What follows belongs to an exercise in optimizing a design on an open flow for a short achievable clock period and few clock cycles; a production flow would make more cautious choices. Where RTL was checked, it was by simulation tests only, not by an equivalence proof against the original. Some runs may be left out. An edit can pass the tests and still lose a function that they never use. Function not checked in runs 4, 8 and 9: the RTL went through the layout flow alone.

[design/flow/config.mk]
export PLATFORM = sky130hd
export DESIGN_NAME = cpu
export DESIGN_NICKNAME = cpu
export VERILOG_FILES = /design/flow/design.v
export SDC_FILE = /design/flow/constraint.sdc
export NUM_CORES = 4
export LEC_CHECK = 0
export CAP_MARGIN = 20
export CORE_MARGIN = 2
export CORE_UTILIZATION = 40
export SLEW_MARGIN = 20
[design/flow/constraint.sdc]
create_clock -name core_clock -period 38.0 [get_ports {clk}]
set_input_delay 7.6000 -clock core_clock [delete_from_list [all_inputs] [get_ports {clk}]]
set_output_delay 7.6000 -clock core_clock [all_outputs]
set_load 0.01 [all_outputs]
[design/flow/design.v]
module pc(
    input clk,
    input reset,
    input pcwrite,
    input [7:0] next_pc,
    output reg [7:0] pc
);
    always @ (posedge clk or posedge reset) begin
        if (reset) begin
            pc <= 8'b0;
        end
        else if (pcwrite) begin
            pc <= next_pc;
        end
    end
endmodule
module IF_ID (
    input clk,
    input reset,
    input [18:0] IF_instruction,
    input IF_IDwrite,
    input [7:0] IF_pc_plus_one,
    output reg [7:0] ID_pc_plus_one,
    output reg [18:0] ID_instruction,
    output reg ID_valid
);
    always @(posedge clk or posedge reset) begin
        if (reset) begin
            ID_valid <= 1'b0;
        end
        else if (IF_IDwrite) begin
            ID_valid <= 1'b1;
        end
    end
    always @(posedge clk) begin
        if (IF_IDwrite) begin
            ID_instruction <= IF_instruction;
            ID_pc_plus_one <= IF_pc_plus_one;
        end
    end
endmodule
module control(
    input [4:0] opcode,
    input hazard,
    output reg ID_branch,
    output reg ID_regwrite,
    output reg ID_memtoreg,
    output reg ID_memread,
    output reg ID_memwrite,
    output reg ID_alusrc,
    output reg ID_aluop,
    output reg ID_regdist,
    output reg ID_branchtype,
    output reg ID_push,
    output reg ID_pop,
    output reg ID_ret,
    output reg ID_jump
);
    always @(*) begin
        ID_branch = 1'b0;
        ID_regwrite = 1'b0;
        ID_memtoreg = 1'b0;
        ID_memread = 1'b0;
        ID_memwrite = 1'b0;
        ID_alusrc = 1'b0;
        ID_aluop = 1'b0;
        ID_regdist = 1'b0;
        ID_branchtype = 1'b0;
        ID_push = 1'b0;
        ID_pop = 1'b0;
        ID_ret = 1'b0;
        ID_jump = 1'b0;
        if (!hazard) begin
            case (opcode)
                5'd0: begin
                    ID_regdist = 1'b1;
                    ID_regwrite = 1'b1;
                end
                5'd1: begin
                    ID_regdist = 1'b1;
                    ID_regwrite = 1'b1;
                end
                5'd2: begin
                    ID_jump = 1'b1;
                end
                5'd3: begin
                    ID_branch = 1'b1;
                    ID_branchtype = 1'b0;
                end
                5'd4: begin
                    ID_branch = 1'b1;
                    ID_branchtype = 1'b1;
                end
                5'd5: begin
                    ID_push = 1'b1;
                    ID_jump = 1'b1;
                    ID_regdist = 1'b1;
                    ID_regwrite = 1'b1;
                    ID_alusrc = 1'b1;
                end
                5'd6: begin
                    ID_pop = 1'b1;
                    ID_ret = 1'b1;
                    ID_regdist = 1'b1;
                    ID_regwrite = 1'b1;
                    ID_alusrc = 1'b1;
                end
                5'd7: begin
                    ID_memread = 1'b1;
                    ID_memtoreg = 1'b1;
                    ID_regwrite = 1'b1;
                    ID_alusrc = 1'b1;
                end
                5'd8: begin
                    ID_memwrite = 1'b1;
                    ID_alusrc = 1'b1;
                end
                5'd9: begin
                    ID_regwrite = 1'b1;
                end
                5'd10: begin
                    ID_regwrite = 1'b1;
                    ID_alusrc = 1'b1;
                end
                default: begin
                end
            endcase
        end
    end
endmodule
module reg_file(
    input clk,
    input reset,
    input WB_regwrite,
    input ID_push,
    input ID_pop,
    input [2:0] rs1,
    input [2:0] rs2,
    input [2:0] ws,
    input [18:0] wd,
    output reg [18:0] ID_rd1,
    output reg [18:0] ID_rd2,
    output [2:0] sp
);
    integer i;
    reg [2:0] SP;
    reg [18:0] register_file[0:7];
    assign sp = SP;
    always @(*) begin
        if (WB_regwrite && (ws == rs1))
            ID_rd1 = wd;
        else
            ID_rd1 = register_file[rs1];
        if (WB_regwrite && (ws == rs2))
            ID_rd2 = wd;
        else
            ID_rd2 = register_file[rs2];
    end
    always @(posedge clk or posedge reset) begin
        if (reset) begin
            for (i=0;i<8;i=i+1) begin
                register_file[i] <= 19'd0;
            end
            SP <= 3'd7;
        end else begin
            if (WB_regwrite) begin
                register_file[ws] <= wd;
            end
            if (ID_push) begin
                SP <= SP - 3'd1;
            end
            else if (ID_pop) begin
                SP <= SP + 3'd1;
            end
        end
    end
endmodule
module comparator (
    input [18:0] ID_rd1,
    input [18:0] ID_rd2,
    output reg zero
);
    always @(*) begin
        if (ID_rd1 == ID_rd2) begin
            zero = 1'b1;
        end
        else begin
            zero = 1'b0;
        end
    end
endmodule
module ID_EX(
    input clk,
    input reset,
    input [4:0] ID_opcode,
    input ID_regwrite,
    input ID_memtoreg,
    input ID_memread,
    input ID_memwrite,
    input ID_alusrc,
    input ID_aluop,
    input ID_regdist,
    input [7:0] ID_immediate,
    input [2:0] ID_rs,
    input [2:0] ID_rt,
    input [2:0] ID_rd,
    input [18:0] ID_rd1,
    input [18:0] ID_rd2,
    output reg [4:0] EX_opcode,
    output reg EX_regwrite,
    output reg EX_memtoreg,
    output reg EX_memread,
    output reg EX_memwrite,
    output reg EX_alusrc,
    output reg EX_aluop,
    output reg EX_regdist,
    output reg [7:0] EX_immediate,
    output reg [2:0] EX_rs,
    output reg [2:0] EX_rt,
    output reg [2:0] EX_rd,
    output reg [18:0] EX_rd1,
    output reg [18:0] EX_rd2
);
    always @(posedge clk or posedge reset) begin
        if (reset) begin
            EX_regwrite <= 1'b0;
            EX_memread <= 1'b0;
            EX_memwrite <= 1'b0;
        end
        else begin
            EX_regwrite <= ID_regwrite;
            EX_memread <= ID_memread;
            EX_memwrite <= ID_memwrite;
        end
    end
    always @(posedge clk) begin
        EX_opcode <= ID_opcode;
        EX_memtoreg <= ID_memtoreg;
        EX_alusrc <= ID_alusrc;
        EX_aluop <= ID_aluop;
        EX_regdist <= ID_regdist;
        EX_immediate <= ID_immediate;
        EX_rs <= ID_rs;
        EX_rt <= ID_rt;
        EX_rd <= ID_rd;
        EX_rd1 <= ID_rd1;
        EX_rd2 <= ID_rd2;
    end
endmodule
module alu_mux(
    input [1:0] sel,
    input [18:0] EX_data,
    input [18:0] MEM_data,
    input [18:0] WB_data,
    output reg [18:0] in
);
    always @(*) begin
        case (sel)
            2'b00 : in = EX_data;
            2'b01 : in = MEM_data;
            2'b10 : in = WB_data;
            default: in = 19'd0;
        endcase
    end
endmodule
module alu_control (
    input [4:0] opcode,
    input [4:0] funct,
    output reg [4:0] operation
);
    always @(*) begin
        case (opcode)
            5'd0: operation = funct;
            5'd1: operation = funct;
            5'd9: operation = funct;
            5'd10: operation = 5'd12;
            5'd8: operation = 5'd12;
            5'd7: operation = 5'd12;
            5'd5: operation = 5'd12;
            5'd6: operation = 5'd12;
            default: operation = 5'd0;
        endcase
    end
endmodule
module alu (
    input [18:0] in1,
    input [18:0] in2,
    input [4:0] alu_ctrl,
    output reg [18:0] EX_out
);
    always @(*) begin
        case (alu_ctrl)
            5'd0: EX_out = in1 + in2;
            5'd1: EX_out = in1 - in2;
            5'd2: EX_out = in1 * in2;
            5'd3: EX_out = (in2 == 19'd0) ? 19'd0 : in1 / in2;
            5'd4: EX_out = in1 + 1;
            5'd5: EX_out = in1 - 1;
            5'd6: EX_out = in1 & in2;
            5'd7: EX_out = in1 | in2;
            5'd8: EX_out = in1 ^ in2;
            5'd9: EX_out = ~in1;
            5'd10: EX_out = in1 ^ 19'b0011001010111010110;  
            5'd11: EX_out = in1 ^ 19'b0011001010111010110;
            5'd12: EX_out = in2;
            default: EX_out = 19'd0;
        endcase
    end
endmodule
module EX_MEM (
    input clk,
    input reset,
    input EX_regwrite,
    input EX_memtoreg,
    input EX_memread,
    input EX_memwrite,
    input [18:0] EX_out,
    input [18:0] EX_wdata,
    input [2:0] EX_rd,
    output reg MEM_regwrite,
    output reg MEM_memtoreg,
    output reg MEM_memread,
    output reg MEM_memwrite,
    output reg [18:0] MEM_out,
    output reg [18:0] MEM_wdata,
    output reg [2:0] MEM_rd
);
    always @(posedge clk or posedge reset) begin
        if (reset) begin
            MEM_regwrite <= 1'b0;
            MEM_memread <= 1'b0;
            MEM_memwrite <= 1'b0;
        end
        else begin
            MEM_regwrite <= EX_regwrite;
            MEM_memread <= EX_memread;
            MEM_memwrite <= EX_memwrite;
        end
    end
    always @(posedge clk) begin
        MEM_memtoreg <= EX_memtoreg;
        MEM_out <= EX_out;
        MEM_wdata <= EX_wdata;
        MEM_rd <= EX_rd;
    end
endmodule
module MEM_WB (
    input clk,
    input reset,
    input MEM_regwrite,
    input MEM_memtoreg,
    input [18:0] MEM_rdata,
    input [18:0] MEM_out,
    input [2:0] MEM_rd,
    output reg WB_regwrite,
    output reg WB_memtoreg,
    output reg [18:0] WB_rdata,
    output reg [18:0] WB_out,
    output reg [2:0] WB_rd
);
always @(posedge clk or posedge reset) begin
    if (reset) begin
        WB_regwrite <= 1'b0;
    end
    else begin
        WB_regwrite <= MEM_regwrite;
    end
end
always @(posedge clk) begin
    WB_memtoreg <= MEM_memtoreg;
    WB_rdata <= MEM_rdata;
    WB_out <= MEM_out;
    WB_rd <= MEM_rd;
end
endmodule
module forwarding_unit (
    input [2:0] EX_rs,
	input [2:0] EX_rt,
	input [2:0] MEM_rd,
	input [2:0] WB_rd,
	input MEM_regwrite,
	input WB_regwrite,
	output reg [1:0] mux_in1,
	output reg [1:0] mux_in2
);
    always @ (*) begin
	    mux_in1 = 2'b00;
		mux_in2 = 2'b00;
		if ((MEM_rd == EX_rs) && (MEM_regwrite)) begin
		    mux_in1 =2'b01;
		end
		if ((MEM_rd == EX_rt) && (MEM_regwrite)) begin
		    mux_in2 =2'b01;
		end
		if (((WB_rd == EX_rs) && (WB_regwrite)) && ~((MEM_rd == EX_rs) && (MEM_regwrite))) begin
            mux_in1 = 2'b10;
        end
		if (((WB_rd == EX_rt) && (WB_regwrite)) && ~((MEM_rd == EX_rt) && (MEM_regwrite))) begin
            mux_in2 = 2'b10;
        end
	end 
endmodule
module hazard_detection(
    input reset,
    input EX_memread,
    input [2:0] EX_rt,
    input [2:0] ID_rt,
    input [2:0] ID_rs,
    input ID_reads_early,
    input [2:0] ID_ra1,
    input [2:0] ID_ra2,
    input EX_regwrite,
    input [2:0] EX_dest,
    input MEM_regwrite,
    input [2:0] MEM_rd,
    output reg hazard,
    output reg IF_IDwrite,
    output reg PCwrite
);
    wire early_hazard;
    assign early_hazard = ID_reads_early &&
        ((EX_regwrite && ((EX_dest == ID_ra1) || (EX_dest == ID_ra2))) ||
         (MEM_regwrite && ((MEM_rd == ID_ra1) || (MEM_rd == ID_ra2))));
    always @ (*) begin
        if (reset) begin
            hazard = 1'b0;
            IF_IDwrite = 1'b1;
            PCwrite = 1'b1;
        end
        else if ((EX_memread && ((EX_rt == ID_rt) || (EX_rt == ID_rs))) || early_hazard) begin
            hazard = 1'b1;
            IF_IDwrite = 1'b0;
            PCwrite = 1'b0;
        end
        else begin
            hazard = 1'b0;
            IF_IDwrite = 1'b1;
            PCwrite = 1'b1;
        end
    end
endmodule
module cpu(
    input clk,
    input reset,
    output [7:0] imem_addr,
    input [18:0] imem_data,
    output [7:0] dmem_addr,
    output [18:0] dmem_wdata,
    output dmem_we,
    input [18:0] dmem_rdata,
    output rf_we,
    output [2:0] rf_waddr,
    output [18:0] rf_wdata
);
    wire [7:0] ret_mux_pc;
    wire [7:0] pc;
    wire pcwrite;
    wire IF_IDwrite;
    wire hazard;
    wire WB_regwrite;
    pc pc_cpu (
        .clk(clk),
        .reset(reset),
        .pcwrite(pcwrite),
        .next_pc(ret_mux_pc),
        .pc(pc)
    );
    wire [18:0] IF_instruction;
    assign imem_addr = pc;
    assign IF_instruction = imem_data;
    wire [7:0] IF_pc_plus_one;
    assign IF_pc_plus_one = pc + 8'd1;
    wire [7:0] ID_pc_plus_one;
    wire [18:0] ID_instruction;
    wire ID_valid;
    wire branch_signal;
    IF_ID IF_ID_cpu (
        .clk(clk),
        .reset(reset),
        .IF_instruction(IF_instruction),
        .IF_IDwrite(IF_IDwrite),
        .IF_pc_plus_one(IF_pc_plus_one),
        .ID_pc_plus_one(ID_pc_plus_one),
        .ID_instruction(ID_instruction),
        .ID_valid(ID_valid)
    );
    wire ID_branch, ID_regwrite, ID_memtoreg, ID_memread, ID_memwrite, ID_alusrc, ID_aluop;
    wire ID_regdist, ID_branchtype, ID_push, ID_pop, ID_ret, ID_jump;
    control control_cpu(
        .opcode(ID_instruction[18:14]),
        .hazard(hazard | ~ID_valid),
        .ID_branch(ID_branch),
        .ID_regwrite(ID_regwrite),
        .ID_memtoreg(ID_memtoreg),
        .ID_memread(ID_memread),
        .ID_memwrite(ID_memwrite),
        .ID_alusrc(ID_alusrc),
        .ID_aluop(ID_aluop),
        .ID_regdist(ID_regdist),
        .ID_branchtype(ID_branchtype),
        .ID_push(ID_push),
        .ID_pop(ID_pop),
        .ID_ret(ID_ret),
        .ID_jump(ID_jump)
    );
    wire [18:0] wd;
    wire [18:0] ID_rd1, ID_rd2;
    wire [2:0] ws;
    wire [2:0] sp;
    wire ID_is_ret = (ID_instruction[18:14] == 5'd6);
    wire ID_is_call = (ID_instruction[18:14] == 5'd5);
    wire [2:0] ID_ra1 = ID_is_ret ? (sp + 3'd1) : ID_instruction[13:11];
    wire [2:0] ID_ra2 = ID_instruction[10:8];
    reg_file reg_file_cpu(
        .clk(clk),
        .reset(reset),
        .WB_regwrite(WB_regwrite),
        .ID_push(ID_push),
        .ID_pop(ID_pop),
        .rs1(ID_ra1),
        .rs2(ID_ra2),
        .ws(ws),
        .wd(wd),
        .ID_rd1(ID_rd1),
        .ID_rd2(ID_rd2),
        .sp(sp)
    );
    wire zero;
    comparator comparator_cpu(
        .ID_rd1(ID_rd1),
        .ID_rd2(ID_rd2),
        .zero(zero)
    );
    wire zero_flag;
    assign zero_flag = (ID_branchtype) ? ~zero : zero;
    assign branch_signal = ID_branch && zero_flag;
    wire [7:0] branch_mux_pc;
    assign branch_mux_pc = (branch_signal) ? ID_instruction[7:0] : IF_pc_plus_one;
    wire [7:0] jump_mux_pc;
    assign jump_mux_pc = (ID_jump) ? ID_instruction[7:0] : branch_mux_pc;
    assign ret_mux_pc = (ID_ret) ? ID_rd1[7:0] : jump_mux_pc;
    wire [7:0] ID_immediate = ID_is_call ? ID_pc_plus_one :
                              (ID_is_ret ? 8'd0 : ID_instruction[7:0]);
    wire [2:0] ID_rd = ID_is_call ? sp :
                       (ID_is_ret ? (sp + 3'd1) : ID_instruction[7:5]);
    wire EX_regwrite, EX_memtoreg, EX_memread, EX_memwrite, EX_alusrc, EX_aluop, EX_regdist;
    wire [7:0] EX_immediate;
    wire [2:0] EX_rs, EX_rt, EX_rd;
    wire [18:0] EX_rd1, EX_rd2;
    wire [4:0] EX_opcode;
    ID_EX ID_EX_cpu(
        .clk(clk),
        .reset(reset),
        .ID_opcode(ID_instruction[18:14]),
        .ID_regwrite(ID_regwrite),
        .ID_memtoreg(ID_memtoreg),
        .ID_memread(ID_memread),
        .ID_memwrite(ID_memwrite),
        .ID_alusrc(ID_alusrc),
        .ID_aluop(ID_aluop),
        .ID_regdist(ID_regdist),
        .ID_immediate(ID_immediate),
        .ID_rs(ID_instruction[13:11]),
        .ID_rt(ID_instruction[10:8]),
        .ID_rd(ID_rd),
        .ID_rd1(ID_rd1),
        .ID_rd2(ID_rd2),
        .EX_opcode(EX_opcode),
        .EX_regwrite(EX_regwrite),
        .EX_memtoreg(EX_memtoreg),
        .EX_memread(EX_memread),
        .EX_memwrite(EX_memwrite),
        .EX_alusrc(EX_alusrc),
        .EX_aluop(EX_aluop),
        .EX_regdist(EX_regdist),
        .EX_immediate(EX_immediate),
        .EX_rs(EX_rs),
        .EX_rt(EX_rt),
        .EX_rd(EX_rd),
        .EX_rd1(EX_rd1),
        .EX_rd2(EX_rd2)
    );
    wire [1:0] sel1, sel2;
    wire [18:0] in1, EX_in2_mux, in2;
    wire [18:0] MEM_out;
    alu_mux alu_mux_in1(
        .sel(sel1),
        .EX_data(EX_rd1),
        .MEM_data(MEM_out),
        .WB_data(wd),
        .in(in1)
    );
    alu_mux alu_mux_in2(
        .sel(sel2),
        .EX_data(EX_rd2),
        .MEM_data(MEM_out),
        .WB_data(wd),
        .in(EX_in2_mux)
    );
    wire [18:0] extended_EX_immediate;
    assign extended_EX_immediate = { 11'b0, EX_immediate};
    assign in2 = (EX_alusrc) ? extended_EX_immediate : EX_in2_mux;
    wire [4:0] alu_ctrl;
    alu_control alu_control_cpu(
        .opcode(EX_opcode),
        .funct(EX_immediate[4:0]),
        .operation(alu_ctrl)
    );
    wire [18:0] EX_out;
    alu alu_cpu(
        .in1(in1),
        .in2(in2),
        .alu_ctrl(alu_ctrl),
        .EX_out(EX_out)
    );
    wire [2:0] EX_rd_muxed;
    assign EX_rd_muxed = (EX_regdist) ? EX_rd : EX_rt;
    wire MEM_regwrite, MEM_memtoreg, MEM_memread, MEM_memwrite;
    wire [18:0] MEM_wdata;
    wire [2:0] MEM_rd;
    EX_MEM EX_MEM_cpu (
        .clk(clk),
        .reset(reset),
        .EX_regwrite(EX_regwrite),
        .EX_memtoreg(EX_memtoreg),
        .EX_memread(EX_memread),
        .EX_memwrite(EX_memwrite),
        .EX_out(EX_out),
        .EX_wdata(EX_in2_mux),
        .EX_rd(EX_rd_muxed),
        .MEM_regwrite(MEM_regwrite),
        .MEM_memtoreg(MEM_memtoreg),
        .MEM_memread(MEM_memread),
        .MEM_memwrite(MEM_memwrite),
        .MEM_out(MEM_out),
        .MEM_wdata(MEM_wdata),
        .MEM_rd(MEM_rd)
    );
    wire [18:0] MEM_rdata;
    assign dmem_addr = MEM_out[7:0];
    assign dmem_wdata = MEM_wdata;
    assign dmem_we = MEM_memwrite;
    assign MEM_rdata = dmem_rdata;
    wire WB_memtoreg;
    wire [18:0] WB_rdata, WB_out;
    wire [2:0] WB_rd;
    MEM_WB MEM_WB_cpu(
        .clk(clk),
        .reset(reset),
        .MEM_regwrite(MEM_regwrite),
        .MEM_memtoreg(MEM_memtoreg),
        .MEM_rdata(MEM_rdata),
        .MEM_out(MEM_out),
        .MEM_rd(MEM_rd),
        .WB_regwrite(WB_regwrite),
        .WB_memtoreg(WB_memtoreg),
        .WB_rdata(WB_rdata),
        .WB_out(WB_out),
        .WB_rd(WB_rd)
    );
    assign ws = WB_rd;
    assign wd = (WB_memtoreg) ? WB_rdata : WB_out;
    assign rf_we = WB_regwrite;
    assign rf_waddr = WB_rd;
    assign rf_wdata = wd;
    forwarding_unit forwarding_unit_cpu(
        .EX_rs(EX_rs),
        .EX_rt(EX_rt),
        .MEM_rd(MEM_rd),
        .WB_rd(WB_rd),
        .MEM_regwrite(MEM_regwrite),
        .WB_regwrite(WB_regwrite),
        .mux_in1(sel1),
        .mux_in2(sel2)
    );
    wire ID_reads_early = ID_valid && ((ID_instruction[18:14] == 5'd3) ||
                          (ID_instruction[18:14] == 5'd4) || ID_is_ret);
    hazard_detection hazard_detection_cpu(
        .reset(reset),
        .EX_memread(EX_memread),
        .EX_rt(EX_rt),
        .ID_rs(ID_instruction[13:11]),
        .ID_rt(ID_instruction[10:8]),
        .ID_reads_early(ID_reads_early),
        .ID_ra1(ID_ra1),
        .ID_ra2(ID_ra2),
        .EX_regwrite(EX_regwrite),
        .EX_dest(EX_rd_muxed),
        .MEM_regwrite(MEM_regwrite),
        .MEM_rd(MEM_rd),
        .hazard(hazard),
        .IF_IDwrite(IF_IDwrite),
        .PCwrite(pcwrite)
    );
endmodule
[design/flow/run.sh]
#!/bin/bash
# synth_recipe.tcl (not shown) runs the flow's synth.tcl, then flattens the netlist and writes it again
# the make line also repeats each setting of config.mk as NAME=value (left out here)
make -C /OpenROAD-flow-scripts/flow DESIGN_CONFIG=/design/flow/config.mk WORK_HOME=/design/flow/orfs CLKGATE_MAP_FILE= SYNTH_SCRIPT=/design/flow/synth_recipe.tcl finish
**Run 1: cell outlines without signal wires**

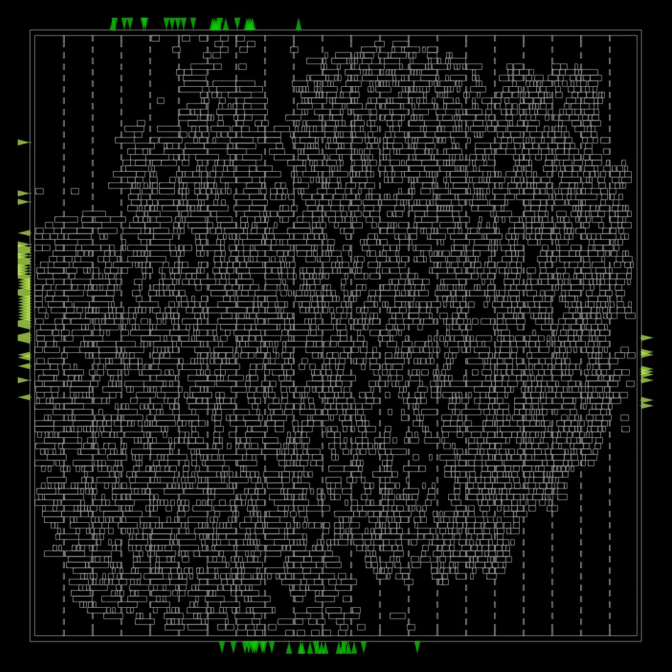
# Taps: 1080
non-filler cells, final: 5460

**Run 1: cell area per tile**

29 x 29 tiles, from white (low) to dark blue (high), 0 to 100% covered.
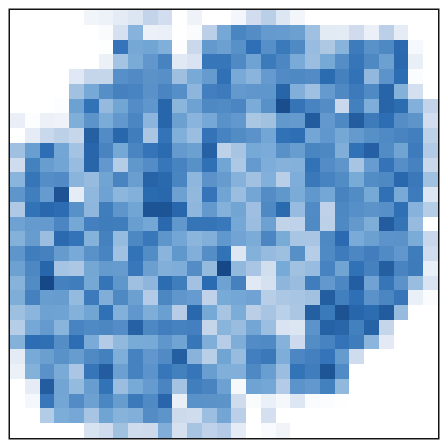
nearly empty tiles: 15%
tiles over 75% full: 7.5%
mean over tiles: 45%
fullest tile: 91%
Starting Density: 40.25%
core area: 0.08342 mm^2
Final Util: 47.69%

**Run 1: layout detail**

Region (53, 53) to (93, 93) um. Cells in gray, sequential cells in the stronger gray; small squares are vias.
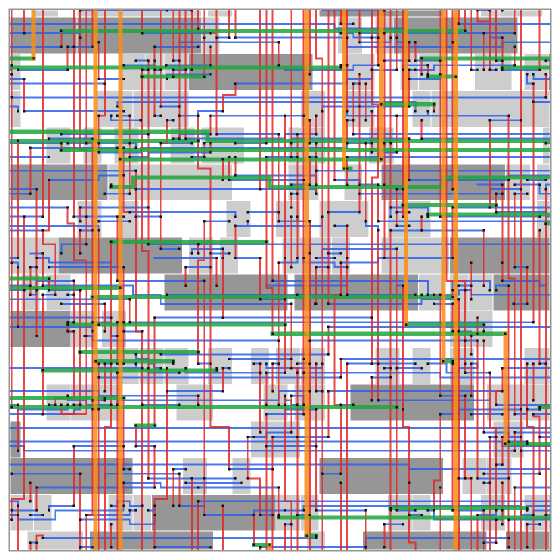
legend:
  blue:
    layer: metal 1
  red:
    layer: metal 2
  green:
    layer: metal 3
  orange:
    layer: metal 4
netlist names of flops here include: reg_file_cpu.register_file (16)
most frequent: o21ai_0 (21), dfrtp_1 (16), nand2_1 (15)
cells with their middle in the window: 106
sequential cells in the window: 16

**Run 1: flops by top-level scope**

Bar = 100 um. Other sequential cells in the stronger gray, the rest of the logic in the fainter gray.
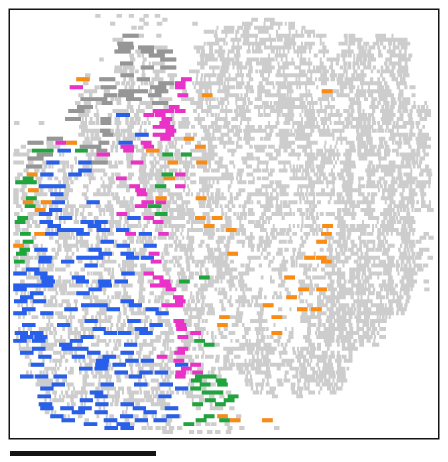
legend:
  orange:
    scope: EX_MEM_cpu
    flops: 44
  magenta:
    scope: ID_EX_cpu
    flops: 66
  green:
    scope: MEM_WB_cpu
    flops: 43
  blue:
    scope: reg_file_cpu
    flops: 155

==> flow_metrics.tcl, run 1 <==
set metrics [dict create \
    grt_overflow 0 \
    hpwl_um 96010 \
    gp_congestion 0.9951 \
    critPathArrivalTime_ns 36.81 \
    fmax_ghz 0.02750 \
    seq_area_share_pct 20.70 \
    grt_pass1_wl_um 194800 \
    antenna_found_initial 9 \
    clkLatencyLatePin_ns 0.60 \
    synth_xor_area_share_pct 5.031 \
    layout_setup_ws_ns 1.638 \
    synth_area_mm2 0.03357 \
    vias 32590 \
    maxSlewViolCount 0 \
    wl_per_cell_um 24.05 \
    muxShareOfSynthArea_pct 5.288 \
    drive_gt1_share_pct 15.21 \
    synthMostInstantiatedCell "nor2_1" \
    clock_sinks 354 \
    synth_top_area_cell "dfrtp_1" \
    ant_nets 0 \
    critical-path-max-stage-delay_ns 0.37 \
    worst-path-max-fanout 8 \
    ys_ff_latch 354 \
    multi_input_area_mm2 0.02420 \
    synth_top_family_by_area "compound AO/OA/AOI/OAI gates" \
    ys_types 98 \
    hold_depth 0 \
    maxCapViolCount 0 \
    fin_nets 4830 \
    worst_setup_path_end_kind "flip-flop" \
    multi_input_area_share_pct 60.82 \
    crit_family "compound AO/OA/AOI/OAI gates" \
    critPathRequiredTime_ns 38.45 \
    critPathKind "flip-flop to flip-flop" \
    viasPerCell 5.969 \
    synth-simple-area-share_pct 17.49 \
    synthFlopType "dfrtp_1" \
    cp-start-kind "flip-flop" \
    clockBufferDepth 3 \
    htree_levels 2 \
    fin_crit_ns 36.36 \
    clock-root-buffer "clkbuf_16" \
    nNonClkBuffers 397 \
    seq_cells 354 \
    synth_edf_count 27 \
    hold_viol 0 \
    outcome "complete, no violations" \
    synth-compound-area-share_pct 21.97 \
    first_iter_violations 3053 \
    synth_top_area_share_pct 12.45 \
    drc 0 \
    die-area_mm2 0.08627 \
    relSlewSlack_pct 26.18 \
    final_cell_mix "nor2_1, nand2_1, inv_1" \
    worstSetupPathDepth 189 \
    cp_slowest_cell "dfxtp_4" \
    final_common_cell "nor2_1" \
    synth_fa_ha_area_share_pct 19.28 \
    grt_max_degree 77 \
    synth_top_cells_by_count "nor2_1, nand2_1, inv_1, ha_1, o21ai_0" \
    postCtsHoldBufs 0 \
    grt_pass1_vias 31200 \
    ys_top_cells_by_area "dfrtp_1, ha_1, dfxtp_1" \
    port_buffers 98 \
    largest_cell_class "multi-input combinational cells" \
    multi_input_cells 3213 \
    buf_share_pct 8.410 \
    num-clock-buffers 55 \
    dp_slack_ns -0.7578 \
    tns_ns 0 \
    post-route-period-util_pct 95.69 \
    die_h_um 293.7 \
    synth_cells 4131 \
    setup_viol_count_final 0 \
    finalClockSkew_ns 0.03229 \
    wl_um 131300 \
    cpMostUsedCell "o21a_1" \
    cts_tree "built" \
    r2r_cells 189 \
    fillCellCount 8115 \
    hp-class "flip-flop to flip-flop" \
    synthArstFlopShare_pct 48.02 \
    area_growth_pct 18.50 \
    worst_pin_slew_ns 1.107 \
    nNonClkInverters 340 \
    dieWidth_um 293.7 \
    yosys_warnings 14 \
    path_clk_slew_ns 0.08 \
    seq_area_mm2 0.008235 \
    antenna_cells 0 \
    dr.pass1.iters 8 \
    io_pins 99 \
    track_usage_pct 29.51 \
    num_rows 106 \
    yosysSeqAreaShare_pct 24.46 \
    clk_share_pct 3.450 \
    cts_buffers 41 \
    path_buf_inv 9 \
    syn_avg_cell_area_um2 8.127 \
]
Testbench counts for the RTL of run 1, summed over its fixed seeds: cycles 12,611.
==> run 1: worst paths after layout <==
kind                                          from  slack [ns]                           endpoint
min reg2reg                EX_MEM_cpu.MEM_memtoreg        0.33             MEM_WB_cpu.WB_memtoreg
min                        EX_MEM_cpu.MEM_memtoreg        0.33             MEM_WB_cpu.WB_memtoreg
max in group asynchronous                    reset       28.66  reg_file_cpu.register_file[5][10]
min in group asynchronous                    reset        7.49                       pc_cpu.pc[5]
max reg2reg                    MEM_WB_cpu.WB_rd[2]        1.64              EX_MEM_cpu.MEM_out[0]
max                            MEM_WB_cpu.WB_rd[2]        1.64              EX_MEM_cpu.MEM_out[0]
==> run 1: timing repair <==
action	in CTS	in global routing
setup buffers	5	78
resized for setup	37	195
setup endpoints to repair	1	2
pin swaps	9	135
gates cloned	0	2
==> run 1: sequential cells by signal, indices dropped and copies added (netlist names), 8 cells and up, named ones only <==
name	cells
ID_EX_cpu.EX_immediate	8
EX_MEM_cpu.MEM_wdata	19
IF_ID_cpu.ID_instruction	19
IF_ID_cpu.ID_pc_plus_one	8
pc_cpu.pc	8
MEM_WB_cpu.WB_rdata	19
EX_MEM_cpu.MEM_out	19
MEM_WB_cpu.WB_out	19
ID_EX_cpu.EX_rd2	19
ID_EX_cpu.EX_rd1	19
reg_file_cpu.register_file	152
==> run 1: metal layers <==
layer  part of all wire [%]  global-route usage [%]  wire [um]  vias up
li1                       -                       -          -    15050
met1                     41                   37.73      53330    15710
met2                     46                   48.39      60610     1467
met3                    8.1                   5.279      10650      357
met4                    5.1                   13.69       6672        6
met5                  0.034                       0         44        -
==> run 1: metrics by stage <==
| step | cells | hold slack, ns | cell area (um^2) |
|---|---|---|---|
| after floorplan | 4131 | 0.3096 | 33680 |
| after global placement | 5298 | 0.3120 | 36800 |
| after detailed placement | 5298 | 0.3121 | 36800 |
| after CTS | 5379 | 0.3259 | 38360 |
| after global routing | 5460 | 0.3317 | 39780 |
| final | 5460 | 0.3265 | 39780 |
==> run 2: a larger rewrite; changed files in full <==
removed: design/flow/run.sh
==> design/flow/design.v <==
module cpu(
    input clk,
    input reset,
    output [7:0] imem_addr,
    input [18:0] imem_data,
    output [7:0] dmem_addr,
    output [18:0] dmem_wdata,
    output dmem_we,
    input [18:0] dmem_rdata,
    output rf_we,
    output [2:0] rf_waddr,
    output [18:0] rf_wdata
);
    localparam [18:0] KEY = 19'b0011001010111010110;
    reg [7:0] pc;
    reg [18:0] ir;
    reg ir_valid;
    reg [7:0] ir_pcp1;
    reg [2:0] sp;
    reg [18:0] rf [0:7];
    reg x_we, x_ld, x_st, x_div;
    reg [2:0] x_rd;
    reg [7:0] x_imm;
    reg [18:0] x_a, x_b, x_sd;
    reg x_fa, x_fb;
    reg [11:0] x_sel;      
    reg [1:0] dv_ph;
    reg [18:0] dv_r;
    reg w_we;
    reg [2:0] w_rd;
    reg [18:0] w_data;
    assign imem_addr = pc;
    assign dmem_addr = x_imm;
    assign dmem_we = x_st;
    assign dmem_wdata = x_sd;
    assign rf_we = w_we;
    assign rf_waddr = w_rd;
    assign rf_wdata = w_data;
    wire [18:0] a = x_fa ? w_data : x_a;
    wire [18:0] b = x_fb ? w_data : x_b;
    wire [22:0] bm [0:15];
    assign bm[0] = 23'd0;
    genvar g;
    generate
        for (g = 1; g < 16; g = g + 1) begin : g_mult
            assign bm[g] = b * g;
        end
    endgenerate
    wire b_zero = (b == 19'd0);
    wire lt1 = {4'd0, a} < {b, 4'd0};
    wire lt2 = {8'd0, a} < {b, 8'd0};
    wire lt3 = {12'd0, a} < {b, 12'd0};
    wire lt4 = {16'd0, a} < {b, 16'd0};
    wire [2:0] d0_top = b_zero ? 3'd0 : lt1 ? 3'd0 : lt2 ? 3'd1 : lt3 ? 3'd2 : lt4 ? 3'd3 : 3'd4;
    wire [18:0] d0_r = (d0_top == 3'd0) ? a : (d0_top == 3'd1) ? {4'd0, a[18:4]} :
                       (d0_top == 3'd2) ? {8'd0, a[18:8]} : (d0_top == 3'd3) ? {12'd0, a[18:12]} :
                       {16'd0, a[18:16]};
    reg [22:0] dm [1:15];       
    reg [18:0] dv_a;            
    reg [2:0] dv_i;             
    reg [18:0] dv_q;            
    function [22:0] dstep;      
        input [22:0] r;
        input [22:0] m1, m2, m3, m4, m5, m6, m7, m8, m9, m10, m11, m12, m13, m14, m15;
        reg [23:0] t [1:15];
        reg [15:0] ge;
        reg [3:0] dig;
        reg [18:0] rem;
        integer j;
        begin
            t[1] = {1'b0, r} - {1'b0, m1};   t[2] = {1'b0, r} - {1'b0, m2};
            t[3] = {1'b0, r} - {1'b0, m3};   t[4] = {1'b0, r} - {1'b0, m4};
            t[5] = {1'b0, r} - {1'b0, m5};   t[6] = {1'b0, r} - {1'b0, m6};
            t[7] = {1'b0, r} - {1'b0, m7};   t[8] = {1'b0, r} - {1'b0, m8};
            t[9] = {1'b0, r} - {1'b0, m9};   t[10] = {1'b0, r} - {1'b0, m10};
            t[11] = {1'b0, r} - {1'b0, m11}; t[12] = {1'b0, r} - {1'b0, m12};
            t[13] = {1'b0, r} - {1'b0, m13}; t[14] = {1'b0, r} - {1'b0, m14};
            t[15] = {1'b0, r} - {1'b0, m15};
            ge[0] = 1'b1;
            for (j = 1; j < 16; j = j + 1) ge[j] = !t[j][23];
            ge[0] = 1'b1;
            dig = 4'd0;
            rem = (ge[1] ? 19'd0 : r[18:0]);
            for (j = 1; j < 15; j = j + 1) begin
                dig = dig | ((ge[j] && !ge[j+1]) ? j[3:0] : 4'd0);
                rem = rem | ((ge[j] && !ge[j+1]) ? t[j][18:0] : 19'd0);
            end
            dig = dig | (ge[15] ? 4'd15 : 4'd0);
            rem = rem | (ge[15] ? t[15][18:0] : 19'd0);
            dstep = {dig, rem};
        end
    endfunction
    wire [22:0] s0 = dstep({4'd0, d0_r}, bm[1], bm[2], bm[3], bm[4], bm[5], bm[6], bm[7], bm[8],
                           bm[9], bm[10], bm[11], bm[12], bm[13], bm[14], bm[15]);
    reg [3:0] nib1, nib2;
    always @(*) begin
        case (dv_i)
            3'd0: nib1 = dv_a[3:0];
            3'd1: nib1 = dv_a[7:4];
            3'd2: nib1 = dv_a[11:8];
            default: nib1 = dv_a[15:12];
        endcase
        case (dv_i)
            3'd1: nib2 = dv_a[3:0];
            3'd2: nib2 = dv_a[7:4];
            default: nib2 = dv_a[11:8];
        endcase
    end
    wire [22:0] s1 = dstep({dv_r, nib1}, dm[1], dm[2], dm[3], dm[4], dm[5], dm[6], dm[7], dm[8],
                           dm[9], dm[10], dm[11], dm[12], dm[13], dm[14], dm[15]);
    wire [22:0] s2 = dstep({s1[18:0], nib2}, dm[1], dm[2], dm[3], dm[4], dm[5], dm[6], dm[7], dm[8],
                           dm[9], dm[10], dm[11], dm[12], dm[13], dm[14], dm[15]);
    wire dv_first = (dv_ph == 2'd0);
    wire dv_last = dv_first ? (d0_top == 3'd0) : (dv_i <= 3'd1);
    wire [18:0] div_res = dv_first ? (b_zero ? 19'd0 : {15'd0, s0[22:19]}) :
                          (dv_i == 3'd0) ? {dv_q[14:0], s1[22:19]} :
                          {dv_q[10:0], s1[22:19], s2[22:19]};
    wire x_hold = x_div && !dv_last;
    always @(posedge clk or posedge reset) begin
        if (reset) begin
            dv_ph <= 2'd0;
        end else if (x_div) begin
            dv_ph <= dv_last ? 2'd0 : 2'd1;
        end
    end
    integer mi;
    always @(posedge clk) begin
        if (x_div) begin
            if (dv_first) begin
                for (mi = 1; mi < 16; mi = mi + 1) dm[mi] <= bm[mi];
                dv_a <= a;
                dv_i <= d0_top - 3'd1;
                dv_r <= s0[18:0];
                dv_q <= {15'd0, s0[22:19]};
            end else begin
                dv_i <= dv_i - 3'd2;
                dv_r <= s2[18:0];
                dv_q <= {dv_q[10:0], s1[22:19], s2[22:19]};
            end
        end
    end
    wire [18:0] r_add = a + b;
    wire [18:0] r_sub = a - b;
    wire [18:0] r_mul = a * b;
    wire [18:0] r_inc = a + 19'd1;
    wire [18:0] r_dec = a - 19'd1;
    wire [18:0] x_fast =
        ({19{x_sel[0]}} & r_add) |
        ({19{x_sel[1]}} & r_sub) |
        ({19{x_sel[4]}} & r_inc) |
        ({19{x_sel[5]}} & r_dec) |
        ({19{x_sel[6]}} & (a & b)) |
        ({19{x_sel[7]}} & (a | b)) |
        ({19{x_sel[8]}} & (a ^ b)) |
        ({19{x_sel[9]}} & (~a)) |
        ({19{x_sel[10]}} & (a ^ KEY)) |
        ({19{x_sel[11]}} & b);
    wire [18:0] x_res = x_fast | ({19{x_sel[2]}} & r_mul);
    wire [4:0] op = ir[18:14];
    wire [2:0] f_rs = ir[13:11];
    wire [2:0] f_rt = ir[10:8];
    wire [7:0] f_imm = ir[7:0];
    wire [2:0] f_rd = ir[7:5];
    wire [4:0] f_fn = ir[4:0];
    wire d_art = ir_valid && (op == 5'd0 || op == 5'd1);
    wire d_cry = ir_valid && (op == 5'd9);
    wire d_jmp = ir_valid && (op == 5'd2);
    wire d_beq = ir_valid && (op == 5'd3);
    wire d_bne = ir_valid && (op == 5'd4);
    wire d_call = ir_valid && (op == 5'd5);
    wire d_ret = ir_valid && (op == 5'd6);
    wire d_ld = ir_valid && (op == 5'd7);
    wire d_st = ir_valid && (op == 5'd8);
    wire d_imm = ir_valid && (op == 5'd10);
    wire d_alu = d_art || d_cry;
    wire [2:0] sp1 = sp + 3'd1;
    wire [2:0] ra = d_ret ? sp1 : f_rs;
    wire [2:0] rb = f_rt;
    wire [18:0] rfa = (w_we && w_rd == ra) ? w_data : rf[ra];
    wire [18:0] rfb = (w_we && w_rd == rb) ? w_data : rf[rb];
    wire xa_hit = x_we && x_rd == ra;
    wire xb_hit = x_we && x_rd == rb;
    wire x_slow = x_ld || x_div || x_sel[2];    
    wire [18:0] va = xa_hit ? x_fast : rfa;
    wire [18:0] vb = xb_hit ? x_fast : rfb;
    wire use_a_early = d_beq || d_bne || d_ret;
    wire use_b_early = d_beq || d_bne || d_st;
    wire stall = x_hold || (x_slow && ((use_a_early && xa_hit) || (use_b_early && xb_hit)));
    wire eq = (va == vb);
    wire taken = d_jmp || d_call || (d_beq && eq) || (d_bne && !eq);
    wire [7:0] pcp1 = pc + 8'd1;
    wire [7:0] next_pc = d_ret ? va[7:0] : (taken ? f_imm : pcp1);
    wire d_we = d_alu || d_call || d_ret || d_ld || d_imm;
    wire [2:0] d_rd = d_call ? sp : (d_ret ? sp1 : (d_art ? f_rd : f_rt));
    wire d_useimm = !d_alu;
    wire [18:0] d_bval = d_call ? {11'd0, ir_pcp1} : (d_ret ? 19'd0 : {11'd0, f_imm});
    reg [11:0] d_sel;
    always @(*) begin
        d_sel = 12'd0;
        if (d_alu) begin
            case (f_fn)
                5'd0: d_sel[0] = 1'b1;
                5'd1: d_sel[1] = 1'b1;
                5'd2: d_sel[2] = 1'b1;
                5'd3: d_sel[3] = 1'b1;
                5'd4: d_sel[4] = 1'b1;
                5'd5: d_sel[5] = 1'b1;
                5'd6: d_sel[6] = 1'b1;
                5'd7: d_sel[7] = 1'b1;
                5'd8: d_sel[8] = 1'b1;
                5'd9: d_sel[9] = 1'b1;
                5'd10: d_sel[10] = 1'b1;
                5'd11: d_sel[10] = 1'b1;
                5'd12: d_sel[11] = 1'b1;
                default: d_sel = 12'd0;
            endcase
        end else if (d_imm || d_call || d_ret) begin
            d_sel[11] = 1'b1;
        end
    end
    integer i;
    always @(posedge clk or posedge reset) begin
        if (reset) begin
            pc <= 8'd0;
            ir_valid <= 1'b0;
            sp <= 3'd7;
            x_we <= 1'b0; x_ld <= 1'b0; x_st <= 1'b0; x_div <= 1'b0;
            w_we <= 1'b0;
            for (i = 0; i < 8; i = i + 1) rf[i] <= 19'd0;
        end else begin
            if (w_we) rf[w_rd] <= w_data;
            w_we <= x_we && !x_hold;
            if (!x_hold) begin
                x_we <= d_we && !stall;
                x_ld <= d_ld && !stall;
                x_st <= d_st && !stall;
                x_div <= d_alu && (f_fn == 5'd3) && !stall;
            end
            if (!stall) begin
                pc <= next_pc;
                ir_valid <= 1'b1;
                if (d_call) sp <= sp - 3'd1;
                else if (d_ret) sp <= sp1;
            end
        end
    end
    always @(posedge clk) begin
        w_rd <= x_rd;
        w_data <= x_ld ? dmem_rdata : (x_div ? div_res : x_res);
        if (!x_hold) begin
            x_rd <= d_rd;
            x_imm <= f_imm;
            x_a <= rfa;
            x_b <= d_useimm ? d_bval : rfb;
            x_fa <= xa_hit && d_alu;
            x_fb <= xb_hit && d_alu;
            x_sd <= vb;
            x_sel <= d_sel;
        end
        if (!stall) begin
            ir <= imem_data;
            ir_pcp1 <= pcp1;
        end
    end
endmodule
==> design/flow/flow/run.sh <==
#!/bin/bash
# The standard layout (standard.sh), with timing repair asked to leave
# a setup margin, so that it sizes and buffers the critical paths.
set -euo pipefail
bash standard.sh SETUP_SLACK_MARGIN=28 TNS_END_PERCENT=100 finish > standard_flow.log 2>&1
==> design/flow/standard.sh <==
#!/bin/bash
# synth_recipe.tcl (not shown) runs the flow's synth.tcl, then flattens the netlist and writes it again
# the make line also repeats each setting of config.mk as NAME=value (left out here)
make -C /OpenROAD-flow-scripts/flow DESIGN_CONFIG=/design/flow/config.mk WORK_HOME=/design/flow/orfs CLKGATE_MAP_FILE= SYNTH_SCRIPT=/design/flow/synth_recipe.tcl "${@:-finish}"
**Run 2: M2 wires**

Bar = 100 um.
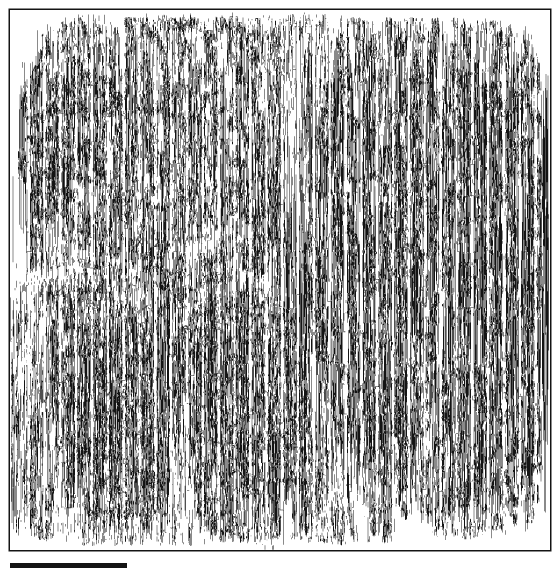
wire length on this layer: 204 mm
nets with wire on the layer: 10129
main direction: vertical
share of all routed wire: 44%
longest straight run: 195 um
Via Count: 87090
routed wire length: 464000 um
met2 Usage GRT: 65.88%

**Run 2: layout detail**

Region (96, 96) to (136, 136) um. Cells in gray, sequential cells in the stronger gray; small squares are vias.
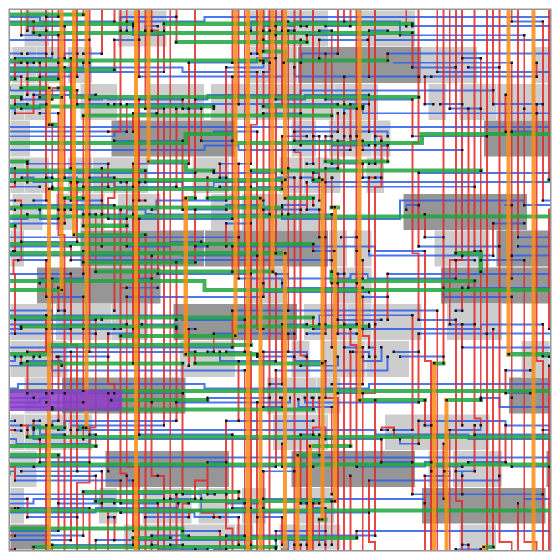
legend:
  purple:
    layer: metal 5
  red:
    layer: metal 2
  green:
    layer: metal 3
  blue:
    layer: metal 1
  orange:
    layer: metal 4
netlist names of flops here include: rf (13)
most frequent: mux2_2 (15), dfrtp_1 (13), a21oi_1 (8)
sequential cells in the window: 13
cells with their middle in the window: 95

==> run 2 against run 1 <==
  * Still clean on timing, DRC and antenna
  * Setup slack gained 26 ns
  * Clock skew grew 0.026 ns
  * Clock-buffer cell count grew 18
  * Fmax grew to 3.6 times the previous value
  * Critical endpoint is now dv_r[17]
  * Highest routed layer unchanged
==> flow_metrics.tcl, run 2 <==
set metrics [dict create \
    synth_cells 10160 \
    num_rows 168 \
    reg2reg_to "dv_r[17]" \
    clock-root-buffer "clkbuf_16" \
    grt_setup_unrepaired "yes" \
    cp-start-kind "flip-flop" \
    final_common_cell "ha_1" \
    yosysSeqAreaShare_pct 17.29 \
    worst-path-max-fanout 18 \
    synthMostInstantiatedCell "ha_1" \
    grt_overflow 0 \
    finalClockSkew_ns 0.05856 \
    ys_top_cells_by_area "ha_1, edfxtp_1, xnor2_1" \
    outcome "complete, no violations" \
    io_pins 99 \
    clock_sinks 523 \
    final_cell_mix "ha_1, inv_1, a21oi_1" \
    port_buffers 98 \
    worst_pin_slew_ns 1.260 \
    worst_setup_path_end_kind "flip-flop" \
    gp_congestion 1.055 \
    grt_max_degree 149 \
    cts_buffers 60 \
    r2r_cells 33 \
    hpwl_um 372500 \
    critical-path-max-stage-delay_ns 0.59 \
    worstSetupPathDepth 33 \
    tns_ns 0 \
    whs_endpoint "w_rd[1]" \
    synth_top_area_cell "ha_1" \
    drc 0 \
    synth_area_mm2 0.08403 \
    die-area_mm2 0.2138 \
    ys_types 117 \
    setup_viol_count_final 0 \
    clockBufferDepth 3 \
    largestRegisters "dm: 159 flops, rf: 152 flops" \
    fin_crit_ns 9.974 \
    maxSlewViolCount 0 \
    syn_avg_cell_area_um2 8.268 \
    fmax_ghz 0.1003 \
    area_growth_pct 11.14 \
    fin_area_mm2 0.09339 \
    grt_pass1_vias 84660 \
    synth_edf_count 320 \
    critPathRequiredTime_ns 38.46 \
    dpl-instance-area_mm2 0.09032 \
    path_clk_slew_ns 0.07 \
    hold_viol 0 \
    critPathKind "flip-flop to flip-flop" \
    hp-start "x_rd[1]" \
    hold_depth 0 \
    drive_gt1_share_pct 8.750 \
    cpMostUsedCell "buf_4" \
    largest_reg_flops 159 \
    coreArea_mm2 0.2092 \
    crit_path_start "x_fb" \
    synth_top_area_share_pct 17.91 \
    crit_path_end "dv_r[17]" \
    hp-class "flip-flop to flip-flop" \
    maxCapViolCount 0 \
    viasPerCell 6.559 \
    synthArstFlopShare_pct 32.50 \
    cts_tree "built" \
    first_iter_violations 10150 \
    critPathArrivalTime_ns 10.44 \
    crit_family "compound AO/OA/AOI/OAI gates" \
    dr.pass1.iters 9 \
    track_usage_pct 41.60 \
    initial_core_util_pct 40.18 \
    yosys_warnings 6 \
    htree_levels 2 \
    ant_nets 0 \
    r2r_start "x_fb" \
    fin_nets 11880 \
    synth_top_cells_by_count "ha_1, inv_1, a21oi_1, nand2_1, nor2_1" \
    cp_slowest_cell "xnor2_2" \
    dieWidth_um 462.3 \
    largest_register "dm" \
    relSlewSlack_pct 15.80 \
    synthFlopType "edfxtp_1" \
    ys_ff_latch 523 \
    reg2reg_slack_ns 28.03 \
    path_buf_inv 8 \
    post-route-period-util_pct 26.25 \
    die_h_um 462.3 \
    clkLatencyLatePin_ns 0.76 \
    antenna_found_initial 41 \
    grt_pass1_wl_um 638300 \
    wl_per_cell_um 34.95 \
]
Testbench counts for the RTL of run 2, summed over its fixed seeds: cycles 12,128.
[run 2: cell types whose count changed after synthesis, moves of 256 or more]
cell	before	now
xnor2_1	142	549
nand2_1	394	711
ha_1	319	1203
edfxtp_1	27	320
o21ai_0	309	575
a21o_1	60	352
inv_1	331	916
a21oi_1	250	753
nor2_1	439	695
[run 2: layer usage]
metal | up-vias | share of wire [%] | track usage [%]
met5 | - | 0.043 | 0
met4 | 30 | 9.4 | 32.06
met3 | 1519 | 9.7 | 10.04
met2 | 5015 | 44 | 65.88
met1 | 42540 | 37 | 48.42
li1 | 37980 | - | -
[run 2: per-stage QoR]
stage | util (%) | hold slack [ns] | worst slack [ns] | std cells
floorplan | - | 0.4326 | 28.23 | 10160
global placement | 43.17 | 0.4758 | 25.70 | 13110
detailed placement | 43.18 | 0.4670 | 26.03 | 13110
CTS | 44.43 | 0.4787 | 28.01 | 13250
global route | 44.64 | 0.5035 | 27.97 | 13260
finish | 44.65 | 0.4846 | 28.03 | 13280
[run 2: repair_timing]
action	4_1_cts	5_1_grt
endpoints found under the setup margin	27	28
gates cloned	0	0
resized for setup	67	71
hold buffers	0	0
pin swaps	6	6
buffers inserted	22	13
[run 2: kinds of logic after synthesis]
| family | after synthesis | share of synthesized area, % |
|---|---|---|
| AND/OR/NAND/NOR | 2642 | 15.37 |
| AO/OA/AOI/OAI | 3241 | 26.05 |
| buffers and inverters | 1218 | 5.511 |
| multiplexers | 288 | 3.795 |
| XOR/XNOR | 813 | 8.474 |
| adder cells (fa/ha/maj) | 1438 | 23.51 |
| flip-flops | 523 | 17.29 |
[run 2: layout make-up]
| type | instances | area [um^2] |
|---|---|---|
| Tap cell | 2805 | 3510 |
| Timing Repair Buffer | 468 | 3801 |
| Inverter | 930 | 3532 |
| Antenna cell | 16 | 40.04 |
| Clock inverter | 41 | 531.8 |
| Sequential cell | 523 | 14540 |
| Clock buffer | 73 | 1612 |
| Multi-Input combinational cell | 8422 | 65830 |
| Fill cell | 20730 | 115800 |
**Run 2: where the registers sit**

Bar = 100 um. Other sequential cells in the stronger gray, the rest of the logic in the fainter gray.
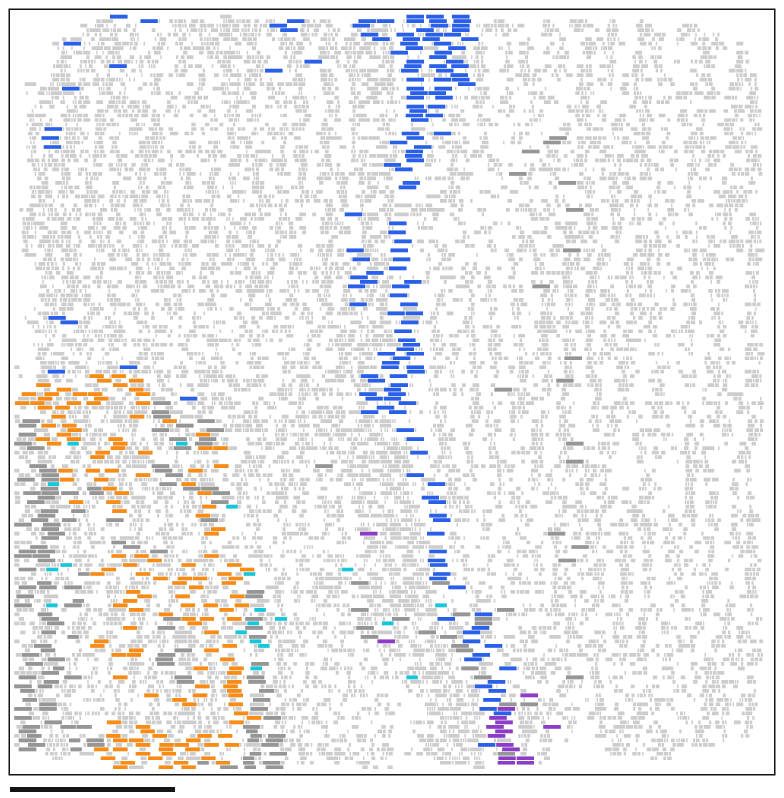

==> run 3, diff against run 2 <==
==> design/flow/run.sh (new file) <==
#!/bin/bash
# synth_recipe.tcl (not shown) runs the flow's synth.tcl, then flattens the netlist and writes it again
# the make line also repeats each setting of config.mk as NAME=value (left out here)
make -C /OpenROAD-flow-scripts/flow DESIGN_CONFIG=/design/flow/config.mk WORK_HOME=/design/flow/orfs CLKGATE_MAP_FILE= SYNTH_SCRIPT=/design/flow/synth_recipe.tcl finish
removed: design/flow/flow/run.sh
removed: design/flow/standard.sh
**Run 3: where the registers sit**

Bar = 100 um. Other sequential cells in the stronger gray, the rest of the logic in the fainter gray.
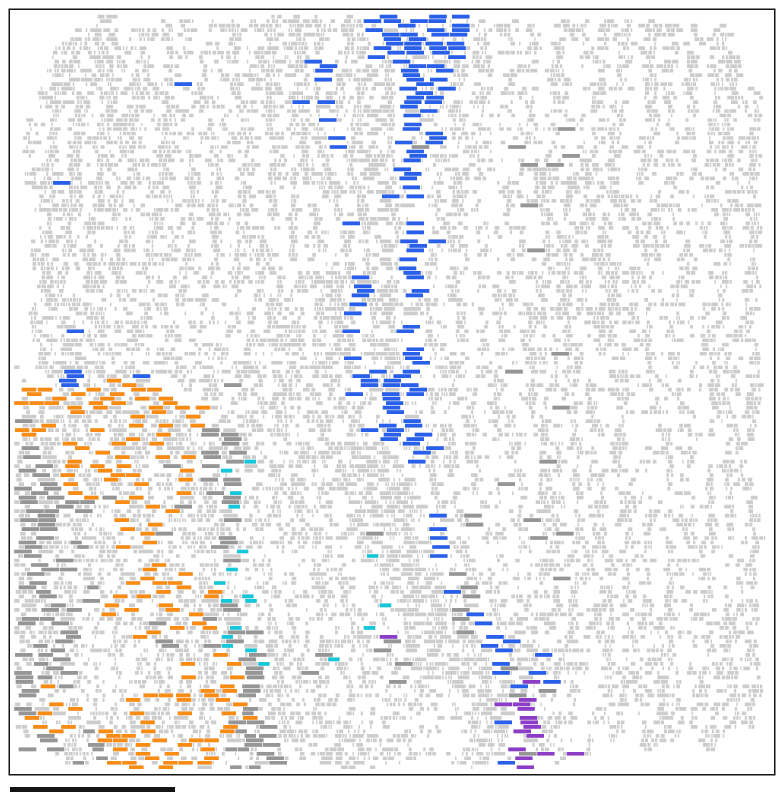
legend:
  blue:
    name_in_the_netlist: dm
    flops: 159
    where: a vertical strip down the middle
  purple:
    name_in_the_netlist: dv_a
    flops: 16
  cyan:
    name_in_the_netlist: w_data
    flops: 19
  orange:
    name_in_the_netlist: rf
    flops: 152
not colored: 177
Final Util: 44.23%
register area: 0.01453 mm^2
sequential fraction of total cell area: 15.71%

**Run 3: routing congestion**

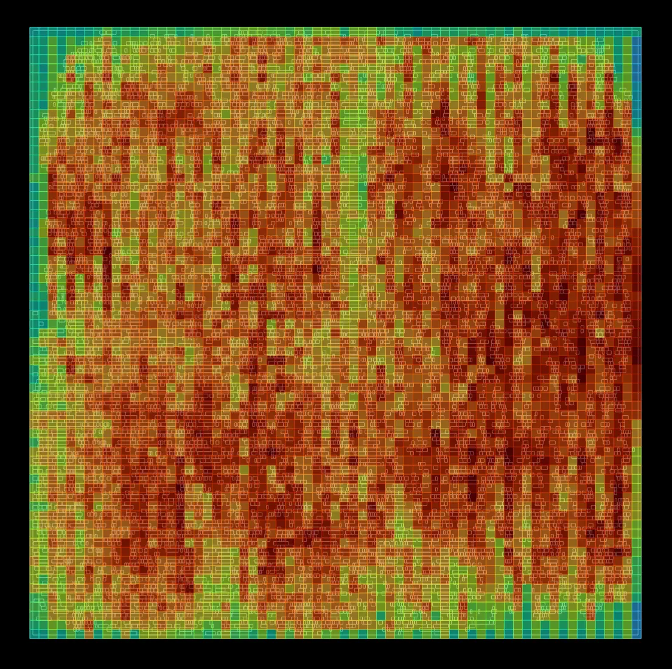
overall global routing resource usage: 41.15%
global routing's busiest layer: met2
met2 Usage GRT: 65.19%
drt wl/cell: 34.64 um

==> run 3 against run 2 <==
  * Still clean
  * Clock-buffer cell count decreased by 11
  * Global-route usage decreased by 0.45 points
  * Wire length decreased by 1.1%
  * Register-to-register slack got worse by 2.4 ns
  * Die area unchanged
  * Sequential share of layout area increased by 0.15 points
  * Highest routed layer unchanged
==> flow_metrics.tcl, run 3 <==
set metrics [dict create \
    synth_area_mm2 0.08403 \
    synthArstFlopShare_pct 32.50 \
    dr.pass1.iters 8 \
    cts_resized 0 \
    reg2reg_to "dv_r[16]" \
    first_iter_violations 9470 \
    port_buffers 98 \
    synthMostInstantiatedCell "ha_1" \
    worst-path-max-fanout 12 \
    clock-root-buffer "clkbuf_16" \
    clkLatencyLatePin_ns 0.75 \
    ant_nets 0 \
    r2r_cells 34 \
    cts_buffers 59 \
    grtUsageMet3_pct 9.613 \
    maxCapViolCount 0 \
    outcome "complete, no violations" \
    finalClockSkew_ns 0.06606 \
    hold_depth 0 \
    critical-path-max-stage-delay_ns 0.83 \
    drive_gt1_share_pct 7.669 \
    postCtsHoldBufs 0 \
    num_rows 168 \
    synth_top_area_cell "ha_1" \
    ys_types 117 \
    synth_top_cells_by_count "ha_1, inv_1, a21oi_1, nand2_1, nor2_1" \
    yosysSeqAreaShare_pct 17.29 \
    grt_max_degree 72 \
    io_pins 99 \
    largest_reg_flops 159 \
    met1_usage_pct 48.63 \
    critPathRequiredTime_ns 38.42 \
    layout_setup_ws_ns 25.64 \
    path_buf_inv 6 \
    dieWidth_um 462.3 \
    maxSlewViolCount 0 \
    hpwl_um 371800 \
    hp-start "x_rd[0]" \
    largestRegisters "dm: 159 flops, rf: 152 flops" \
    dp_slack_ns 25.91 \
    relSlewSlack_pct 16.09 \
    fillCellCount 20850 \
    wl_um 458700 \
    critPathArrivalTime_ns 12.78 \
    synthFlopType "edfxtp_1" \
    die_h_um 462.3 \
    grt_overflow 0 \
    grt_pass1_wl_um 632800 \
    viasPerCell 6.544 \
    worst_pin_slew_ns 1.248 \
    clockBufferDepth 3 \
    largest_register "dm" \
    yosys_warnings 6 \
    r2r_start "dv_i[0]" \
    cp_slowest_cell "o31ai_1" \
    area_growth_pct 10.08 \
    hold_viol 0 \
    hp-class "flip-flop to flip-flop" \
    fin_crit_ns 12.36 \
    final_common_cell "ha_1" \
    synth_cells 10160 \
    critPathKind "flip-flop to flip-flop" \
    final_cell_mix "ha_1, inv_1, a21oi_1" \
    post-route-period-util_pct 32.51 \
    reg2reg_slack_ns 25.64 \
    grt_setup_unrepaired "no" \
    ys_top_cells_by_area "ha_1, edfxtp_1, xnor2_1" \
    cts_tree "built" \
    cpMostUsedCell "nor2_1" \
    whs_endpoint "w_rd[0]" \
    fmax_ghz 0.08094 \
    vias 86660 \
    ys_ff_latch 523 \
    path_clk_slew_ns 0.07 \
    fin_nets 11850 \
    syn_avg_cell_area_um2 8.268 \
    clock_sinks 523 \
    cp-start-kind "flip-flop" \
    synth_edf_count 320 \
    drc 0 \
    antenna_found_initial 35 \
    setup_viol_count_final 0 \
    initial_core_util_pct 40.18 \
    cts_setup_buffers 0 \
    gp_congestion 1.063 \
    htree_levels 2 \
    tns_ns 0 \
    worst_setup_path_end_kind "flip-flop" \
    grt_pass1_vias 83780 \
    die-area_mm2 0.2138 \
    synth_top_area_share_pct 17.91 \
    crit_family "compound AO/OA/AOI/OAI gates" \
    coreArea_mm2 0.2092 \
]
run 3: worst max path at each step:
| stage | from | endpoint | slack (ns) | cells after the start |
|---|---|---|---|---|
| after floorplan | reset | dv_ph[0] | 25.80 | 1 |
| after global placement | dv_i[0] | dv_r[16] | 25.92 | 34 |
| after detailed placement | dv_i[0] | dv_r[16] | 25.91 | 34 |
| after CTS | dv_i[0] | dv_r[16] | 25.85 | 34 |
| after global routing | dv_i[0] | dv_r[16] | 25.32 | 34 |
| final | dv_i[0] | dv_r[16] | 25.64 | 34 |
run 3: metal layers:
metal | vias to the layer above | share of wire, %
li1 | 37890 | -
met1 | 42530 | 37
met4 | 22 | 8.9
met2 | 4870 | 44
met5 | - | 0.030
met3 | 1349 | 9.5
run 3: cells by family (layout without fill, tap and decap cells):
logic type,count (synthesis),after routing,share of synthesized area (%)
buf+inv,1218,1473,5.511
simple gates,2642,2642,15.37
mux,288,288,3.795
other cells,0,20,0
flops,523,523,17.29
compound gates,3241,3241,26.05
fa+ha+maj,1438,1438,23.51
xor+xnor,813,813,8.474
run 3: layout make-up:
class / instances / area [um^2] / share of cell area (%)
Tap cell: 2805 / 3510 / 3.794
Antenna cell: 20 / 50.05 / 0.05411
Clock buffer: 62 / 1519 / 1.642
Inverter: 930 / 3496 / 3.779
Sequential cell: 523 / 14530 / 15.71
Multi-Input combinational cell: 8422 / 65300 / 70.59
Timing Repair Buffer: 431 / 3476 / 3.758
Clock inverter: 50 / 619.3 / 0.6696
run 3: metrics by stage:
step / hold WS [ns] / instances / utilization [%] / instance area, um^2
floorplan: 0.4326 / 10160 / - / 84030
global placement: 0.4723 / 13110 / 43.15 / 90250
detailed placement: 0.4763 / 13110 / 43.17 / 90290
CTS: 0.4921 / 13220 / 44.19 / 92430
global route: 0.5122 / 13230 / 44.21 / 92460
finish: 0.5006 / 13240 / 44.23 / 92500
==> run 4: a larger rewrite; changed files in full <==
removed: design/flow/run.sh
==> design/flow/design.v <==
module cpu(
    input clk,
    input reset,
    output [7:0] imem_addr,
    input [18:0] imem_data,
    output [7:0] dmem_addr,
    output [18:0] dmem_wdata,
    output dmem_we,
    input [18:0] dmem_rdata,
    output rf_we,
    output [2:0] rf_waddr,
    output [18:0] rf_wdata
);
    localparam [18:0] KEY = 19'b0011001010111010110;
    reg [7:0] pc;           
    reg [7:0] pcn;          
    reg [18:0] ir;
    reg ir_valid;
    reg [7:0] ir_pcp1;
    reg [2:0] sp;
    reg [18:0] rf [0:7];
    reg [7:0] rz;           
    reg x_we, x_ld, x_st, x_div;
    reg [2:0] x_rd;
    reg [7:0] x_imm;
    reg [18:0] x_a, x_b, x_sd;
    reg x_fa, x_fb;
    reg [11:0] x_sel;       
    reg x_mul;
    reg [7:0] w_oh;         
    reg [18:0] w_data;
    reg o_we;
    reg [2:0] o_rd;
    reg [18:0] o_data;
    assign imem_addr = pc;
    assign dmem_addr = x_imm;
    assign dmem_we = x_st;
    assign dmem_wdata = x_sd;
    assign rf_we = o_we;
    assign rf_waddr = o_rd;
    assign rf_wdata = o_data;
    wire [18:0] a = x_fa ? w_data : x_a;
    wire [18:0] b = x_fb ? w_data : x_b;
    reg dv_busy;                
    reg [18:0] dv_a, dv_b, dv_r, dv_q;
    reg [20:0] dv_b3;
    reg [3:0] dv_i;             
    function [20:0] dstep;      
        input [20:0] r;
        input [18:0] d;
        input [20:0] d3;
        reg [21:0] t1, t2, t3;
        begin
            t1 = {1'b0, r} - {3'b0, d};
            t2 = {1'b0, r} - {2'b0, d, 1'b0};
            t3 = {1'b0, r} - {1'b0, d3};
            if (!t3[21]) dstep = {2'd3, t3[18:0]};
            else if (!t2[21]) dstep = {2'd2, t2[18:0]};
            else if (!t1[21]) dstep = {2'd1, t1[18:0]};
            else dstep = {2'd0, r[18:0]};
        end
    endfunction
    wire b_zero = (b == 19'd0);
    wire [20:0] b3 = {2'b0, b} + {1'b0, b, 1'b0};
    wire [9:1] lt;
    genvar g;
    generate
        for (g = 1; g < 10; g = g + 1) begin : g_lt
            assign lt[g] = {{(2*g){1'b0}}, a} < {b, {(2*g){1'b0}}};
        end
    endgenerate
    wire dv_fast = b_zero || lt[1];
    wire [20:0] f0 = dstep({2'b0, a}, b, b3);
    wire [18:0] q_fast = b_zero ? 19'd0 : {17'd0, f0[20:19]};
    reg [3:0] nd;               
    always @(*) begin
        nd = 4'd9;
        if (lt[9]) nd = 4'd8;
        if (lt[8]) nd = 4'd7;
        if (lt[7]) nd = 4'd6;
        if (lt[6]) nd = 4'd5;
        if (lt[5]) nd = 4'd4;
        if (lt[4]) nd = 4'd3;
        if (lt[3]) nd = 4'd2;
        if (lt[2]) nd = 4'd1;
    end
    wire [18:0] a_top = a >> {nd, 1'b0};
    wire [20:0] s0 = dstep({2'b0, a_top}, b, b3);
    wire [18:0] dv_sh = dv_a >> {dv_i, 1'b0};
    wire [20:0] s1 = dstep({dv_r, dv_sh[1:0]}, dv_b, dv_b3);
    wire [18:0] dv_sh2 = dv_a >> {dv_i - 4'd1, 1'b0};
    wire [20:0] s2 = dstep({s1[18:0], dv_sh2[1:0]}, dv_b, dv_b3);
    wire dv_last = (dv_i <= 4'd1);
    wire [18:0] q_slow = (dv_i == 4'd0) ? {dv_q[16:0], s1[20:19]} : {dv_q[14:0], s1[20:19], s2[20:19]};
    wire [18:0] div_res = dv_busy ? q_slow : q_fast;
    wire x_hold = x_div && (dv_busy ? !dv_last : !dv_fast);
    always @(posedge clk or posedge reset) begin
        if (reset) begin
            dv_busy <= 1'b0;
        end else begin
            dv_busy <= x_hold;
        end
    end
    always @(posedge clk) begin
        if (!dv_busy) begin
            dv_a <= a;
            dv_b <= b;
            dv_b3 <= b3;
            dv_i <= nd - 4'd1;
            dv_r <= s0[18:0];
            dv_q <= {17'd0, s0[20:19]};
        end else begin
            dv_i <= dv_i - 4'd2;
            dv_r <= s2[18:0];
            dv_q <= {dv_q[14:0], s1[20:19], s2[20:19]};
        end
    end
    wire [18:0] r_mul = a * b;
    wire [18:0] x_fast =
        ({19{x_sel[0]}} & (a + b)) |
        ({19{x_sel[1]}} & (a - b)) |
        ({19{x_sel[4]}} & (a + 19'd1)) |
        ({19{x_sel[5]}} & (a - 19'd1)) |
        ({19{x_sel[6]}} & (a & b)) |
        ({19{x_sel[7]}} & (a | b)) |
        ({19{x_sel[8]}} & (a ^ b)) |
        ({19{x_sel[9]}} & (~a)) |
        ({19{x_sel[10]}} & (a ^ KEY)) |
        ({19{x_sel[11]}} & b);
    wire [18:0] x_out = x_ld ? dmem_rdata :
                        x_div ? div_res :
                        (x_fast | ({19{x_sel[2]}} & r_mul));
    wire x_wr = x_we && !x_hold;
    wire [4:0] op = ir[18:14];
    wire [2:0] f_rs = ir[13:11];
    wire [2:0] f_rt = ir[10:8];
    wire [7:0] f_imm = ir[7:0];
    wire [2:0] f_rd = ir[7:5];
    wire [4:0] f_fn = ir[4:0];
    wire d_art = ir_valid && (op == 5'd0 || op == 5'd1);
    wire d_cry = ir_valid && (op == 5'd9);
    wire d_jmp = ir_valid && (op == 5'd2);
    wire d_beq = ir_valid && (op == 5'd3);
    wire d_bne = ir_valid && (op == 5'd4);
    wire d_call = ir_valid && (op == 5'd5);
    wire d_ret = ir_valid && (op == 5'd6);
    wire d_ld = ir_valid && (op == 5'd7);
    wire d_st = ir_valid && (op == 5'd8);
    wire d_imm = ir_valid && (op == 5'd10);
    wire d_alu = d_art || d_cry;
    wire [2:0] sp1 = sp + 3'd1;
    wire [2:0] ra = d_ret ? sp1 : f_rs;
    wire [2:0] rb = f_rt;
    wire [18:0] rfa = w_oh[ra] ? w_data : (rz[ra] ? 19'd0 : rf[ra]);
    wire [18:0] rfb = w_oh[rb] ? w_data : (rz[rb] ? 19'd0 : rf[rb]);
    wire xa_hit = x_we && x_rd == ra;
    wire xb_hit = x_we && x_rd == rb;
    wire x_slow = x_ld || x_div || x_mul;
    wire [18:0] va = xa_hit ? x_fast : rfa;
    wire [18:0] vb = xb_hit ? x_fast : rfb;
    wire use_a_early = d_beq || d_bne || d_ret;
    wire use_b_early = d_beq || d_bne || d_st;
    wire stall = x_hold || (x_slow && ((use_a_early && xa_hit) || (use_b_early && xb_hit)));
    wire eq = (va == vb);
    wire taken = d_jmp || d_call || (d_beq && eq) || (d_bne && !eq);
    wire [7:0] next_pc = d_ret ? va[7:0] : (taken ? f_imm : pcn);
    wire [7:0] next_pcn = d_ret ? va[7:0] + 8'd1 : (taken ? f_imm + 8'd1 : pcn + 8'd1);
    wire d_we = d_alu || d_call || d_ret || d_ld || d_imm;
    wire [2:0] d_rd = d_call ? sp : (d_ret ? sp1 : (d_art ? f_rd : f_rt));
    wire d_useimm = !d_alu;
    wire [18:0] d_bval = d_call ? {11'd0, ir_pcp1} : (d_ret ? 19'd0 : {11'd0, f_imm});
    reg [11:0] d_sel;
    always @(*) begin
        d_sel = 12'd0;
        if (d_alu) begin
            case (f_fn)
                5'd0: d_sel[0] = 1'b1;
                5'd1: d_sel[1] = 1'b1;
                5'd2: d_sel[2] = 1'b1;
                5'd3: d_sel[3] = 1'b1;
                5'd4: d_sel[4] = 1'b1;
                5'd5: d_sel[5] = 1'b1;
                5'd6: d_sel[6] = 1'b1;
                5'd7: d_sel[7] = 1'b1;
                5'd8: d_sel[8] = 1'b1;
                5'd9: d_sel[9] = 1'b1;
                5'd10: d_sel[10] = 1'b1;
                5'd11: d_sel[10] = 1'b1;
                5'd12: d_sel[11] = 1'b1;
                default: d_sel = 12'd0;
            endcase
        end else if (d_imm || d_call || d_ret) begin
            d_sel[11] = 1'b1;
        end
    end
    integer i;
    always @(posedge clk or posedge reset) begin
        if (reset) begin
            pc <= 8'd0;
            pcn <= 8'd1;
            ir_valid <= 1'b0;
            sp <= 3'd7;
            rz <= 8'hff;
            x_we <= 1'b0; x_ld <= 1'b0; x_st <= 1'b0; x_div <= 1'b0;
            w_oh <= 8'd0;
            o_we <= 1'b0;
        end else begin
            rz <= rz & ~w_oh;
            w_oh <= x_wr ? (8'd1 << x_rd) : 8'd0;
            o_we <= x_wr;
            if (!x_hold) begin
                x_we <= d_we && !stall;
                x_ld <= d_ld && !stall;
                x_st <= d_st && !stall;
                x_div <= d_alu && (f_fn == 5'd3) && !stall;
            end
            if (!stall) begin
                pc <= next_pc;
                pcn <= next_pcn;
                ir_valid <= 1'b1;
                if (d_call) sp <= sp - 3'd1;
                else if (d_ret) sp <= sp1;
            end
        end
    end
    always @(posedge clk) begin
        for (i = 0; i < 8; i = i + 1)
            if (w_oh[i]) rf[i] <= w_data;
        w_data <= x_out;
        if (x_wr) begin
            o_rd <= x_rd;
            o_data <= x_out;
        end
        if (!x_hold) begin
            x_rd <= d_rd;
            x_imm <= f_imm;
            x_a <= rfa;
            x_b <= d_useimm ? d_bval : rfb;
            x_fa <= xa_hit && d_alu;
            x_fb <= xb_hit && d_alu;
            x_sd <= vb;
            x_sel <= d_sel;
            x_mul <= d_alu && (f_fn == 5'd2);
        end
        if (!stall) begin
            ir <= imem_data;
            ir_pcp1 <= pcn;
        end
    end
endmodule
==> design/flow/flow/run.sh <==
#!/bin/bash
# The standard layout (standard.sh), with timing repair asked to leave
# a setup margin, so that it sizes and buffers the critical paths.
set -euo pipefail
bash standard.sh SETUP_SLACK_MARGIN=29.5 TNS_END_PERCENT=100 finish > standard_flow.log 2>&1
==> design/flow/standard.sh <==
#!/bin/bash
# synth_recipe.tcl (not shown) runs the flow's synth.tcl, then flattens the netlist and writes it again
# the make line also repeats each setting of config.mk as NAME=value (left out here)
make -C /OpenROAD-flow-scripts/flow DESIGN_CONFIG=/design/flow/config.mk WORK_HOME=/design/flow/orfs CLKGATE_MAP_FILE= SYNTH_SCRIPT=/design/flow/synth_recipe.tcl "${@:-finish}"
**Run 4: cell area per tile**

33 x 33 tiles, from white (low) to dark blue (high), 0 to 100% covered.
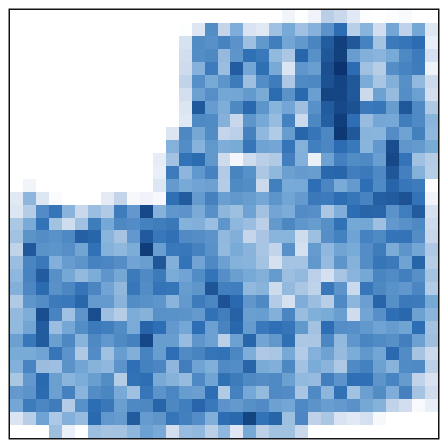
fullest tile: 99%
nearly empty tiles: 19%
emptiest ninth of the die: top left
tiles over 75% full: 8.6%

**Run 4: M2 wires**

Bar = 100 um.
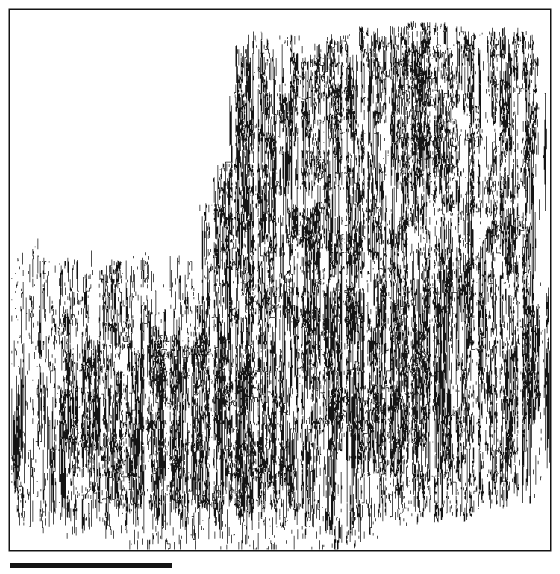
longest straight run: 96.6 um
nets with wire on the layer: 4552
share of all routed wire: 42%
main direction: vertical

==> run 4 against run 3 <==
  * Global-route usage down 12 points
  * Largest cell class unchanged
  * Still clean on timing, DRC and antenna
  * Die area is 48% lower
  * Wire length decreased by 63%
  * Design area decreased by 46%
==> flow_metrics.tcl, run 4 <==
set metrics [dict create \
    synthArstFlopShare_pct 9.272 \
    initial_core_util_pct 40.33 \
    clkLatencyLatePin_ns 0.69 \
    synthMostInstantiatedCell "ha_1" \
    hpwl_um 121400 \
    setup_viol_count_final 0 \
    fin_crit_ns 9.006 \
    critPathArrivalTime_ns 1.41 \
    die_h_um 332.8 \
    crit_path_end "dmem_wdata[17]" \
    path_clk_slew_ns 0.06 \
    r2r_cells 43 \
    cp-start-kind "flip-flop" \
    hold_viol 0 \
    crit_path_start "x_sd[17]" \
    wl_um 170400 \
    r2r_start "dv_i[0]" \
    finalClockSkew_ns 0.04229 \
    crit_chain "buf_2" \
    io_pins 99 \
    ys_types 102 \
    num_rows 120 \
    fin_area_mm2 0.05008 \
    dr.pass1.iters 7 \
    synth_top_area_cell "edfxtp_1" \
    drive_gt1_share_pct 14.31 \
    grt_pass1_vias 37160 \
    ys_ff_latch 453 \
    synthFlopType "edfxtp_1" \
    fmax_ghz 0.1110 \
    outcome "complete, no violations" \
    first_iter_violations 5136 \
    crit_family "flip-flops" \
    yosysSeqAreaShare_pct 29.41 \
    final_cell_mix "ha_1, inv_1, nand2_1" \
    worst-path-max-fanout 1 \
    relSlewSlack_pct 24.81 \
    synth_area_mm2 0.04324 \
    critPathKind "flip-flop to output pin" \
    path_buf_inv 1 \
    gp_congestion 0.9702 \
    postCtsHoldBufs 0 \
    grt_pass1_wl_um 245900 \
    cts_tree "built" \
    port_buffers 98 \
    critical-path-max-stage-delay_ns 0.55 \
    synth_top_area_share_pct 23.75 \
    area_growth_pct 15.82 \
    ant_nets 0 \
    final_common_cell "ha_1" \
    largest_reg_flops 152 \
    drc 0 \
    worst_setup_path_end_kind "output pin" \
    hp-class "flip-flop to flip-flop" \
    worstSetupPathDepth 1 \
    reg2reg_slack_ns 29.57 \
    critPathRequiredTime_ns 30.40 \
    yosys_warnings 2 \
    die-area_mm2 0.1107 \
    reg2reg_to "w_data[0]" \
    grt_setup_unrepaired "yes" \
    dpl-instance-area_mm2 0.04630 \
    synth_top_cells_by_count "ha_1, inv_1, nand2_1, nor2_1, edfxtp_1" \
    maxCapViolCount 0 \
    cp_slowest_cell "edfxtp_1" \
    grt_overflow 0 \
    maxSlewViolCount 0 \
    fin_nets 5659 \
    synth_edf_count 342 \
    cts_buffers 53 \
    dieWidth_um 332.8 \
    clock-root-buffer "clkbuf_16" \
    ys_top_cells_by_area "edfxtp_1, ha_1, fa_1" \
    track_usage_pct 29.46 \
    htree_levels 2 \
    wl_per_cell_um 26.42 \
    viasPerCell 6.124 \
    coreArea_mm2 0.1072 \
    antenna_found_initial 7 \
    tns_ns 0 \
    syn_avg_cell_area_um2 9.103 \
    post-route-period-util_pct 23.70 \
    vias 39500 \
    largestRegisters "rf: 152 flops, dv_b3: 21 flops" \
    synth_cells 4750 \
    clockBufferDepth 3 \
    worst_pin_slew_ns 1.113 \
    grt_max_degree 73 \
    clock_sinks 453 \
    largest_register "rf" \
]
## run 4: stage by stage
| stage | setup slack, ns | hold WS [ns] | utilization [%] | cells |
|---|---|---|---|---|
| 3_5_place_dp | 27.80 | 0.4553 | 43.19 | 6191 |
| 4_1_cts | 28.99 | 0.4702 | 45.41 | 6352 |
| 2_1_floorplan | 29.52 | 0.4244 | - | 4755 |
| 5_1_grt | 28.95 | 0.4937 | 46.71 | 6446 |
| 3_3_place_gp | 27.92 | 0.4541 | 43.18 | 6190 |
| 6_report | 28.99 | 0.4721 | 46.71 | 6450 |
## run 4: how the worst min path moves through the flow
stage | from | to | cells after the start
2_1_floorplan | x_rd[1] | o_rd[1] | 0
3_3_place_gp | pcn[2] | ir_pcp1[2] | 0
3_5_place_dp | pcn[5] | ir_pcp1[5] | 0
4_1_cts | pcn[5] | ir_pcp1[5] | 0
5_1_grt | pcn[5] | ir_pcp1[5] | 0
6_report | pcn[5] | ir_pcp1[5] | 0
## run 4: cell families (layout without fill, tap and decap cells)
logic type      after synthesis  count (layout)  synth area share [%]
mux                         182             182                 4.974
simple gates               1307            1307                 14.23
xor+xnor                    257             257                 5.241
buf+inv                     643             926                 5.814
compound gates             1283            1285                 19.92
other cells                   1              13              0.008673
fa+ha+maj                   624             624                 20.40
flops                       453             453                 29.41
## run 4: area by class of cell
class,count,area [um^2]
tap,1403,1755
clock buffer,74,1583
clock inverter,26,294.0
sequential,453,12720
multi-input combinational,3661,28880
inverter,442,1689
antenna,7,17.52
timing repair buffer,384,3141
fill,10150,57120
## run 4: layer usage
metal  share of wire, %  vias up  track usage, %
met3                 10      425           5.014
met1                 43    19120           42.36
met5                  0        -               0
met4                4.9        0           12.65
li1                   -    17670               -
met2                 42     2290           43.36
## run 4: timing repair
action | CTS | global route
cloned | 1 | 8
resized for setup | 332 | 183
pin swaps | 16 | 77
setup endpoints to repair | 96 | 94
buffers inserted | 60 | 82
==> run 5, diff against run 4 <==
--- a/design/flow/design.v
+++ b/design/flow/design.v
@@ -26,3 +26,2 @@
     reg [18:0] x_a, x_b, x_sd;
-    reg x_fa, x_fb;
     reg [11:0] x_sel;       
@@ -41,4 +40,4 @@
     assign rf_wdata = o_data;
-    wire [18:0] a = x_fa ? w_data : x_a;
-    wire [18:0] b = x_fb ? w_data : x_b;
+    wire [18:0] a = x_a;
+    wire [18:0] b = x_b;
     reg dv_busy;                
@@ -228,15 +227,11 @@
             if (w_oh[i]) rf[i] <= w_data;
-        w_data <= x_out;
-        if (x_wr) begin
-            o_rd <= x_rd;
-            o_data <= x_out;
-        end
+        if (x_wr) w_data <= x_out;
+        o_rd <= x_rd;
+        o_data <= x_out;
+        x_imm <= f_imm;
+        x_sd <= vb;
         if (!x_hold) begin
             x_rd <= d_rd;
-            x_imm <= f_imm;
-            x_a <= rfa;
-            x_b <= d_useimm ? d_bval : rfb;
-            x_fa <= xa_hit && d_alu;
-            x_fb <= xb_hit && d_alu;
-            x_sd <= vb;
+            x_a <= xa_hit ? x_out : rfa;
+            x_b <= d_useimm ? d_bval : (xb_hit ? x_out : rfb);
             x_sel <= d_sel;
==> run 5 against run 4 <==
  * Synthesized area is 0.70% lower
  * Via count is 3.1% lower
  * Design area is 2.6% lower
  * Register-to-register slack better by 0.20 ns
  * Critical path type unchanged
  * Critical endpoint is now dmem_we
==> flow_metrics.tcl, run 5 <==
set metrics [dict create \
    outcome "complete, no violations" \
    setup_viol_count_final 0 \
    area_growth_pct 13.58 \
    largest_reg_flops 152 \
    critical-path-max-stage-delay_ns 0.45 \
    clock_sinks 451 \
    ys_ff_latch 451 \
    dr.pass1.iters 8 \
    synthMostInstantiatedCell "ha_1" \
    synth_fa_ha_area_share_pct 20.54 \
    htree_levels 2 \
    final_cell_count_no_fill 6351 \
    syn_avg_cell_area_um2 8.999 \
    largestRegisters "rf: 152 flops, dv_b3: 21 flops" \
    post-route-period-util_pct 23.24 \
    cp-start-kind "flip-flop" \
    ant_nets 0 \
    crit_chain "buf_6" \
    io_pins 99 \
    yosysSeqAreaShare_pct 28.78 \
    cts_buffers 53 \
    path_clk_slew_ns 0.06 \
    port_buffers 98 \
    grt_pass1_vias 37300 \
    grt_setup_unrepaired "yes" \
    antenna_cells 0 \
    synth_top_area_share_pct 21.68 \
    whs_endpoint "ir_pcp1[5]" \
    synth_xor_area_share_pct 5.138 \
    tns_ns 0 \
    hold_viol 0 \
    dieWidth_um 331.6 \
    die-area_mm2 0.1100 \
    yosys_warnings 2 \
    maxSlewViolCount 0 \
    drc 0 \
    muxShareOfSynthArea_pct 4.497 \
    path_buf_inv 1 \
    worst_setup_path_end_kind "output pin" \
    cp_slowest_cell "dfrtp_2" \
    reg2reg_slack_ns 29.77 \
    clkLatencyLatePin_ns 0.68 \
    grt_pass1_wl_um 242400 \
    synthFlopType "edfxtp_1" \
    final_common_cell "ha_1" \
    viasPerCell 6.029 \
    ys_top_cells_by_area "edfxtp_1, ha_1, fa_1" \
    worst_pin_slew_ns 1.081 \
    synth_cells 4771 \
    fin_crit_ns 8.831 \
    gp_congestion 0.9838 \
    grt_overflow 0 \
    synth_top_family_by_area "adder cells" \
    critPathArrivalTime_ns 1.23 \
    synthArstFlopShare_pct 9.313 \
    largest_register "rf" \
    critPathRequiredTime_ns 30.40 \
    maxCapViolCount 0 \
    final_cell_mix "ha_1, inv_1, nor2_1" \
    hp-start "pcn[5]" \
    reg2reg_to "x_b[0]" \
    grt_max_degree 58 \
    critPathKind "flip-flop to output pin" \
    synth-simple-area-share_pct 14.50 \
    placed_cells 6184 \
    vias 38290 \
    antenna_found_initial 4 \
    relSlewSlack_pct 27.17 \
    synth-compound-area-share_pct 20.43 \
    drive_gt1_share_pct 12.15 \
    die_h_um 331.6 \
    ys_types 112 \
    worst-path-max-fanout 2 \
    hold_depth 0 \
    synth_top_cells_by_count "ha_1, inv_1, nor2_1, nand2_1, a21oi_1" \
    hpwl_um 119000 \
    first_iter_violations 3911 \
    num_rows 120 \
    fmax_ghz 0.1132 \
    synth_top_area_cell "edfxtp_1" \
    r2r_start "dv_i[0]" \
    clock-root-buffer "clkbuf_16" \
    cts_tree "built" \
    crit_family "flip-flops" \
    hp-class "flip-flop to flip-flop" \
    postCtsHoldBufs 0 \
    wl_um 163900 \
    fin_nets 5567 \
    finalClockSkew_ns 0.06127 \
    synth_edf_count 310 \
    r2r_cells 36 \
    clockBufferDepth 3 \
    synth_area_mm2 0.04293 \
]
Testbench counts for the RTL of run 5, summed over its fixed seeds: cycles 12,300.
[run 5: final cells by class]
| type | count | area, um^2 |
|---|---|---|
| Fill cell | 10310 | 57990 |
| Multi-Input combinational cell | 3657 | 28450 |
| Sequential cell | 451 | 12420 |
| Timing Repair Buffer | 290 | 2537 |
| Tap cell | 1403 | 1755 |
| Inverter | 449 | 1712 |
| Clock buffer | 71 | 1528 |
| Clock inverter | 29 | 354.1 |
| Timing Repair inverter | 1 | 5.005 |
[run 5: metrics by stage]
step	setup slack, ns	cell area [um^2]	hold slack [ns]
3_3_place_gp	28.12	45770	0.4537
2_1_floorplan	29.53	42960	0.3874
3_5_place_dp	28.09	45770	0.4609
4_1_cts	29.13	47880	0.4747
5_1_grt	29.12	48770	0.4905
6_report	29.17	48770	0.4710
[run 5: metal layers]
metal	GRT usage (%)	wire length, um	vias up
li1	-	-	17440
met1	36.84	65590	18430
met2	46.78	73920	1919
met3	5.227	14350	496
met4	15.48	9986	6
met5	0	38	-
[run 5: cells by family (layout without fill, tap and decap cells)]
kind of cell / Yosys count / after routing
AOI/OAI and AO/OA: 1307 / 1307
DFF: 451 / 451
buffers and inverters: 669 / 840
xor gates and xnor gates: 251 / 251
adders and majority gates: 624 / 624
and+or+nand+nor: 1306 / 1307
other: 1 / 6
muxes: 162 / 162
[run 5: what timing repair did]
item                                    in CTS  in global routing
gates cloned                                 1                  5
endpoints found under the setup margin      92                 99
setup buffers                               22                 38
resized for setup                          340                142
pin swaps                                    4                 30
[run 5: how the worst max path moves through the flow]
stage | startpoint | end | slack [ns] | cells past startpoint
global route | x_st | dmem_we | 29.12 | 1
detailed placement | dv_i[0] | dv_r[4] | 28.09 | 35
global placement | dv_i[0] | dv_r[4] | 28.12 | 35
floorplan | dmem_rdata[1] | x_b[1] | 29.53 | 8
finish | x_st | dmem_we | 29.17 | 1
CTS | x_st | dmem_we | 29.13 | 1
**Run 5: routing congestion**

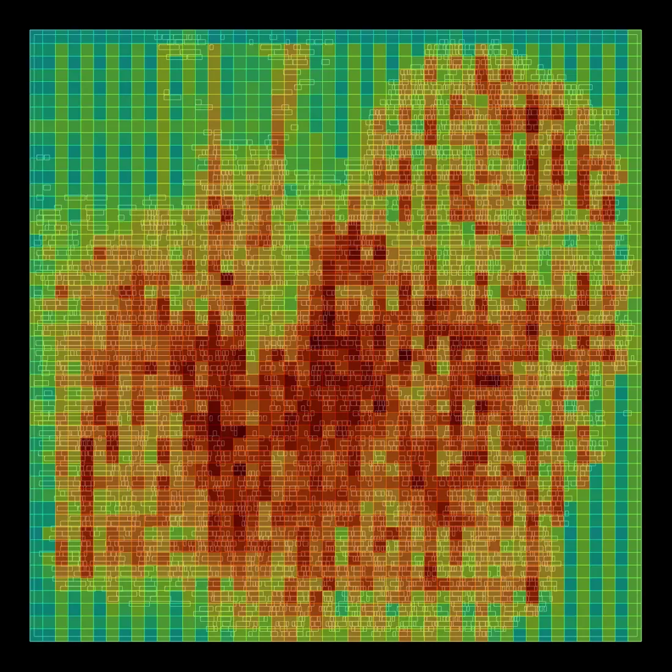
overall global routing resource usage: 28.96%
met2 Usage GRT: 46.78%
drt wl/cell: 25.81 um

**Run 5: cell area per tile**

33 x 33 tiles, from white (low) to dark blue (high), 0 to 100% covered.
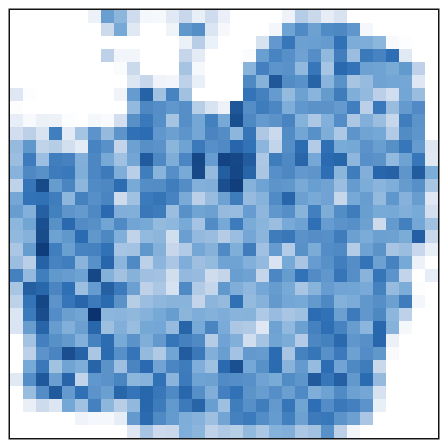
core area: 0.1068 mm^2
Starting Density: 40.22%
Final Util: 45.68%

**Run 5: where the registers sit**

Bar = 100 um. Other sequential cells in the stronger gray, the rest of the logic in the fainter gray.
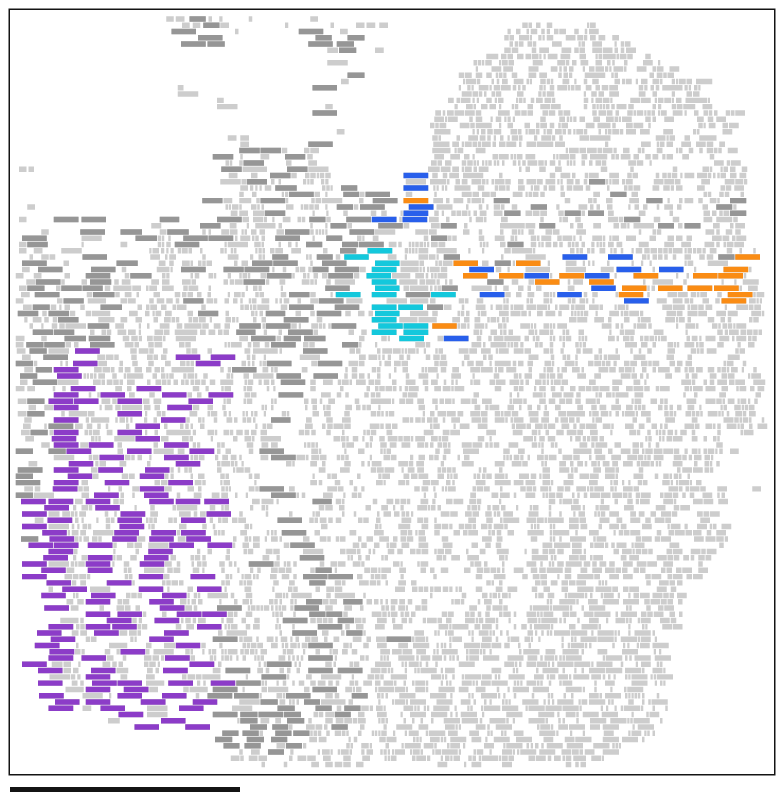

==> run 6, diff against run 5 <==
==> design/flow/flow/run.sh (replaced) <==
#!/bin/bash
# The standard layout (standard.sh), with timing repair asked to leave
# a setup margin, so that it sizes and buffers the critical paths.
set -euo pipefail
bash standard.sh SETUP_SLACK_MARGIN=31 TNS_END_PERCENT=100 MATCH_CELL_FOOTPRINT=0 CORE_UTILIZATION=55 CTS_CLUSTER_SIZE=30 CTS_CLUSTER_DIAMETER=100 finish > standard_flow.log 2>&1
**Run 6: where the registers sit**

Bar = 100 um. Other sequential cells in the stronger gray, the rest of the logic in the fainter gray.
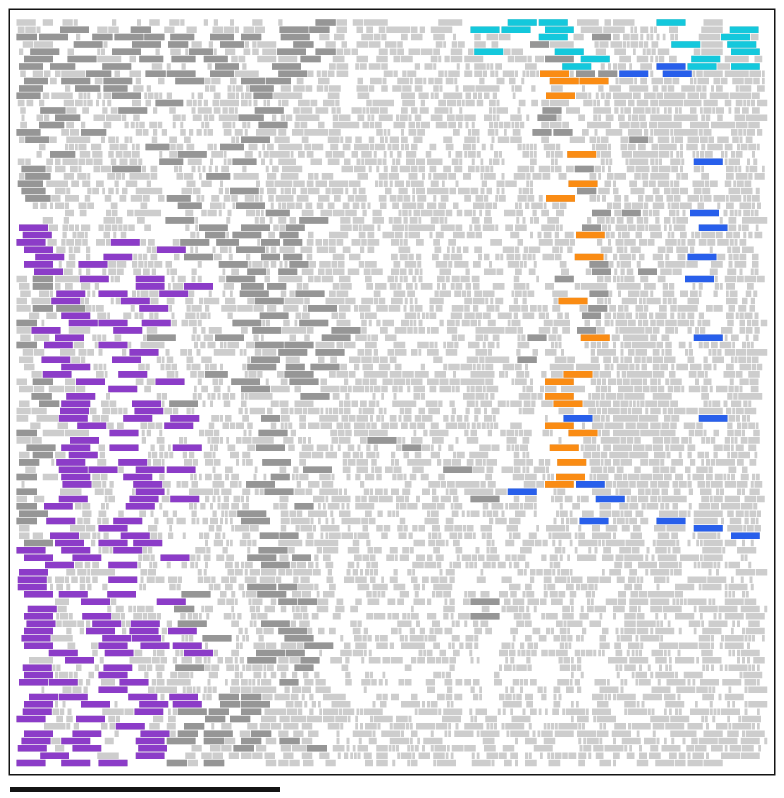
legend:
  orange:
    name_in_the_netlist: dv_b3
    flops: 21
  cyan:
    name_in_the_netlist: dv_a
    flops: 19
    where: top right
  blue:
    name_in_the_netlist: dv_b
    flops: 18
  purple:
    name_in_the_netlist: rf
    flops: 152

==> run 6 against run 5 <==
  * Critical path depth unchanged
  * Flip-flop and latch count unchanged
  * Largest cell class unchanged
==> flow_metrics.tcl, run 6 <==
set metrics [dict create \
    outcome "complete, no violations" \
    cp_slowest_cell "dfrtp_1" \
    wl_met3_um 16280 \
    setup_viol_count_final 0 \
    highest_layer "met5" \
    post-route-period-util_pct 23.16 \
    maxCapViolCount 0 \
    io_pins 99 \
    cts_tree "built" \
    num_rows 102 \
    synth_area_mm2 0.04293 \
    worst_pin_slew_ns 1.299 \
    synth_edf_count 310 \
    fin_nets 5705 \
    cp-start-kind "flip-flop" \
    largest_register "rf" \
    maxSlewViolCount 0 \
    drt-met1-wl_um 64440 \
    worst_setup_path_end_kind "output pin" \
    vias 40120 \
    largest_reg_flops 152 \
    routed-wl-met2_um 76390 \
    die-area_mm2 0.08032 \
    drc 0 \
    worstSetupPathDepth 1 \
    port_buffers 98 \
    critical-path-max-stage-delay_ns 0.41 \
    yosys_warnings 2 \
    viasPerCell 6.575 \
    wl_um 171200 \
    clockBufferDepth 3 \
    fillCellCount 6471 \
    ys_ff_latch 451 \
    syn_avg_cell_area_um2 8.999 \
    coreArea_mm2 0.07734 \
    synth_cells 4771 \
    ys_top_cells_by_area "edfxtp_1, ha_1, fa_1" \
    relSlewSlack_pct 12.67 \
    drive_gt1_share_pct 19.89 \
    die_h_um 283.4 \
    synth_top_area_cell "edfxtp_1" \
    finalClockSkew_ns 0.06186 \
    synthFlopType "edfxtp_1" \
    hpwl_um 120000 \
    hp-class "flip-flop to flip-flop" \
    critPathArrivalTime_ns 1.20 \
    critPathKind "flip-flop to output pin" \
    grt_pass1_wl_um 247200 \
    synthArstFlopShare_pct 9.313 \
    synth_top_area_share_pct 21.68 \
    track_usage_pct 40.71 \
    postCtsHoldBufs 0 \
    dieWidth_um 283.4 \
    gp_congestion 1.016 \
    clock_sinks 451 \
    htree_levels 1 \
    antenna_found_initial 3 \
    initial_core_util_pct 55.52 \
    tns_ns 0 \
    synth_top_cells_by_count "ha_1, inv_1, nor2_1, nand2_1, a21oi_1" \
    grt_setup_unrepaired "yes" \
    largestRegisters "rf: 152 flops, dv_b3: 21 flops" \
    yosysSeqAreaShare_pct 28.78 \
    top_usage_layer "met2" \
    grt_pass1_vias 38200 \
    placed_cells 5812 \
    ys_types 112 \
    fmax_ghz 0.1136 \
    worst-path-max-fanout 2 \
    cts_buffers 24 \
    fin_crit_ns 8.801 \
    hold_viol 0 \
    grt_max_degree 58 \
    path_clk_slew_ns 0.12 \
    grt_overflow 0 \
    first_iter_violations 4859 \
    final_common_cell "ha_1" \
    path_buf_inv 1 \
    clkLatencyLatePin_ns 0.66 \
    grtUsageMet3_pct 6.423 \
    critPathRequiredTime_ns 30.40 \
    dr.pass1.iters 8 \
    final_cell_count_no_fill 6102 \
    crit_chain "clkbuf_2" \
    final_cell_mix "ha_1, inv_1, nand2_1" \
]
**Run 6: routing congestion**

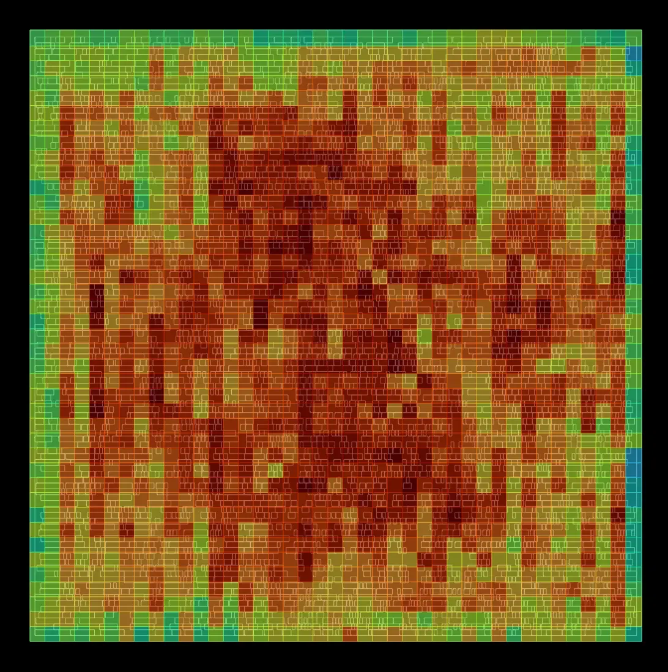
met1 usage: 51.49%
met2 Usage GRT: 65.47%
drt wl/cell: 28.06 um
Final Util: 65.94%

run 6: logic make-up after synthesis:
logic type	share of synthesized area, %
other cells	0.008734
flops	28.78
buf+inv	6.108
xor+xnor	5.138
fa+ha+maj	20.54
mux	4.497
compound gates	20.43
simple gates	14.50
run 6: worst register-to-register path, delay by kind of cell, from the launching register on:
kind	cells	cell delay (ns)
mux	3	1.03
buf+inv	4	0.58
flops	1	0.36
simple gates	4	0.74
compound gates	25	4.58
fa+ha+maj	2	0.48
run 6: final cells by class:
| cell class | count | area [um^2] | share of cell area, % |
|---|---|---|---|
| inverter | 449 | 1784 | 3.498 |
| sequential | 451 | 12430 | 24.37 |
| multi-input combinational | 3660 | 30150 | 59.12 |
| clock buffer | 31 | 626.9 | 1.229 |
| timing repair inverter | 7 | 52.55 | 0.1030 |
| antenna | 3 | 7.507 | 0.01472 |
| clock inverter | 13 | 247.7 | 0.4858 |
| tap | 1040 | 1301 | 2.551 |
| timing repair buffer | 448 | 4399 | 8.626 |
run 6: stage by stage:
stage	utilization (%)	hold slack [ns]	worst slack (ns)	instance area, um^2
after floorplan	-	0.3872	29.58	43780
after global placement	59.38	0.4571	28.55	45930
after detailed placement	59.38	0.4558	28.38	45930
after CTS	63.97	0.4814	29.17	49480
after global routing	65.93	0.4906	29.17	50990
final	65.94	0.4812	29.20	51000
run 6: timing repair:
action | in CTS | in global routing
pin swaps | 141 | 123
setup buffers | 138 | 87
resized for setup | 696 | 170
setup endpoints to repair | 244 | 234
cloned | 13 | 5
run 6: path summary, 6_finish.rpt:
kind	slack [ns]	endpoint	from
setup reg to reg	30.00	x_b[0]	dv_i[0]
min in group asynchronous	6.86	w_oh[0]	reset
hold / removal	0.48	ir_pcp1[4]	pcn[4]
hold reg to reg	0.48	ir_pcp1[4]	pcn[4]
max in group asynchronous	30.88	x_div	reset
setup / recovery	29.20	dmem_we	x_st
==> run 7, diff against run 6 <==
==> design/flow/flow/run.sh (replaced) <==
#!/bin/bash
# The standard layout (standard.sh), with timing repair asked to leave
# a setup margin, so that it sizes and buffers the critical paths.
set -euo pipefail
bash standard.sh SETUP_SLACK_MARGIN=30.5 TNS_END_PERCENT=100 MATCH_CELL_FOOTPRINT=0 CORE_UTILIZATION=55 finish > standard_flow.log 2>&1
**Run 7: where the registers sit**

Bar = 100 um. Other sequential cells in the stronger gray, the rest of the logic in the fainter gray.
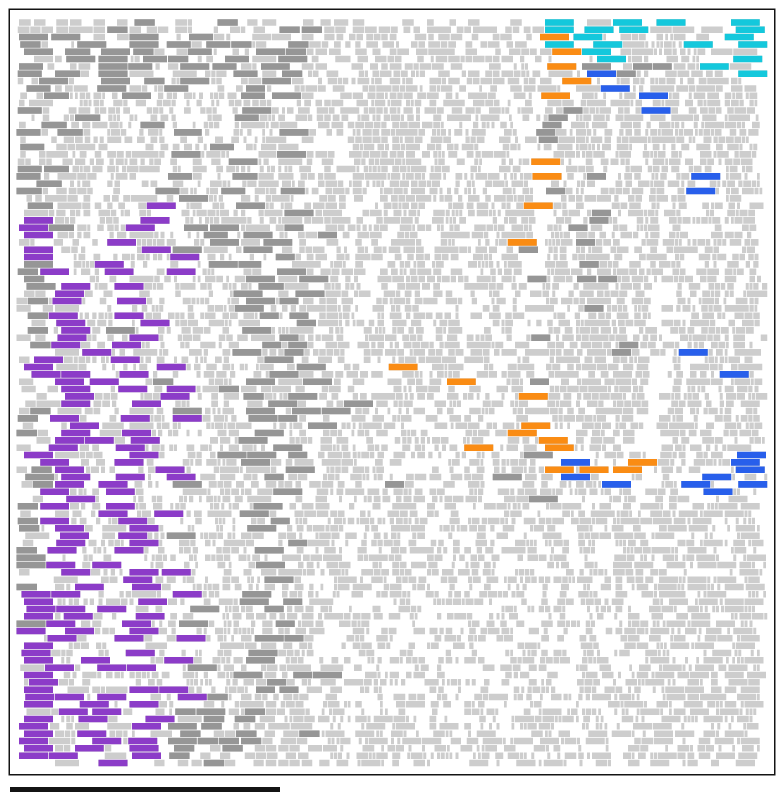
legend:
  purple:
    name_in_the_netlist: rf
    flops: 152
  orange:
    name_in_the_netlist: dv_b3
    flops: 21
  blue:
    name_in_the_netlist: dv_b
    flops: 18
  cyan:
    name_in_the_netlist: dv_a
    flops: 19
    where: top right
not colored: 241

**Run 7: M2 wires**

Bar = 100 um.
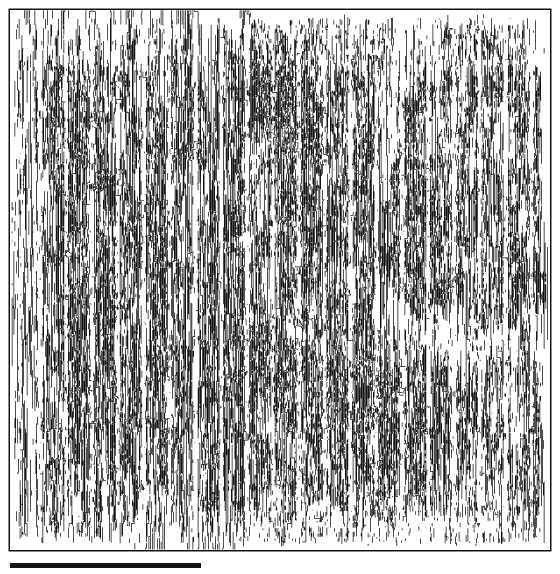
share of all routed wire: 43%
nets with wire on the layer: 4723
wire length on this layer: 75.3 mm

==> run 7 against run 6 <==
  * Wire length rose by 1.9%
  * Hold slack got worse by 0.0054 ns
  * Final cell count rose by 1.1%
  * Register-to-register slack improved by 0.38 ns
  * Critical path type unchanged
  * Highest routed layer unchanged
==> flow_metrics.tcl, run 7 <==
set metrics [dict create \
    outcome "complete, no violations" \
    maxSlewViolCount 0 \
    vias 40340 \
    ys_types 112 \
    dp_slack_ns 28.26 \
    die-area_mm2 0.08032 \
    antenna_cells 0 \
    crit_family "flip-flops" \
    critPathKind "flip-flop to output pin" \
    drc 0 \
    grt_pass1_wl_um 251500 \
    dpl-instance-area_mm2 0.04571 \
    syn_avg_cell_area_um2 8.999 \
    clockBufferDepth 3 \
    fin_crit_ns 8.747 \
    synth_top_cells_by_count "ha_1, inv_1, nor2_1, nand2_1, a21oi_1" \
    hold_depth 0 \
    cts_buffers 52 \
    viasPerCell 6.536 \
    synth_top_area_share_pct 21.68 \
    grt_pass1_vias 38360 \
    synth_top_area_cell "edfxtp_1" \
    track_usage_pct 41.78 \
    grt_setup_unrepaired "yes" \
    clock_sinks 451 \
    whs_endpoint "ir_pcp1[3]" \
    worst_setup_path_end_kind "output pin" \
    wl_per_cell_um 28.27 \
    yosys_warnings 2 \
    maxCapViolCount 0 \
    clock-root-buffer "clkbuf_16" \
    fillCellCount 6359 \
    cp-start-kind "flip-flop" \
    worst-path-max-fanout 2 \
    largestRegisters "rf: 152 flops, dv_b3: 21 flops" \
    postCtsHoldBufs 0 \
    final_cell_mix "ha_1, inv_1, nor2_1, nand2_1, edfxtp_1" \
    path_buf_inv 1 \
    clkLatencyLatePin_ns 0.64 \
    first_iter_violations 5140 \
    ys_ff_latch 451 \
    reg2reg_to "x_b[0]" \
    setup_viol_count_final 0 \
    synth_top_family_by_area "adder cells" \
    critPathArrivalTime_ns 1.15 \
    hp-class "flip-flop to flip-flop" \
    path_clk_slew_ns 0.06 \
    layout_setup_ws_ns 29.25 \
    critPathRequiredTime_ns 30.40 \
    dieWidth_um 283.4 \
    synthArstFlopShare_pct 9.313 \
    initial_core_util_pct 55.52 \
    gp_congestion 1.031 \
    muxShareOfSynthArea_pct 4.497 \
    largest_register "rf" \
    r2r_cells 39 \
    synth-simple-area-share_pct 14.50 \
    finalClockSkew_ns 0.04363 \
    area_growth_pct 20.88 \
    largest_reg_flops 152 \
    wl_um 174500 \
    synth-compound-area-share_pct 20.43 \
    hp-start "pcn[3]" \
    ys_top_cells_by_area "edfxtp_1, ha_1, fa_1" \
    grt_overflow 0 \
    hpwl_um 121300 \
    tns_ns 0 \
    synthFlopType "edfxtp_1" \
    grt_max_degree 58 \
    port_buffers 98 \
    antenna_found_initial 6 \
    synth_cells 4771 \
    cp_slowest_cell "dfrtp_1" \
    cts_tree "built" \
    synth_edf_count 310 \
    ant_nets 0 \
    fin_nets 5753 \
    synth_area_mm2 0.04293 \
    htree_levels 2 \
    synthMostInstantiatedCell "ha_1" \
    post-route-period-util_pct 23.02 \
    fin_area_mm2 0.05190 \
    worst_pin_slew_ns 1.113 \
    synth_xor_area_share_pct 5.138 \
    drive_gt1_share_pct 20.32 \
    fmax_ghz 0.1143 \
    die_h_um 283.4 \
    hold_viol 0 \
    synth_fa_ha_area_share_pct 20.54 \
    yosysSeqAreaShare_pct 28.78 \
    coreArea_mm2 0.07734 \
    reg2reg_slack_ns 30.38 \
    crit_chain "clkbuf_2" \
    io_pins 99 \
    num_rows 102 \
    critical-path-max-stage-delay_ns 0.40 \
    relSlewSlack_pct 25.19 \
    dr.pass1.iters 6 \
    final_common_cell "ha_1" \
    r2r_start "dv_i[0]" \
]
-- run 7: cell counts after synthesis --
No cell type changed its count.
-- run 7: how the worst max path moves through the flow --
stage,startpoint,to,slack [ns],depth (start not counted)
finish,x_st,dmem_we,29.25,1
CTS,x_st,dmem_we,29.23,1
global placement,dv_i[0],x_b[0],28.48,34
global route,pc[4],imem_addr[4],29.24,1
detailed placement,dv_i[0],dv_r[6],28.26,34
floorplan,dmem_rdata[1],x_b[1],29.58,8
-- run 7: metal layers --
layer / vias to the layer above / GRT usage (%) / part of all wire, %
li1: 17810 / - / -
met2: 2467 / 64.17 / 43
met1: 19320 / 52.11 / 37
met3: 738 / 10.07 / 11
met5: - / 0 / 0.025
met4: 6 / 28.56 / 8.8
-- run 7: final cells by class --
class	count	area (um^2)	area share, %
Multi-Input combinational cell	3658	29950	57.71
Sequential cell	451	12430	23.94
Timing Repair Buffer	472	4643	8.946
Inverter	449	1783	3.435
Clock buffer	74	1509	2.907
Tap cell	1040	1301	2.507
Clock inverter	23	252.7	0.4870
Timing Repair inverter	5	35.03	0.06750
-- run 7: cell families after synthesis --
kind of cell | after synthesis
AOI/OAI and AO/OA | 1307
DFF | 451
muxes | 162
other | 1
adders and majority gates | 624
and+or+nand+nor | 1306
buffers and inverters | 669
xor gates and xnor gates | 251
-- run 7: metrics by stage --
stage | hold WS, ns | util (%) | cells
6_report | 0.4759 | 67.11 | 6172
5_1_grt | 0.4863 | 67.11 | 6172
4_1_cts | 0.4721 | 64.61 | 6063
3_5_place_dp | 0.4590 | 59.10 | 5817
3_3_place_gp | 0.4530 | 59.09 | 5817
2_1_floorplan | 0.3872 | - | 4776
-- run 7: what timing repair did --
item | in CTS | in global routing
gates resized for setup | 663 | 260
gates cloned | 13 | 4
setup buffers | 136 | 105
pin swaps | 110 | 146
setup endpoints to repair | 239 | 183
hold endpoints to repair | 0 | 0
==> run 8, diff against run 7 <==
--- a/design/flow/design.v
+++ b/design/flow/design.v
@@ -43,3 +43,4 @@
     reg dv_busy;                
-    reg [18:0] dv_a, dv_b, dv_r, dv_q;
+    reg [18:0] dv_b, dv_r, dv_q;
+    reg [19:0] dv_a;            
     reg [20:0] dv_b3;
@@ -87,10 +88,30 @@
     wire [20:0] s0 = dstep({2'b0, a_top}, b, b3);
-    wire [18:0] dv_sh = dv_a >> {dv_i, 1'b0};
-    wire [20:0] s1 = dstep({dv_r, dv_sh[1:0]}, dv_b, dv_b3);
-    wire [18:0] dv_sh2 = dv_a >> {dv_i - 4'd1, 1'b0};
-    wire [20:0] s2 = dstep({s1[18:0], dv_sh2[1:0]}, dv_b, dv_b3);
+    wire [18:0] da, db;
+    wire [9:1] dlt;
+    generate
+        for (g = 1; g < 10; g = g + 1) begin : g_dlt
+            assign dlt[g] = {{(2*g){1'b0}}, da} < {db, {(2*g){1'b0}}};
+        end
+    endgenerate
+    reg [3:0] dnd;              
+    always @(*) begin
+        dnd = 4'd9;
+        if (dlt[9]) dnd = 4'd8;
+        if (dlt[8]) dnd = 4'd7;
+        if (dlt[7]) dnd = 4'd6;
+        if (dlt[6]) dnd = 4'd5;
+        if (dlt[5]) dnd = 4'd4;
+        if (dlt[4]) dnd = 4'd3;
+        if (dlt[3]) dnd = 4'd2;
+        if (dlt[2]) dnd = 4'd1;
+        if (dlt[1]) dnd = 4'd0;
+    end
+    reg x_pre;                  
+    wire dv_run = dv_busy || x_pre;
+    wire [20:0] s1 = dstep({dv_r, dv_a[19:18]}, dv_b, dv_b3);
+    wire [20:0] s2 = dstep({s1[18:0], dv_a[17:16]}, dv_b, dv_b3);
     wire dv_last = (dv_i <= 4'd1);
     wire [18:0] q_slow = (dv_i == 4'd0) ? {dv_q[16:0], s1[20:19]} : {dv_q[14:0], s1[20:19], s2[20:19]};
-    wire [18:0] div_res = dv_busy ? q_slow : q_fast;
-    wire x_hold = x_div && (dv_busy ? !dv_last : !dv_fast);
+    wire [18:0] div_res = dv_run ? q_slow : q_fast;
+    wire x_hold = x_div && (dv_run ? !dv_last : !dv_fast);
     always @(posedge clk or posedge reset) begin
@@ -103,4 +124,11 @@
     always @(posedge clk) begin
-        if (!dv_busy) begin
-            dv_a <= a;
+        if (!x_hold) begin
+            dv_a <= {1'b0, da} << {4'd9 - dnd, 1'b0};
+            dv_b <= db;
+            dv_b3 <= {2'b0, db} + {1'b0, db, 1'b0};
+            dv_i <= dnd;
+            dv_r <= da >> {dnd + 4'd1, 1'b0};   
+            dv_q <= 19'd0;
+        end else if (!dv_run) begin
+            dv_a <= {1'b0, a} << {4'd10 - nd, 1'b0};
             dv_b <= b;
@@ -112,2 +140,3 @@
             dv_i <= dv_i - 4'd2;
+            dv_a <= dv_a << 4;
             dv_r <= s2[18:0];
@@ -157,2 +186,4 @@
     wire x_slow = x_ld || x_div || x_mul;
+    assign da = rfa;
+    assign db = rfb;
     wire [18:0] va = xa_hit ? x_fast : rfa;
@@ -160,3 +191,3 @@
     wire use_a_early = d_beq || d_bne || d_ret;
-    wire use_b_early = d_beq || d_bne || d_st;
+    wire use_b_early = d_beq || d_bne;
     wire stall = x_hold || (x_slow && ((use_a_early && xa_hit) || (use_b_early && xb_hit)));
@@ -231,3 +262,3 @@
         x_imm <= f_imm;
-        x_sd <= vb;
+        x_sd <= xb_hit ? x_out : rfb;
         if (!x_hold) begin
@@ -238,2 +269,3 @@
             x_mul <= d_alu && (f_fn == 5'd2);
+            x_pre <= d_alu && (f_fn == 5'd3) && !xa_hit && !xb_hit && (rfb != 19'd0);
         end
==> run 8 against run 7 <==
  * Via count rose by 19%
  * Critical path depth is the same
  * Register-to-register slack better by 0.05 ns
  * Critical path type unchanged
  * Highest routed layer unchanged
==> flow_metrics.tcl, run 8 <==
set metrics [dict create \
    num_rows 109 \
    fin_area_mm2 0.05706 \
    critPathArrivalTime_ns 1.25 \
    ys_top_cells_by_area "edfxtp_1, ha_1, fa_1" \
    setup_viol_count_final 0 \
    maxSlewViolCount 0 \
    cp-start-kind "flip-flop" \
    wl_um 211500 \
    fin_nets 6699 \
    grt_pass1_wl_um 302100 \
    cts_buffers 50 \
    crit_path_start "x_sd[8]" \
    first_iter_violations 6331 \
    die_h_um 301.2 \
    final_common_cell "ha_1" \
    hold_viol 0 \
    dpl-instance-area_mm2 0.05166 \
    path_clk_slew_ns 0.06 \
    r2r_cells 31 \
    coreArea_mm2 0.08797 \
    yosysSeqAreaShare_pct 25.15 \
    clock_sinks 453 \
    critPathRequiredTime_ns 30.40 \
    yosys_warnings 2 \
    grt_overflow 0 \
    largest_register "rf" \
    path_buf_inv 1 \
    hpwl_um 151500 \
    tns_ns 0 \
    hp-class "flip-flop to flip-flop" \
    worst_setup_path_end_kind "output pin" \
    synth_top_cells_by_count "ha_1, inv_1, nand2_1, nor2_1, a21oi_1" \
    crit_path_end "dmem_wdata[8]" \
    ys_types 115 \
    vias 47870 \
    grt_pass1_vias 44800 \
    finalClockSkew_ns 0.06656 \
    grt_setup_unrepaired "yes" \
    worst_pin_slew_ns 1.151 \
    synth_area_mm2 0.04858 \
    multi_input_area_mm2 0.03496 \
    initial_core_util_pct 55.23 \
    gp_congestion 1.051 \
    worstSetupPathDepth 1 \
    relSlewSlack_pct 22.69 \
    clkLatencyLatePin_ns 0.67 \
    synthArstFlopShare_pct 9.272 \
    outcome "complete, no violations" \
    critPathKind "flip-flop to output pin" \
    fin_hold_ws_ns 0.4576 \
    post-route-period-util_pct 23.30 \
    fillCellCount 7605 \
    clockBufferDepth 3 \
    worst-path-max-fanout 2 \
    area_growth_pct 17.44 \
    synth_top_area_share_pct 18.05 \
    critical-path-max-stage-delay_ns 0.46 \
    cts_tree "built" \
    viasPerCell 6.707 \
    placed_cells 6815 \
    r2r_start "x_a[2]" \
    synthFlopType "edfxtp_1" \
    dieWidth_um 301.2 \
    port_buffers 98 \
    final_cell_mix "ha_1, nand2_1, nor2_1, inv_1, a21oi_1" \
    synth_cells 5652 \
    htree_levels 2 \
    reg2reg_to "x_b[17]" \
    die-area_mm2 0.09072 \
    drive_gt1_share_pct 17.32 \
    ys_ff_latch 453 \
    fmax_ghz 0.1130 \
    seq_area_mm2 0.01234 \
    dr.pass1.iters 10 \
    cp_slowest_cell "dfxtp_4" \
    antenna_found_initial 25 \
    postLayoutCoreUtil_pct 64.86 \
    synthMostInstantiatedCell "ha_1" \
    syn_avg_cell_area_um2 8.596 \
    io_pins 99 \
    maxCapViolCount 0 \
    crit_family "flip-flops" \
    synth_edf_count 292 \
    largestRegisters "rf: 152 flops, dv_b3: 21 flops, dv_a: 20 flops" \
    ant_nets 0 \
    synth_top_area_cell "edfxtp_1" \
    clock-root-buffer "clkbuf_16" \
    largest_reg_flops 152 \
]
-- run 8: what timing repair did --
| action | in CTS | in global routing |
|---|---|---|
| gates cloned | 7 | 6 |
| resized for setup | 637 | 214 |
| pin swaps | 59 | 89 |
| hold buffers | 0 | 0 |
| endpoints found under the setup margin | 271 | 229 |
| setup buffers | 102 | 106 |
-- run 8: worst min-delay path by stage --
stage	start	to	slack, ns	cells after the start
3_5_place_dp	dv_a[1]	dv_a[5]	0.44	1
4_1_cts	pcn[6]	ir_pcp1[6]	0.46	0
6_report	dv_a[1]	dv_a[5]	0.46	1
2_1_floorplan	x_rd[1]	o_rd[1]	0.35	0
3_3_place_gp	dv_a[6]	dv_a[10]	0.44	2
5_1_grt	dv_a[0]	dv_a[4]	0.47	1
-- run 8: final cells by class --
class	instances	share of cell area (%)
Timing Repair Buffer	482	7.824
Antenna cell	8	0.03509
Multi-Input combinational cell	4433	61.27
Timing Repair inverter	5	0.06140
Tap cell	1165	2.555
Inverter	498	3.509
Sequential cell	453	21.63
Clock inverter	33	0.7083
Clock buffer	61	2.408
-- run 8: cells by family (layout without fill, tap and decap cells) --
| kind of cell | after synthesis | in the layout | synth area share, % |
|---|---|---|---|
| other | 1 | 14 | 0.007719 |
| multiplexers | 167 | 167 | 4.157 |
| AO/OA/AOI/OAI | 1637 | 1639 | 22.81 |
| buffers and inverters | 774 | 1079 | 6.176 |
| AND/OR/NAND/NOR | 1622 | 1623 | 15.92 |
| XOR/XNOR | 262 | 262 | 4.723 |
| flip-flops | 453 | 453 | 25.15 |
| adder cells (fa/ha/maj) | 736 | 736 | 21.06 |
-- run 8: metrics by stage --
| step | worst slack (ns) |
|---|---|
| floorplan | 29.58 |
| global placement | 28.76 |
| detailed placement | 28.75 |
| CTS | 29.17 |
| global route | 29.16 |
| finish | 29.15 |
-- run 8: metal layers --
metal / up-vias / track usage [%] / wire (um)
li1: 21060 / - / -
met1: 22740 / 56.50 / 78540
met2: 3166 / 66.14 / 87740
met3: 876 / 14.62 / 26190
met4: 28 / 32.02 / 18720
met5: - / 0 / 305
**Run 8: routing congestion**

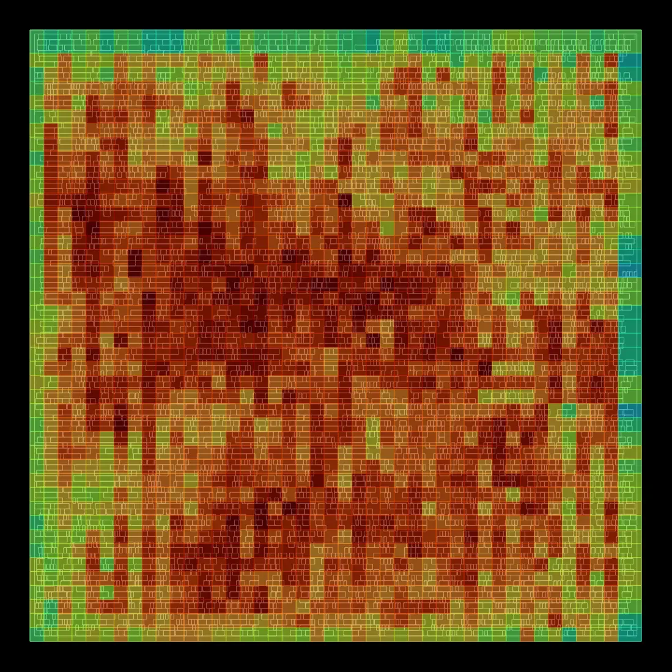
met3 GRT Util: 14.62%
met1 usage: 56.50%
drt wl/cell: 29.63 um
overall global routing resource usage: 45.32%
met2 Usage GRT: 66.14%

**Run 8: where the registers sit**

Bar = 100 um. Other sequential cells in the stronger gray, the rest of the logic in the fainter gray.
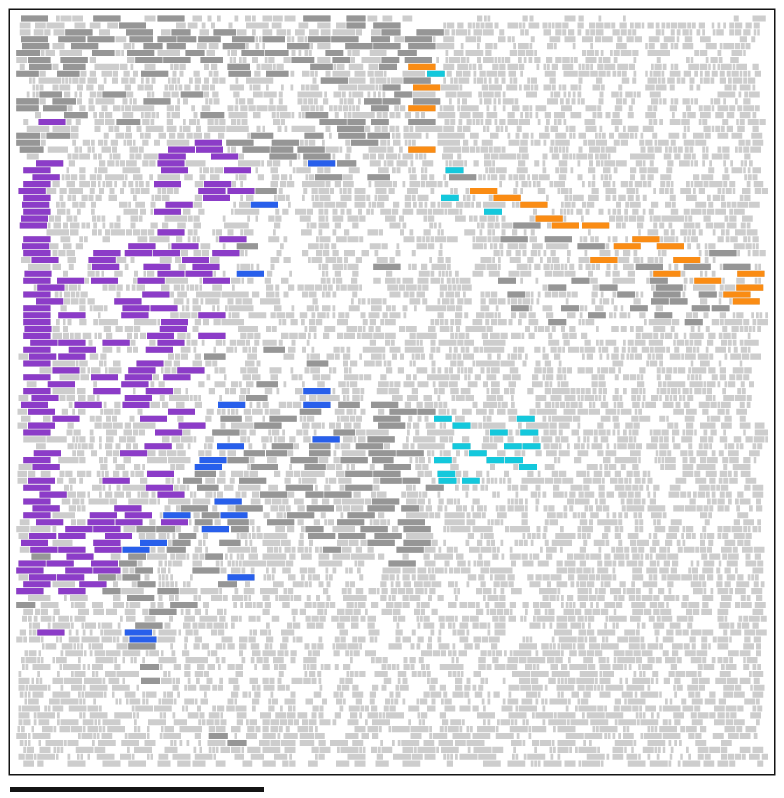
legend:
  cyan:
    name_in_the_netlist: dv_a
    flops: 20
  purple:
    name_in_the_netlist: rf
    flops: 152
  orange:
    name_in_the_netlist: dv_b3
    flops: 21
  blue:
    name_in_the_netlist: w_data
    flops: 19

==> run 9, diff against run 8 <==
==> design/flow/flow/run.sh (replaced) <==
#!/bin/bash
# The standard layout (standard.sh), with timing repair asked to leave
# a setup margin, so that it sizes and buffers the critical paths.
set -euo pipefail
bash standard.sh SETUP_SLACK_MARGIN=30.5 TNS_END_PERCENT=100 MATCH_CELL_FOOTPRINT=0 CORE_UTILIZATION=62 finish > standard_flow.log 2>&1
**Run 9: M2 wires**

Bar = 100 um.
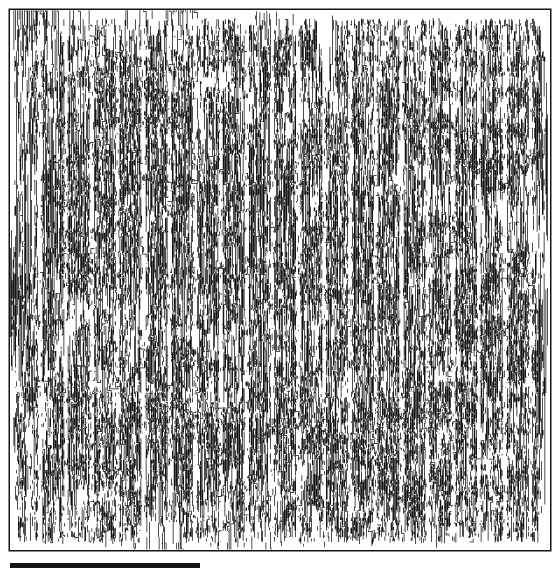
wire length on this layer: 85.0 mm
longest straight run: 144 um
share of all routed wire: 40%
nets with wire on the layer: 5571
main direction: vertical

**Run 9: routing congestion**

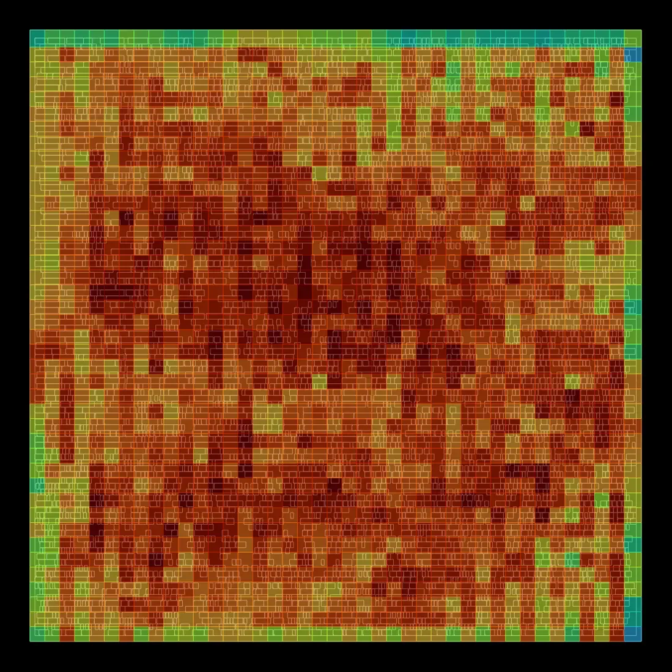
Final Util: 72.31%
overall global routing resource usage: 50.22%
met2 Usage GRT: 72.11%
met1 usage: 61.25%

==> run 9 against run 8 <==
  * Core utilization rose by 7.4 points
  * Critical path type unchanged
  * Still clean on timing, DRC and antenna
  * Critical endpoint is now imem_addr[5]
  * Register-to-register slack is essentially flat
  * Clock skew down 0.020 ns
  * Global-route usage grew 4.9 points
  * Synthesized area did not move
  * Synthesized cell count stayed put
==> flow_metrics.tcl, run 9 <==
set metrics [dict create \
    outcome "complete, no violations" \
    synth_top_cells_by_count "ha_1, inv_1, nand2_1, nor2_1, a21oi_1" \
    io_pins 99 \
    critPathArrivalTime_ns 1.22 \
    layout_setup_ws_ns 29.18 \
    antenna_found_initial 14 \
    grt_setup_unrepaired "yes" \
    critical-path-max-stage-delay_ns 0.46 \
    drive_gt1_share_pct 15.49 \
    yosys_warnings 2 \
    crit_path_end "imem_addr[5]" \
    coreArea_mm2 0.07747 \
    crit_path_start "pc[5]" \
    vias 48940 \
    num_rows 102 \
    synthFlopType "edfxtp_1" \
    cts_buffers 48 \
    critPathRequiredTime_ns 30.40 \
    port_buffers 98 \
    fin_crit_ns 8.823 \
    grt_pass1_wl_um 302000 \
    cp_slowest_cell "dfrtp_2" \
    ys_types 115 \
    final_common_cell "ha_1" \
    syn_avg_cell_area_um2 8.596 \
    clockBufferDepth 3 \
    finalClockSkew_ns 0.04703 \
    placed_cells 6691 \
    synthArstFlopShare_pct 9.272 \
    hold_viol 0 \
    cts_tree "built" \
    maxCapViolCount 0 \
    dieWidth_um 283.9 \
    synth_top_area_share_pct 18.05 \
    ys_top_cells_by_area "edfxtp_1, ha_1, fa_1" \
    final_cell_count_no_fill 6942 \
    die-area_mm2 0.08061 \
    die_h_um 283.9 \
    final_cell_mix "ha_1, nand2_1, inv_1" \
    initial_core_util_pct 62.71 \
    top_usage_layer "met2" \
    grt_pass1_vias 46140 \
    wl_per_cell_um 30.25 \
    ys_ff_latch 453 \
    synthMostInstantiatedCell "ha_1" \
    largestRegisters "rf: 152 flops, dv_b3: 21 flops, dv_a: 20 flops" \
    clock-root-buffer "clkbuf_16" \
    largest_register "rf" \
    hp-class "flip-flop to flip-flop" \
    grt_overflow 0 \
    reg2reg_slack_ns 30.42 \
    area_growth_pct 15.30 \
    htree_levels 2 \
    worst_pin_slew_ns 1.317 \
    clock_sinks 453 \
    fillCellCount 5996 \
    clkLatencyLatePin_ns 0.64 \
    post-route-period-util_pct 23.22 \
    critPathKind "flip-flop to output pin" \
    synth_top_area_cell "edfxtp_1" \
    fin_hold_ws_ns 0.4635 \
    synth_edf_count 292 \
    dr.pass1.iters 7 \
    wl_um 210000 \
    yosysSeqAreaShare_pct 25.15 \
    worstSetupPathDepth 1 \
    reg2reg_to "x_b[17]" \
    path_clk_slew_ns 0.06 \
    crit_family "flip-flops" \
    fin_area_mm2 0.05601 \
    largest_reg_flops 152 \
    synth_area_mm2 0.04858 \
    r2r_start "x_b[3]" \
    grt_max_degree 67 \
    synth_cells 5652 \
    tns_ns 0 \
    dp_slack_ns 28.82 \
    first_iter_violations 7590 \
    cp-start-kind "flip-flop" \
    worst-path-max-fanout 2 \
    worst_setup_path_end_kind "output pin" \
    relSlewSlack_pct 11.42 \
    viasPerCell 7.050 \
    grtUsageMet3_pct 18.17 \
    fmax_ghz 0.1133 \
    hpwl_um 149200 \
    crit_chain "buf_6" \
    drc 0 \
    setup_viol_count_final 0 \
    fin_nets 6632 \
    maxSlewViolCount 0 \
    r2r_cells 32 \
    path_buf_inv 1 \
    ant_nets 0 \
    dpl-instance-area_mm2 0.05151 \
    gp_congestion 1.047 \
]
run 9: cell types whose count changed in the layout (fill, tap and decap cells not counted), moves of 6 or more:
cell        previous run  this run
o21ai_2               13         6
inv_1                439       449
inv_4                 14         4
a21oi_1              346       355
buf_6                 93       103
clkinvlp_4            33        25
o31ai_2               12         6
buf_12                16        10
o21ai_1               65        57
buf_4                320       260
clkbuf_1               4        11
o21ai_0              266       281
run 9: cell families after synthesis:
kind of cell / synth area share (%)
AO/OA/AOI/OAI: 22.81
AND/OR/NAND/NOR: 15.92
buffers and inverters: 6.176
adder cells (fa/ha/maj): 21.06
flip-flops: 25.15
XOR/XNOR: 4.723
multiplexers: 4.157
other: 0.007719
run 9: what timing repair did:
action                                  in CTS  in global routing
hold buffers                                 0                  0
endpoints found under the setup margin     277                227
buffers inserted                            77                 67
resized for setup                          563                194
cloned                                       5                  6
pin swaps                                   53                 56
run 9: cell type report:
cell class | count | area, um^2 | area share (%)
multi-input cells | 4433 | 34780 | 62.08
well taps | 1040 | 1301 | 2.323
inverters | 498 | 1962 | 3.503
clock buffers | 66 | 1361 | 2.430
flip-flops and latches | 453 | 12330 | 22.02
diodes | 8 | 20.02 | 0.03574
repair inverters | 5 | 35.03 | 0.06254
repair buffers | 417 | 3902 | 6.967
clock inverters | 22 | 324.1 | 0.5785
run 9: per-layer routing:
metal | wire length, um | part of all wire, % | vias up
li1 | - | - | 20940
met1 | 72580 | 35 | 23060
met2 | 85020 | 40 | 3837
met3 | 31620 | 15 | 1087
met4 | 20550 | 9.8 | 16
met5 | 195 | 0.093 | -
run 9: how the worst min path moves through the flow:
stage	startpoint	endpoint	slack (ns)	cells after the start
3_5_place_dp	dv_a[6]	dv_a[10]	0.45	2
6_report	dv_a[4]	dv_a[8]	0.46	2
5_1_grt	dv_a[6]	dv_a[10]	0.48	2
3_3_place_gp	dv_a[4]	dv_a[8]	0.44	2
4_1_cts	dv_a[4]	dv_a[8]	0.47	2
2_1_floorplan	x_rd[1]	o_rd[1]	0.35	0

what the ideal ports hide:
Ports are ideal in the flow. The routed layouts listed here were re-timed in OpenROAD. Step 1, drivers: a clkbuf_16 drives clk and a buf_2 each remaining input, both assumed. Step 2 times the ports against the registers' clock, not the clock port: input delays grow and output delays shrink by t, the midpoint of the rising clock arrivals with the driver on. Slacks: ideal / step 1 / step 2; pairs: ideal / step 1.
run	shift t [ns]	setup slack, ns	hold slack, ns	latest minus earliest clock arrival (ns)	slew at the worst register clock pin (ns)
run 1	0.635	1.638 / 1.638 / 1.638	0.327 / 0.327 / 0.327	0.034 / 0.034	0.08 / 0.08
run 2	0.824	28.025 / 27.966 / 28.025	0.485 / 0.485 / 0.485	0.060 / 0.060	0.08 / 0.08
run 3	0.797	25.645 / 25.645 / 25.645	0.501 / 0.501 / 0.501	0.067 / 0.067	0.08 / 0.08
run 4	0.726	28.994 / 28.932 / 29.050	0.472 / 0.472 / 0.472	0.043 / 0.043	0.07 / 0.07
run 5	0.709	29.169 / 29.105 / 28.793	0.471 / 0.471 / 0.471	0.061 / 0.061	0.07 / 0.07
run 6	0.698	29.199 / 29.131 / 29.216	0.481 / 0.481 / 0.481	0.065 / 0.065	0.12 / 0.12
run 7	0.696	29.253 / 29.181 / 29.132	0.476 / 0.476 / 0.476	0.045 / 0.044	0.07 / 0.07
run 8	0.715	29.148 / 29.070 / 29.267	0.458 / 0.458 / 0.458	0.067 / 0.067	0.07 / 0.07
run 9	0.684	29.177 / 29.111 / 29.260	0.464 / 0.464 / 0.464	0.047 / 0.047	0.07 / 0.07
After both steps every run listed still meets setup and hold. For run 5, which loses most, drivers alone change the setup slack by -0.064 ns; drivers and shift together by -0.376 ns.
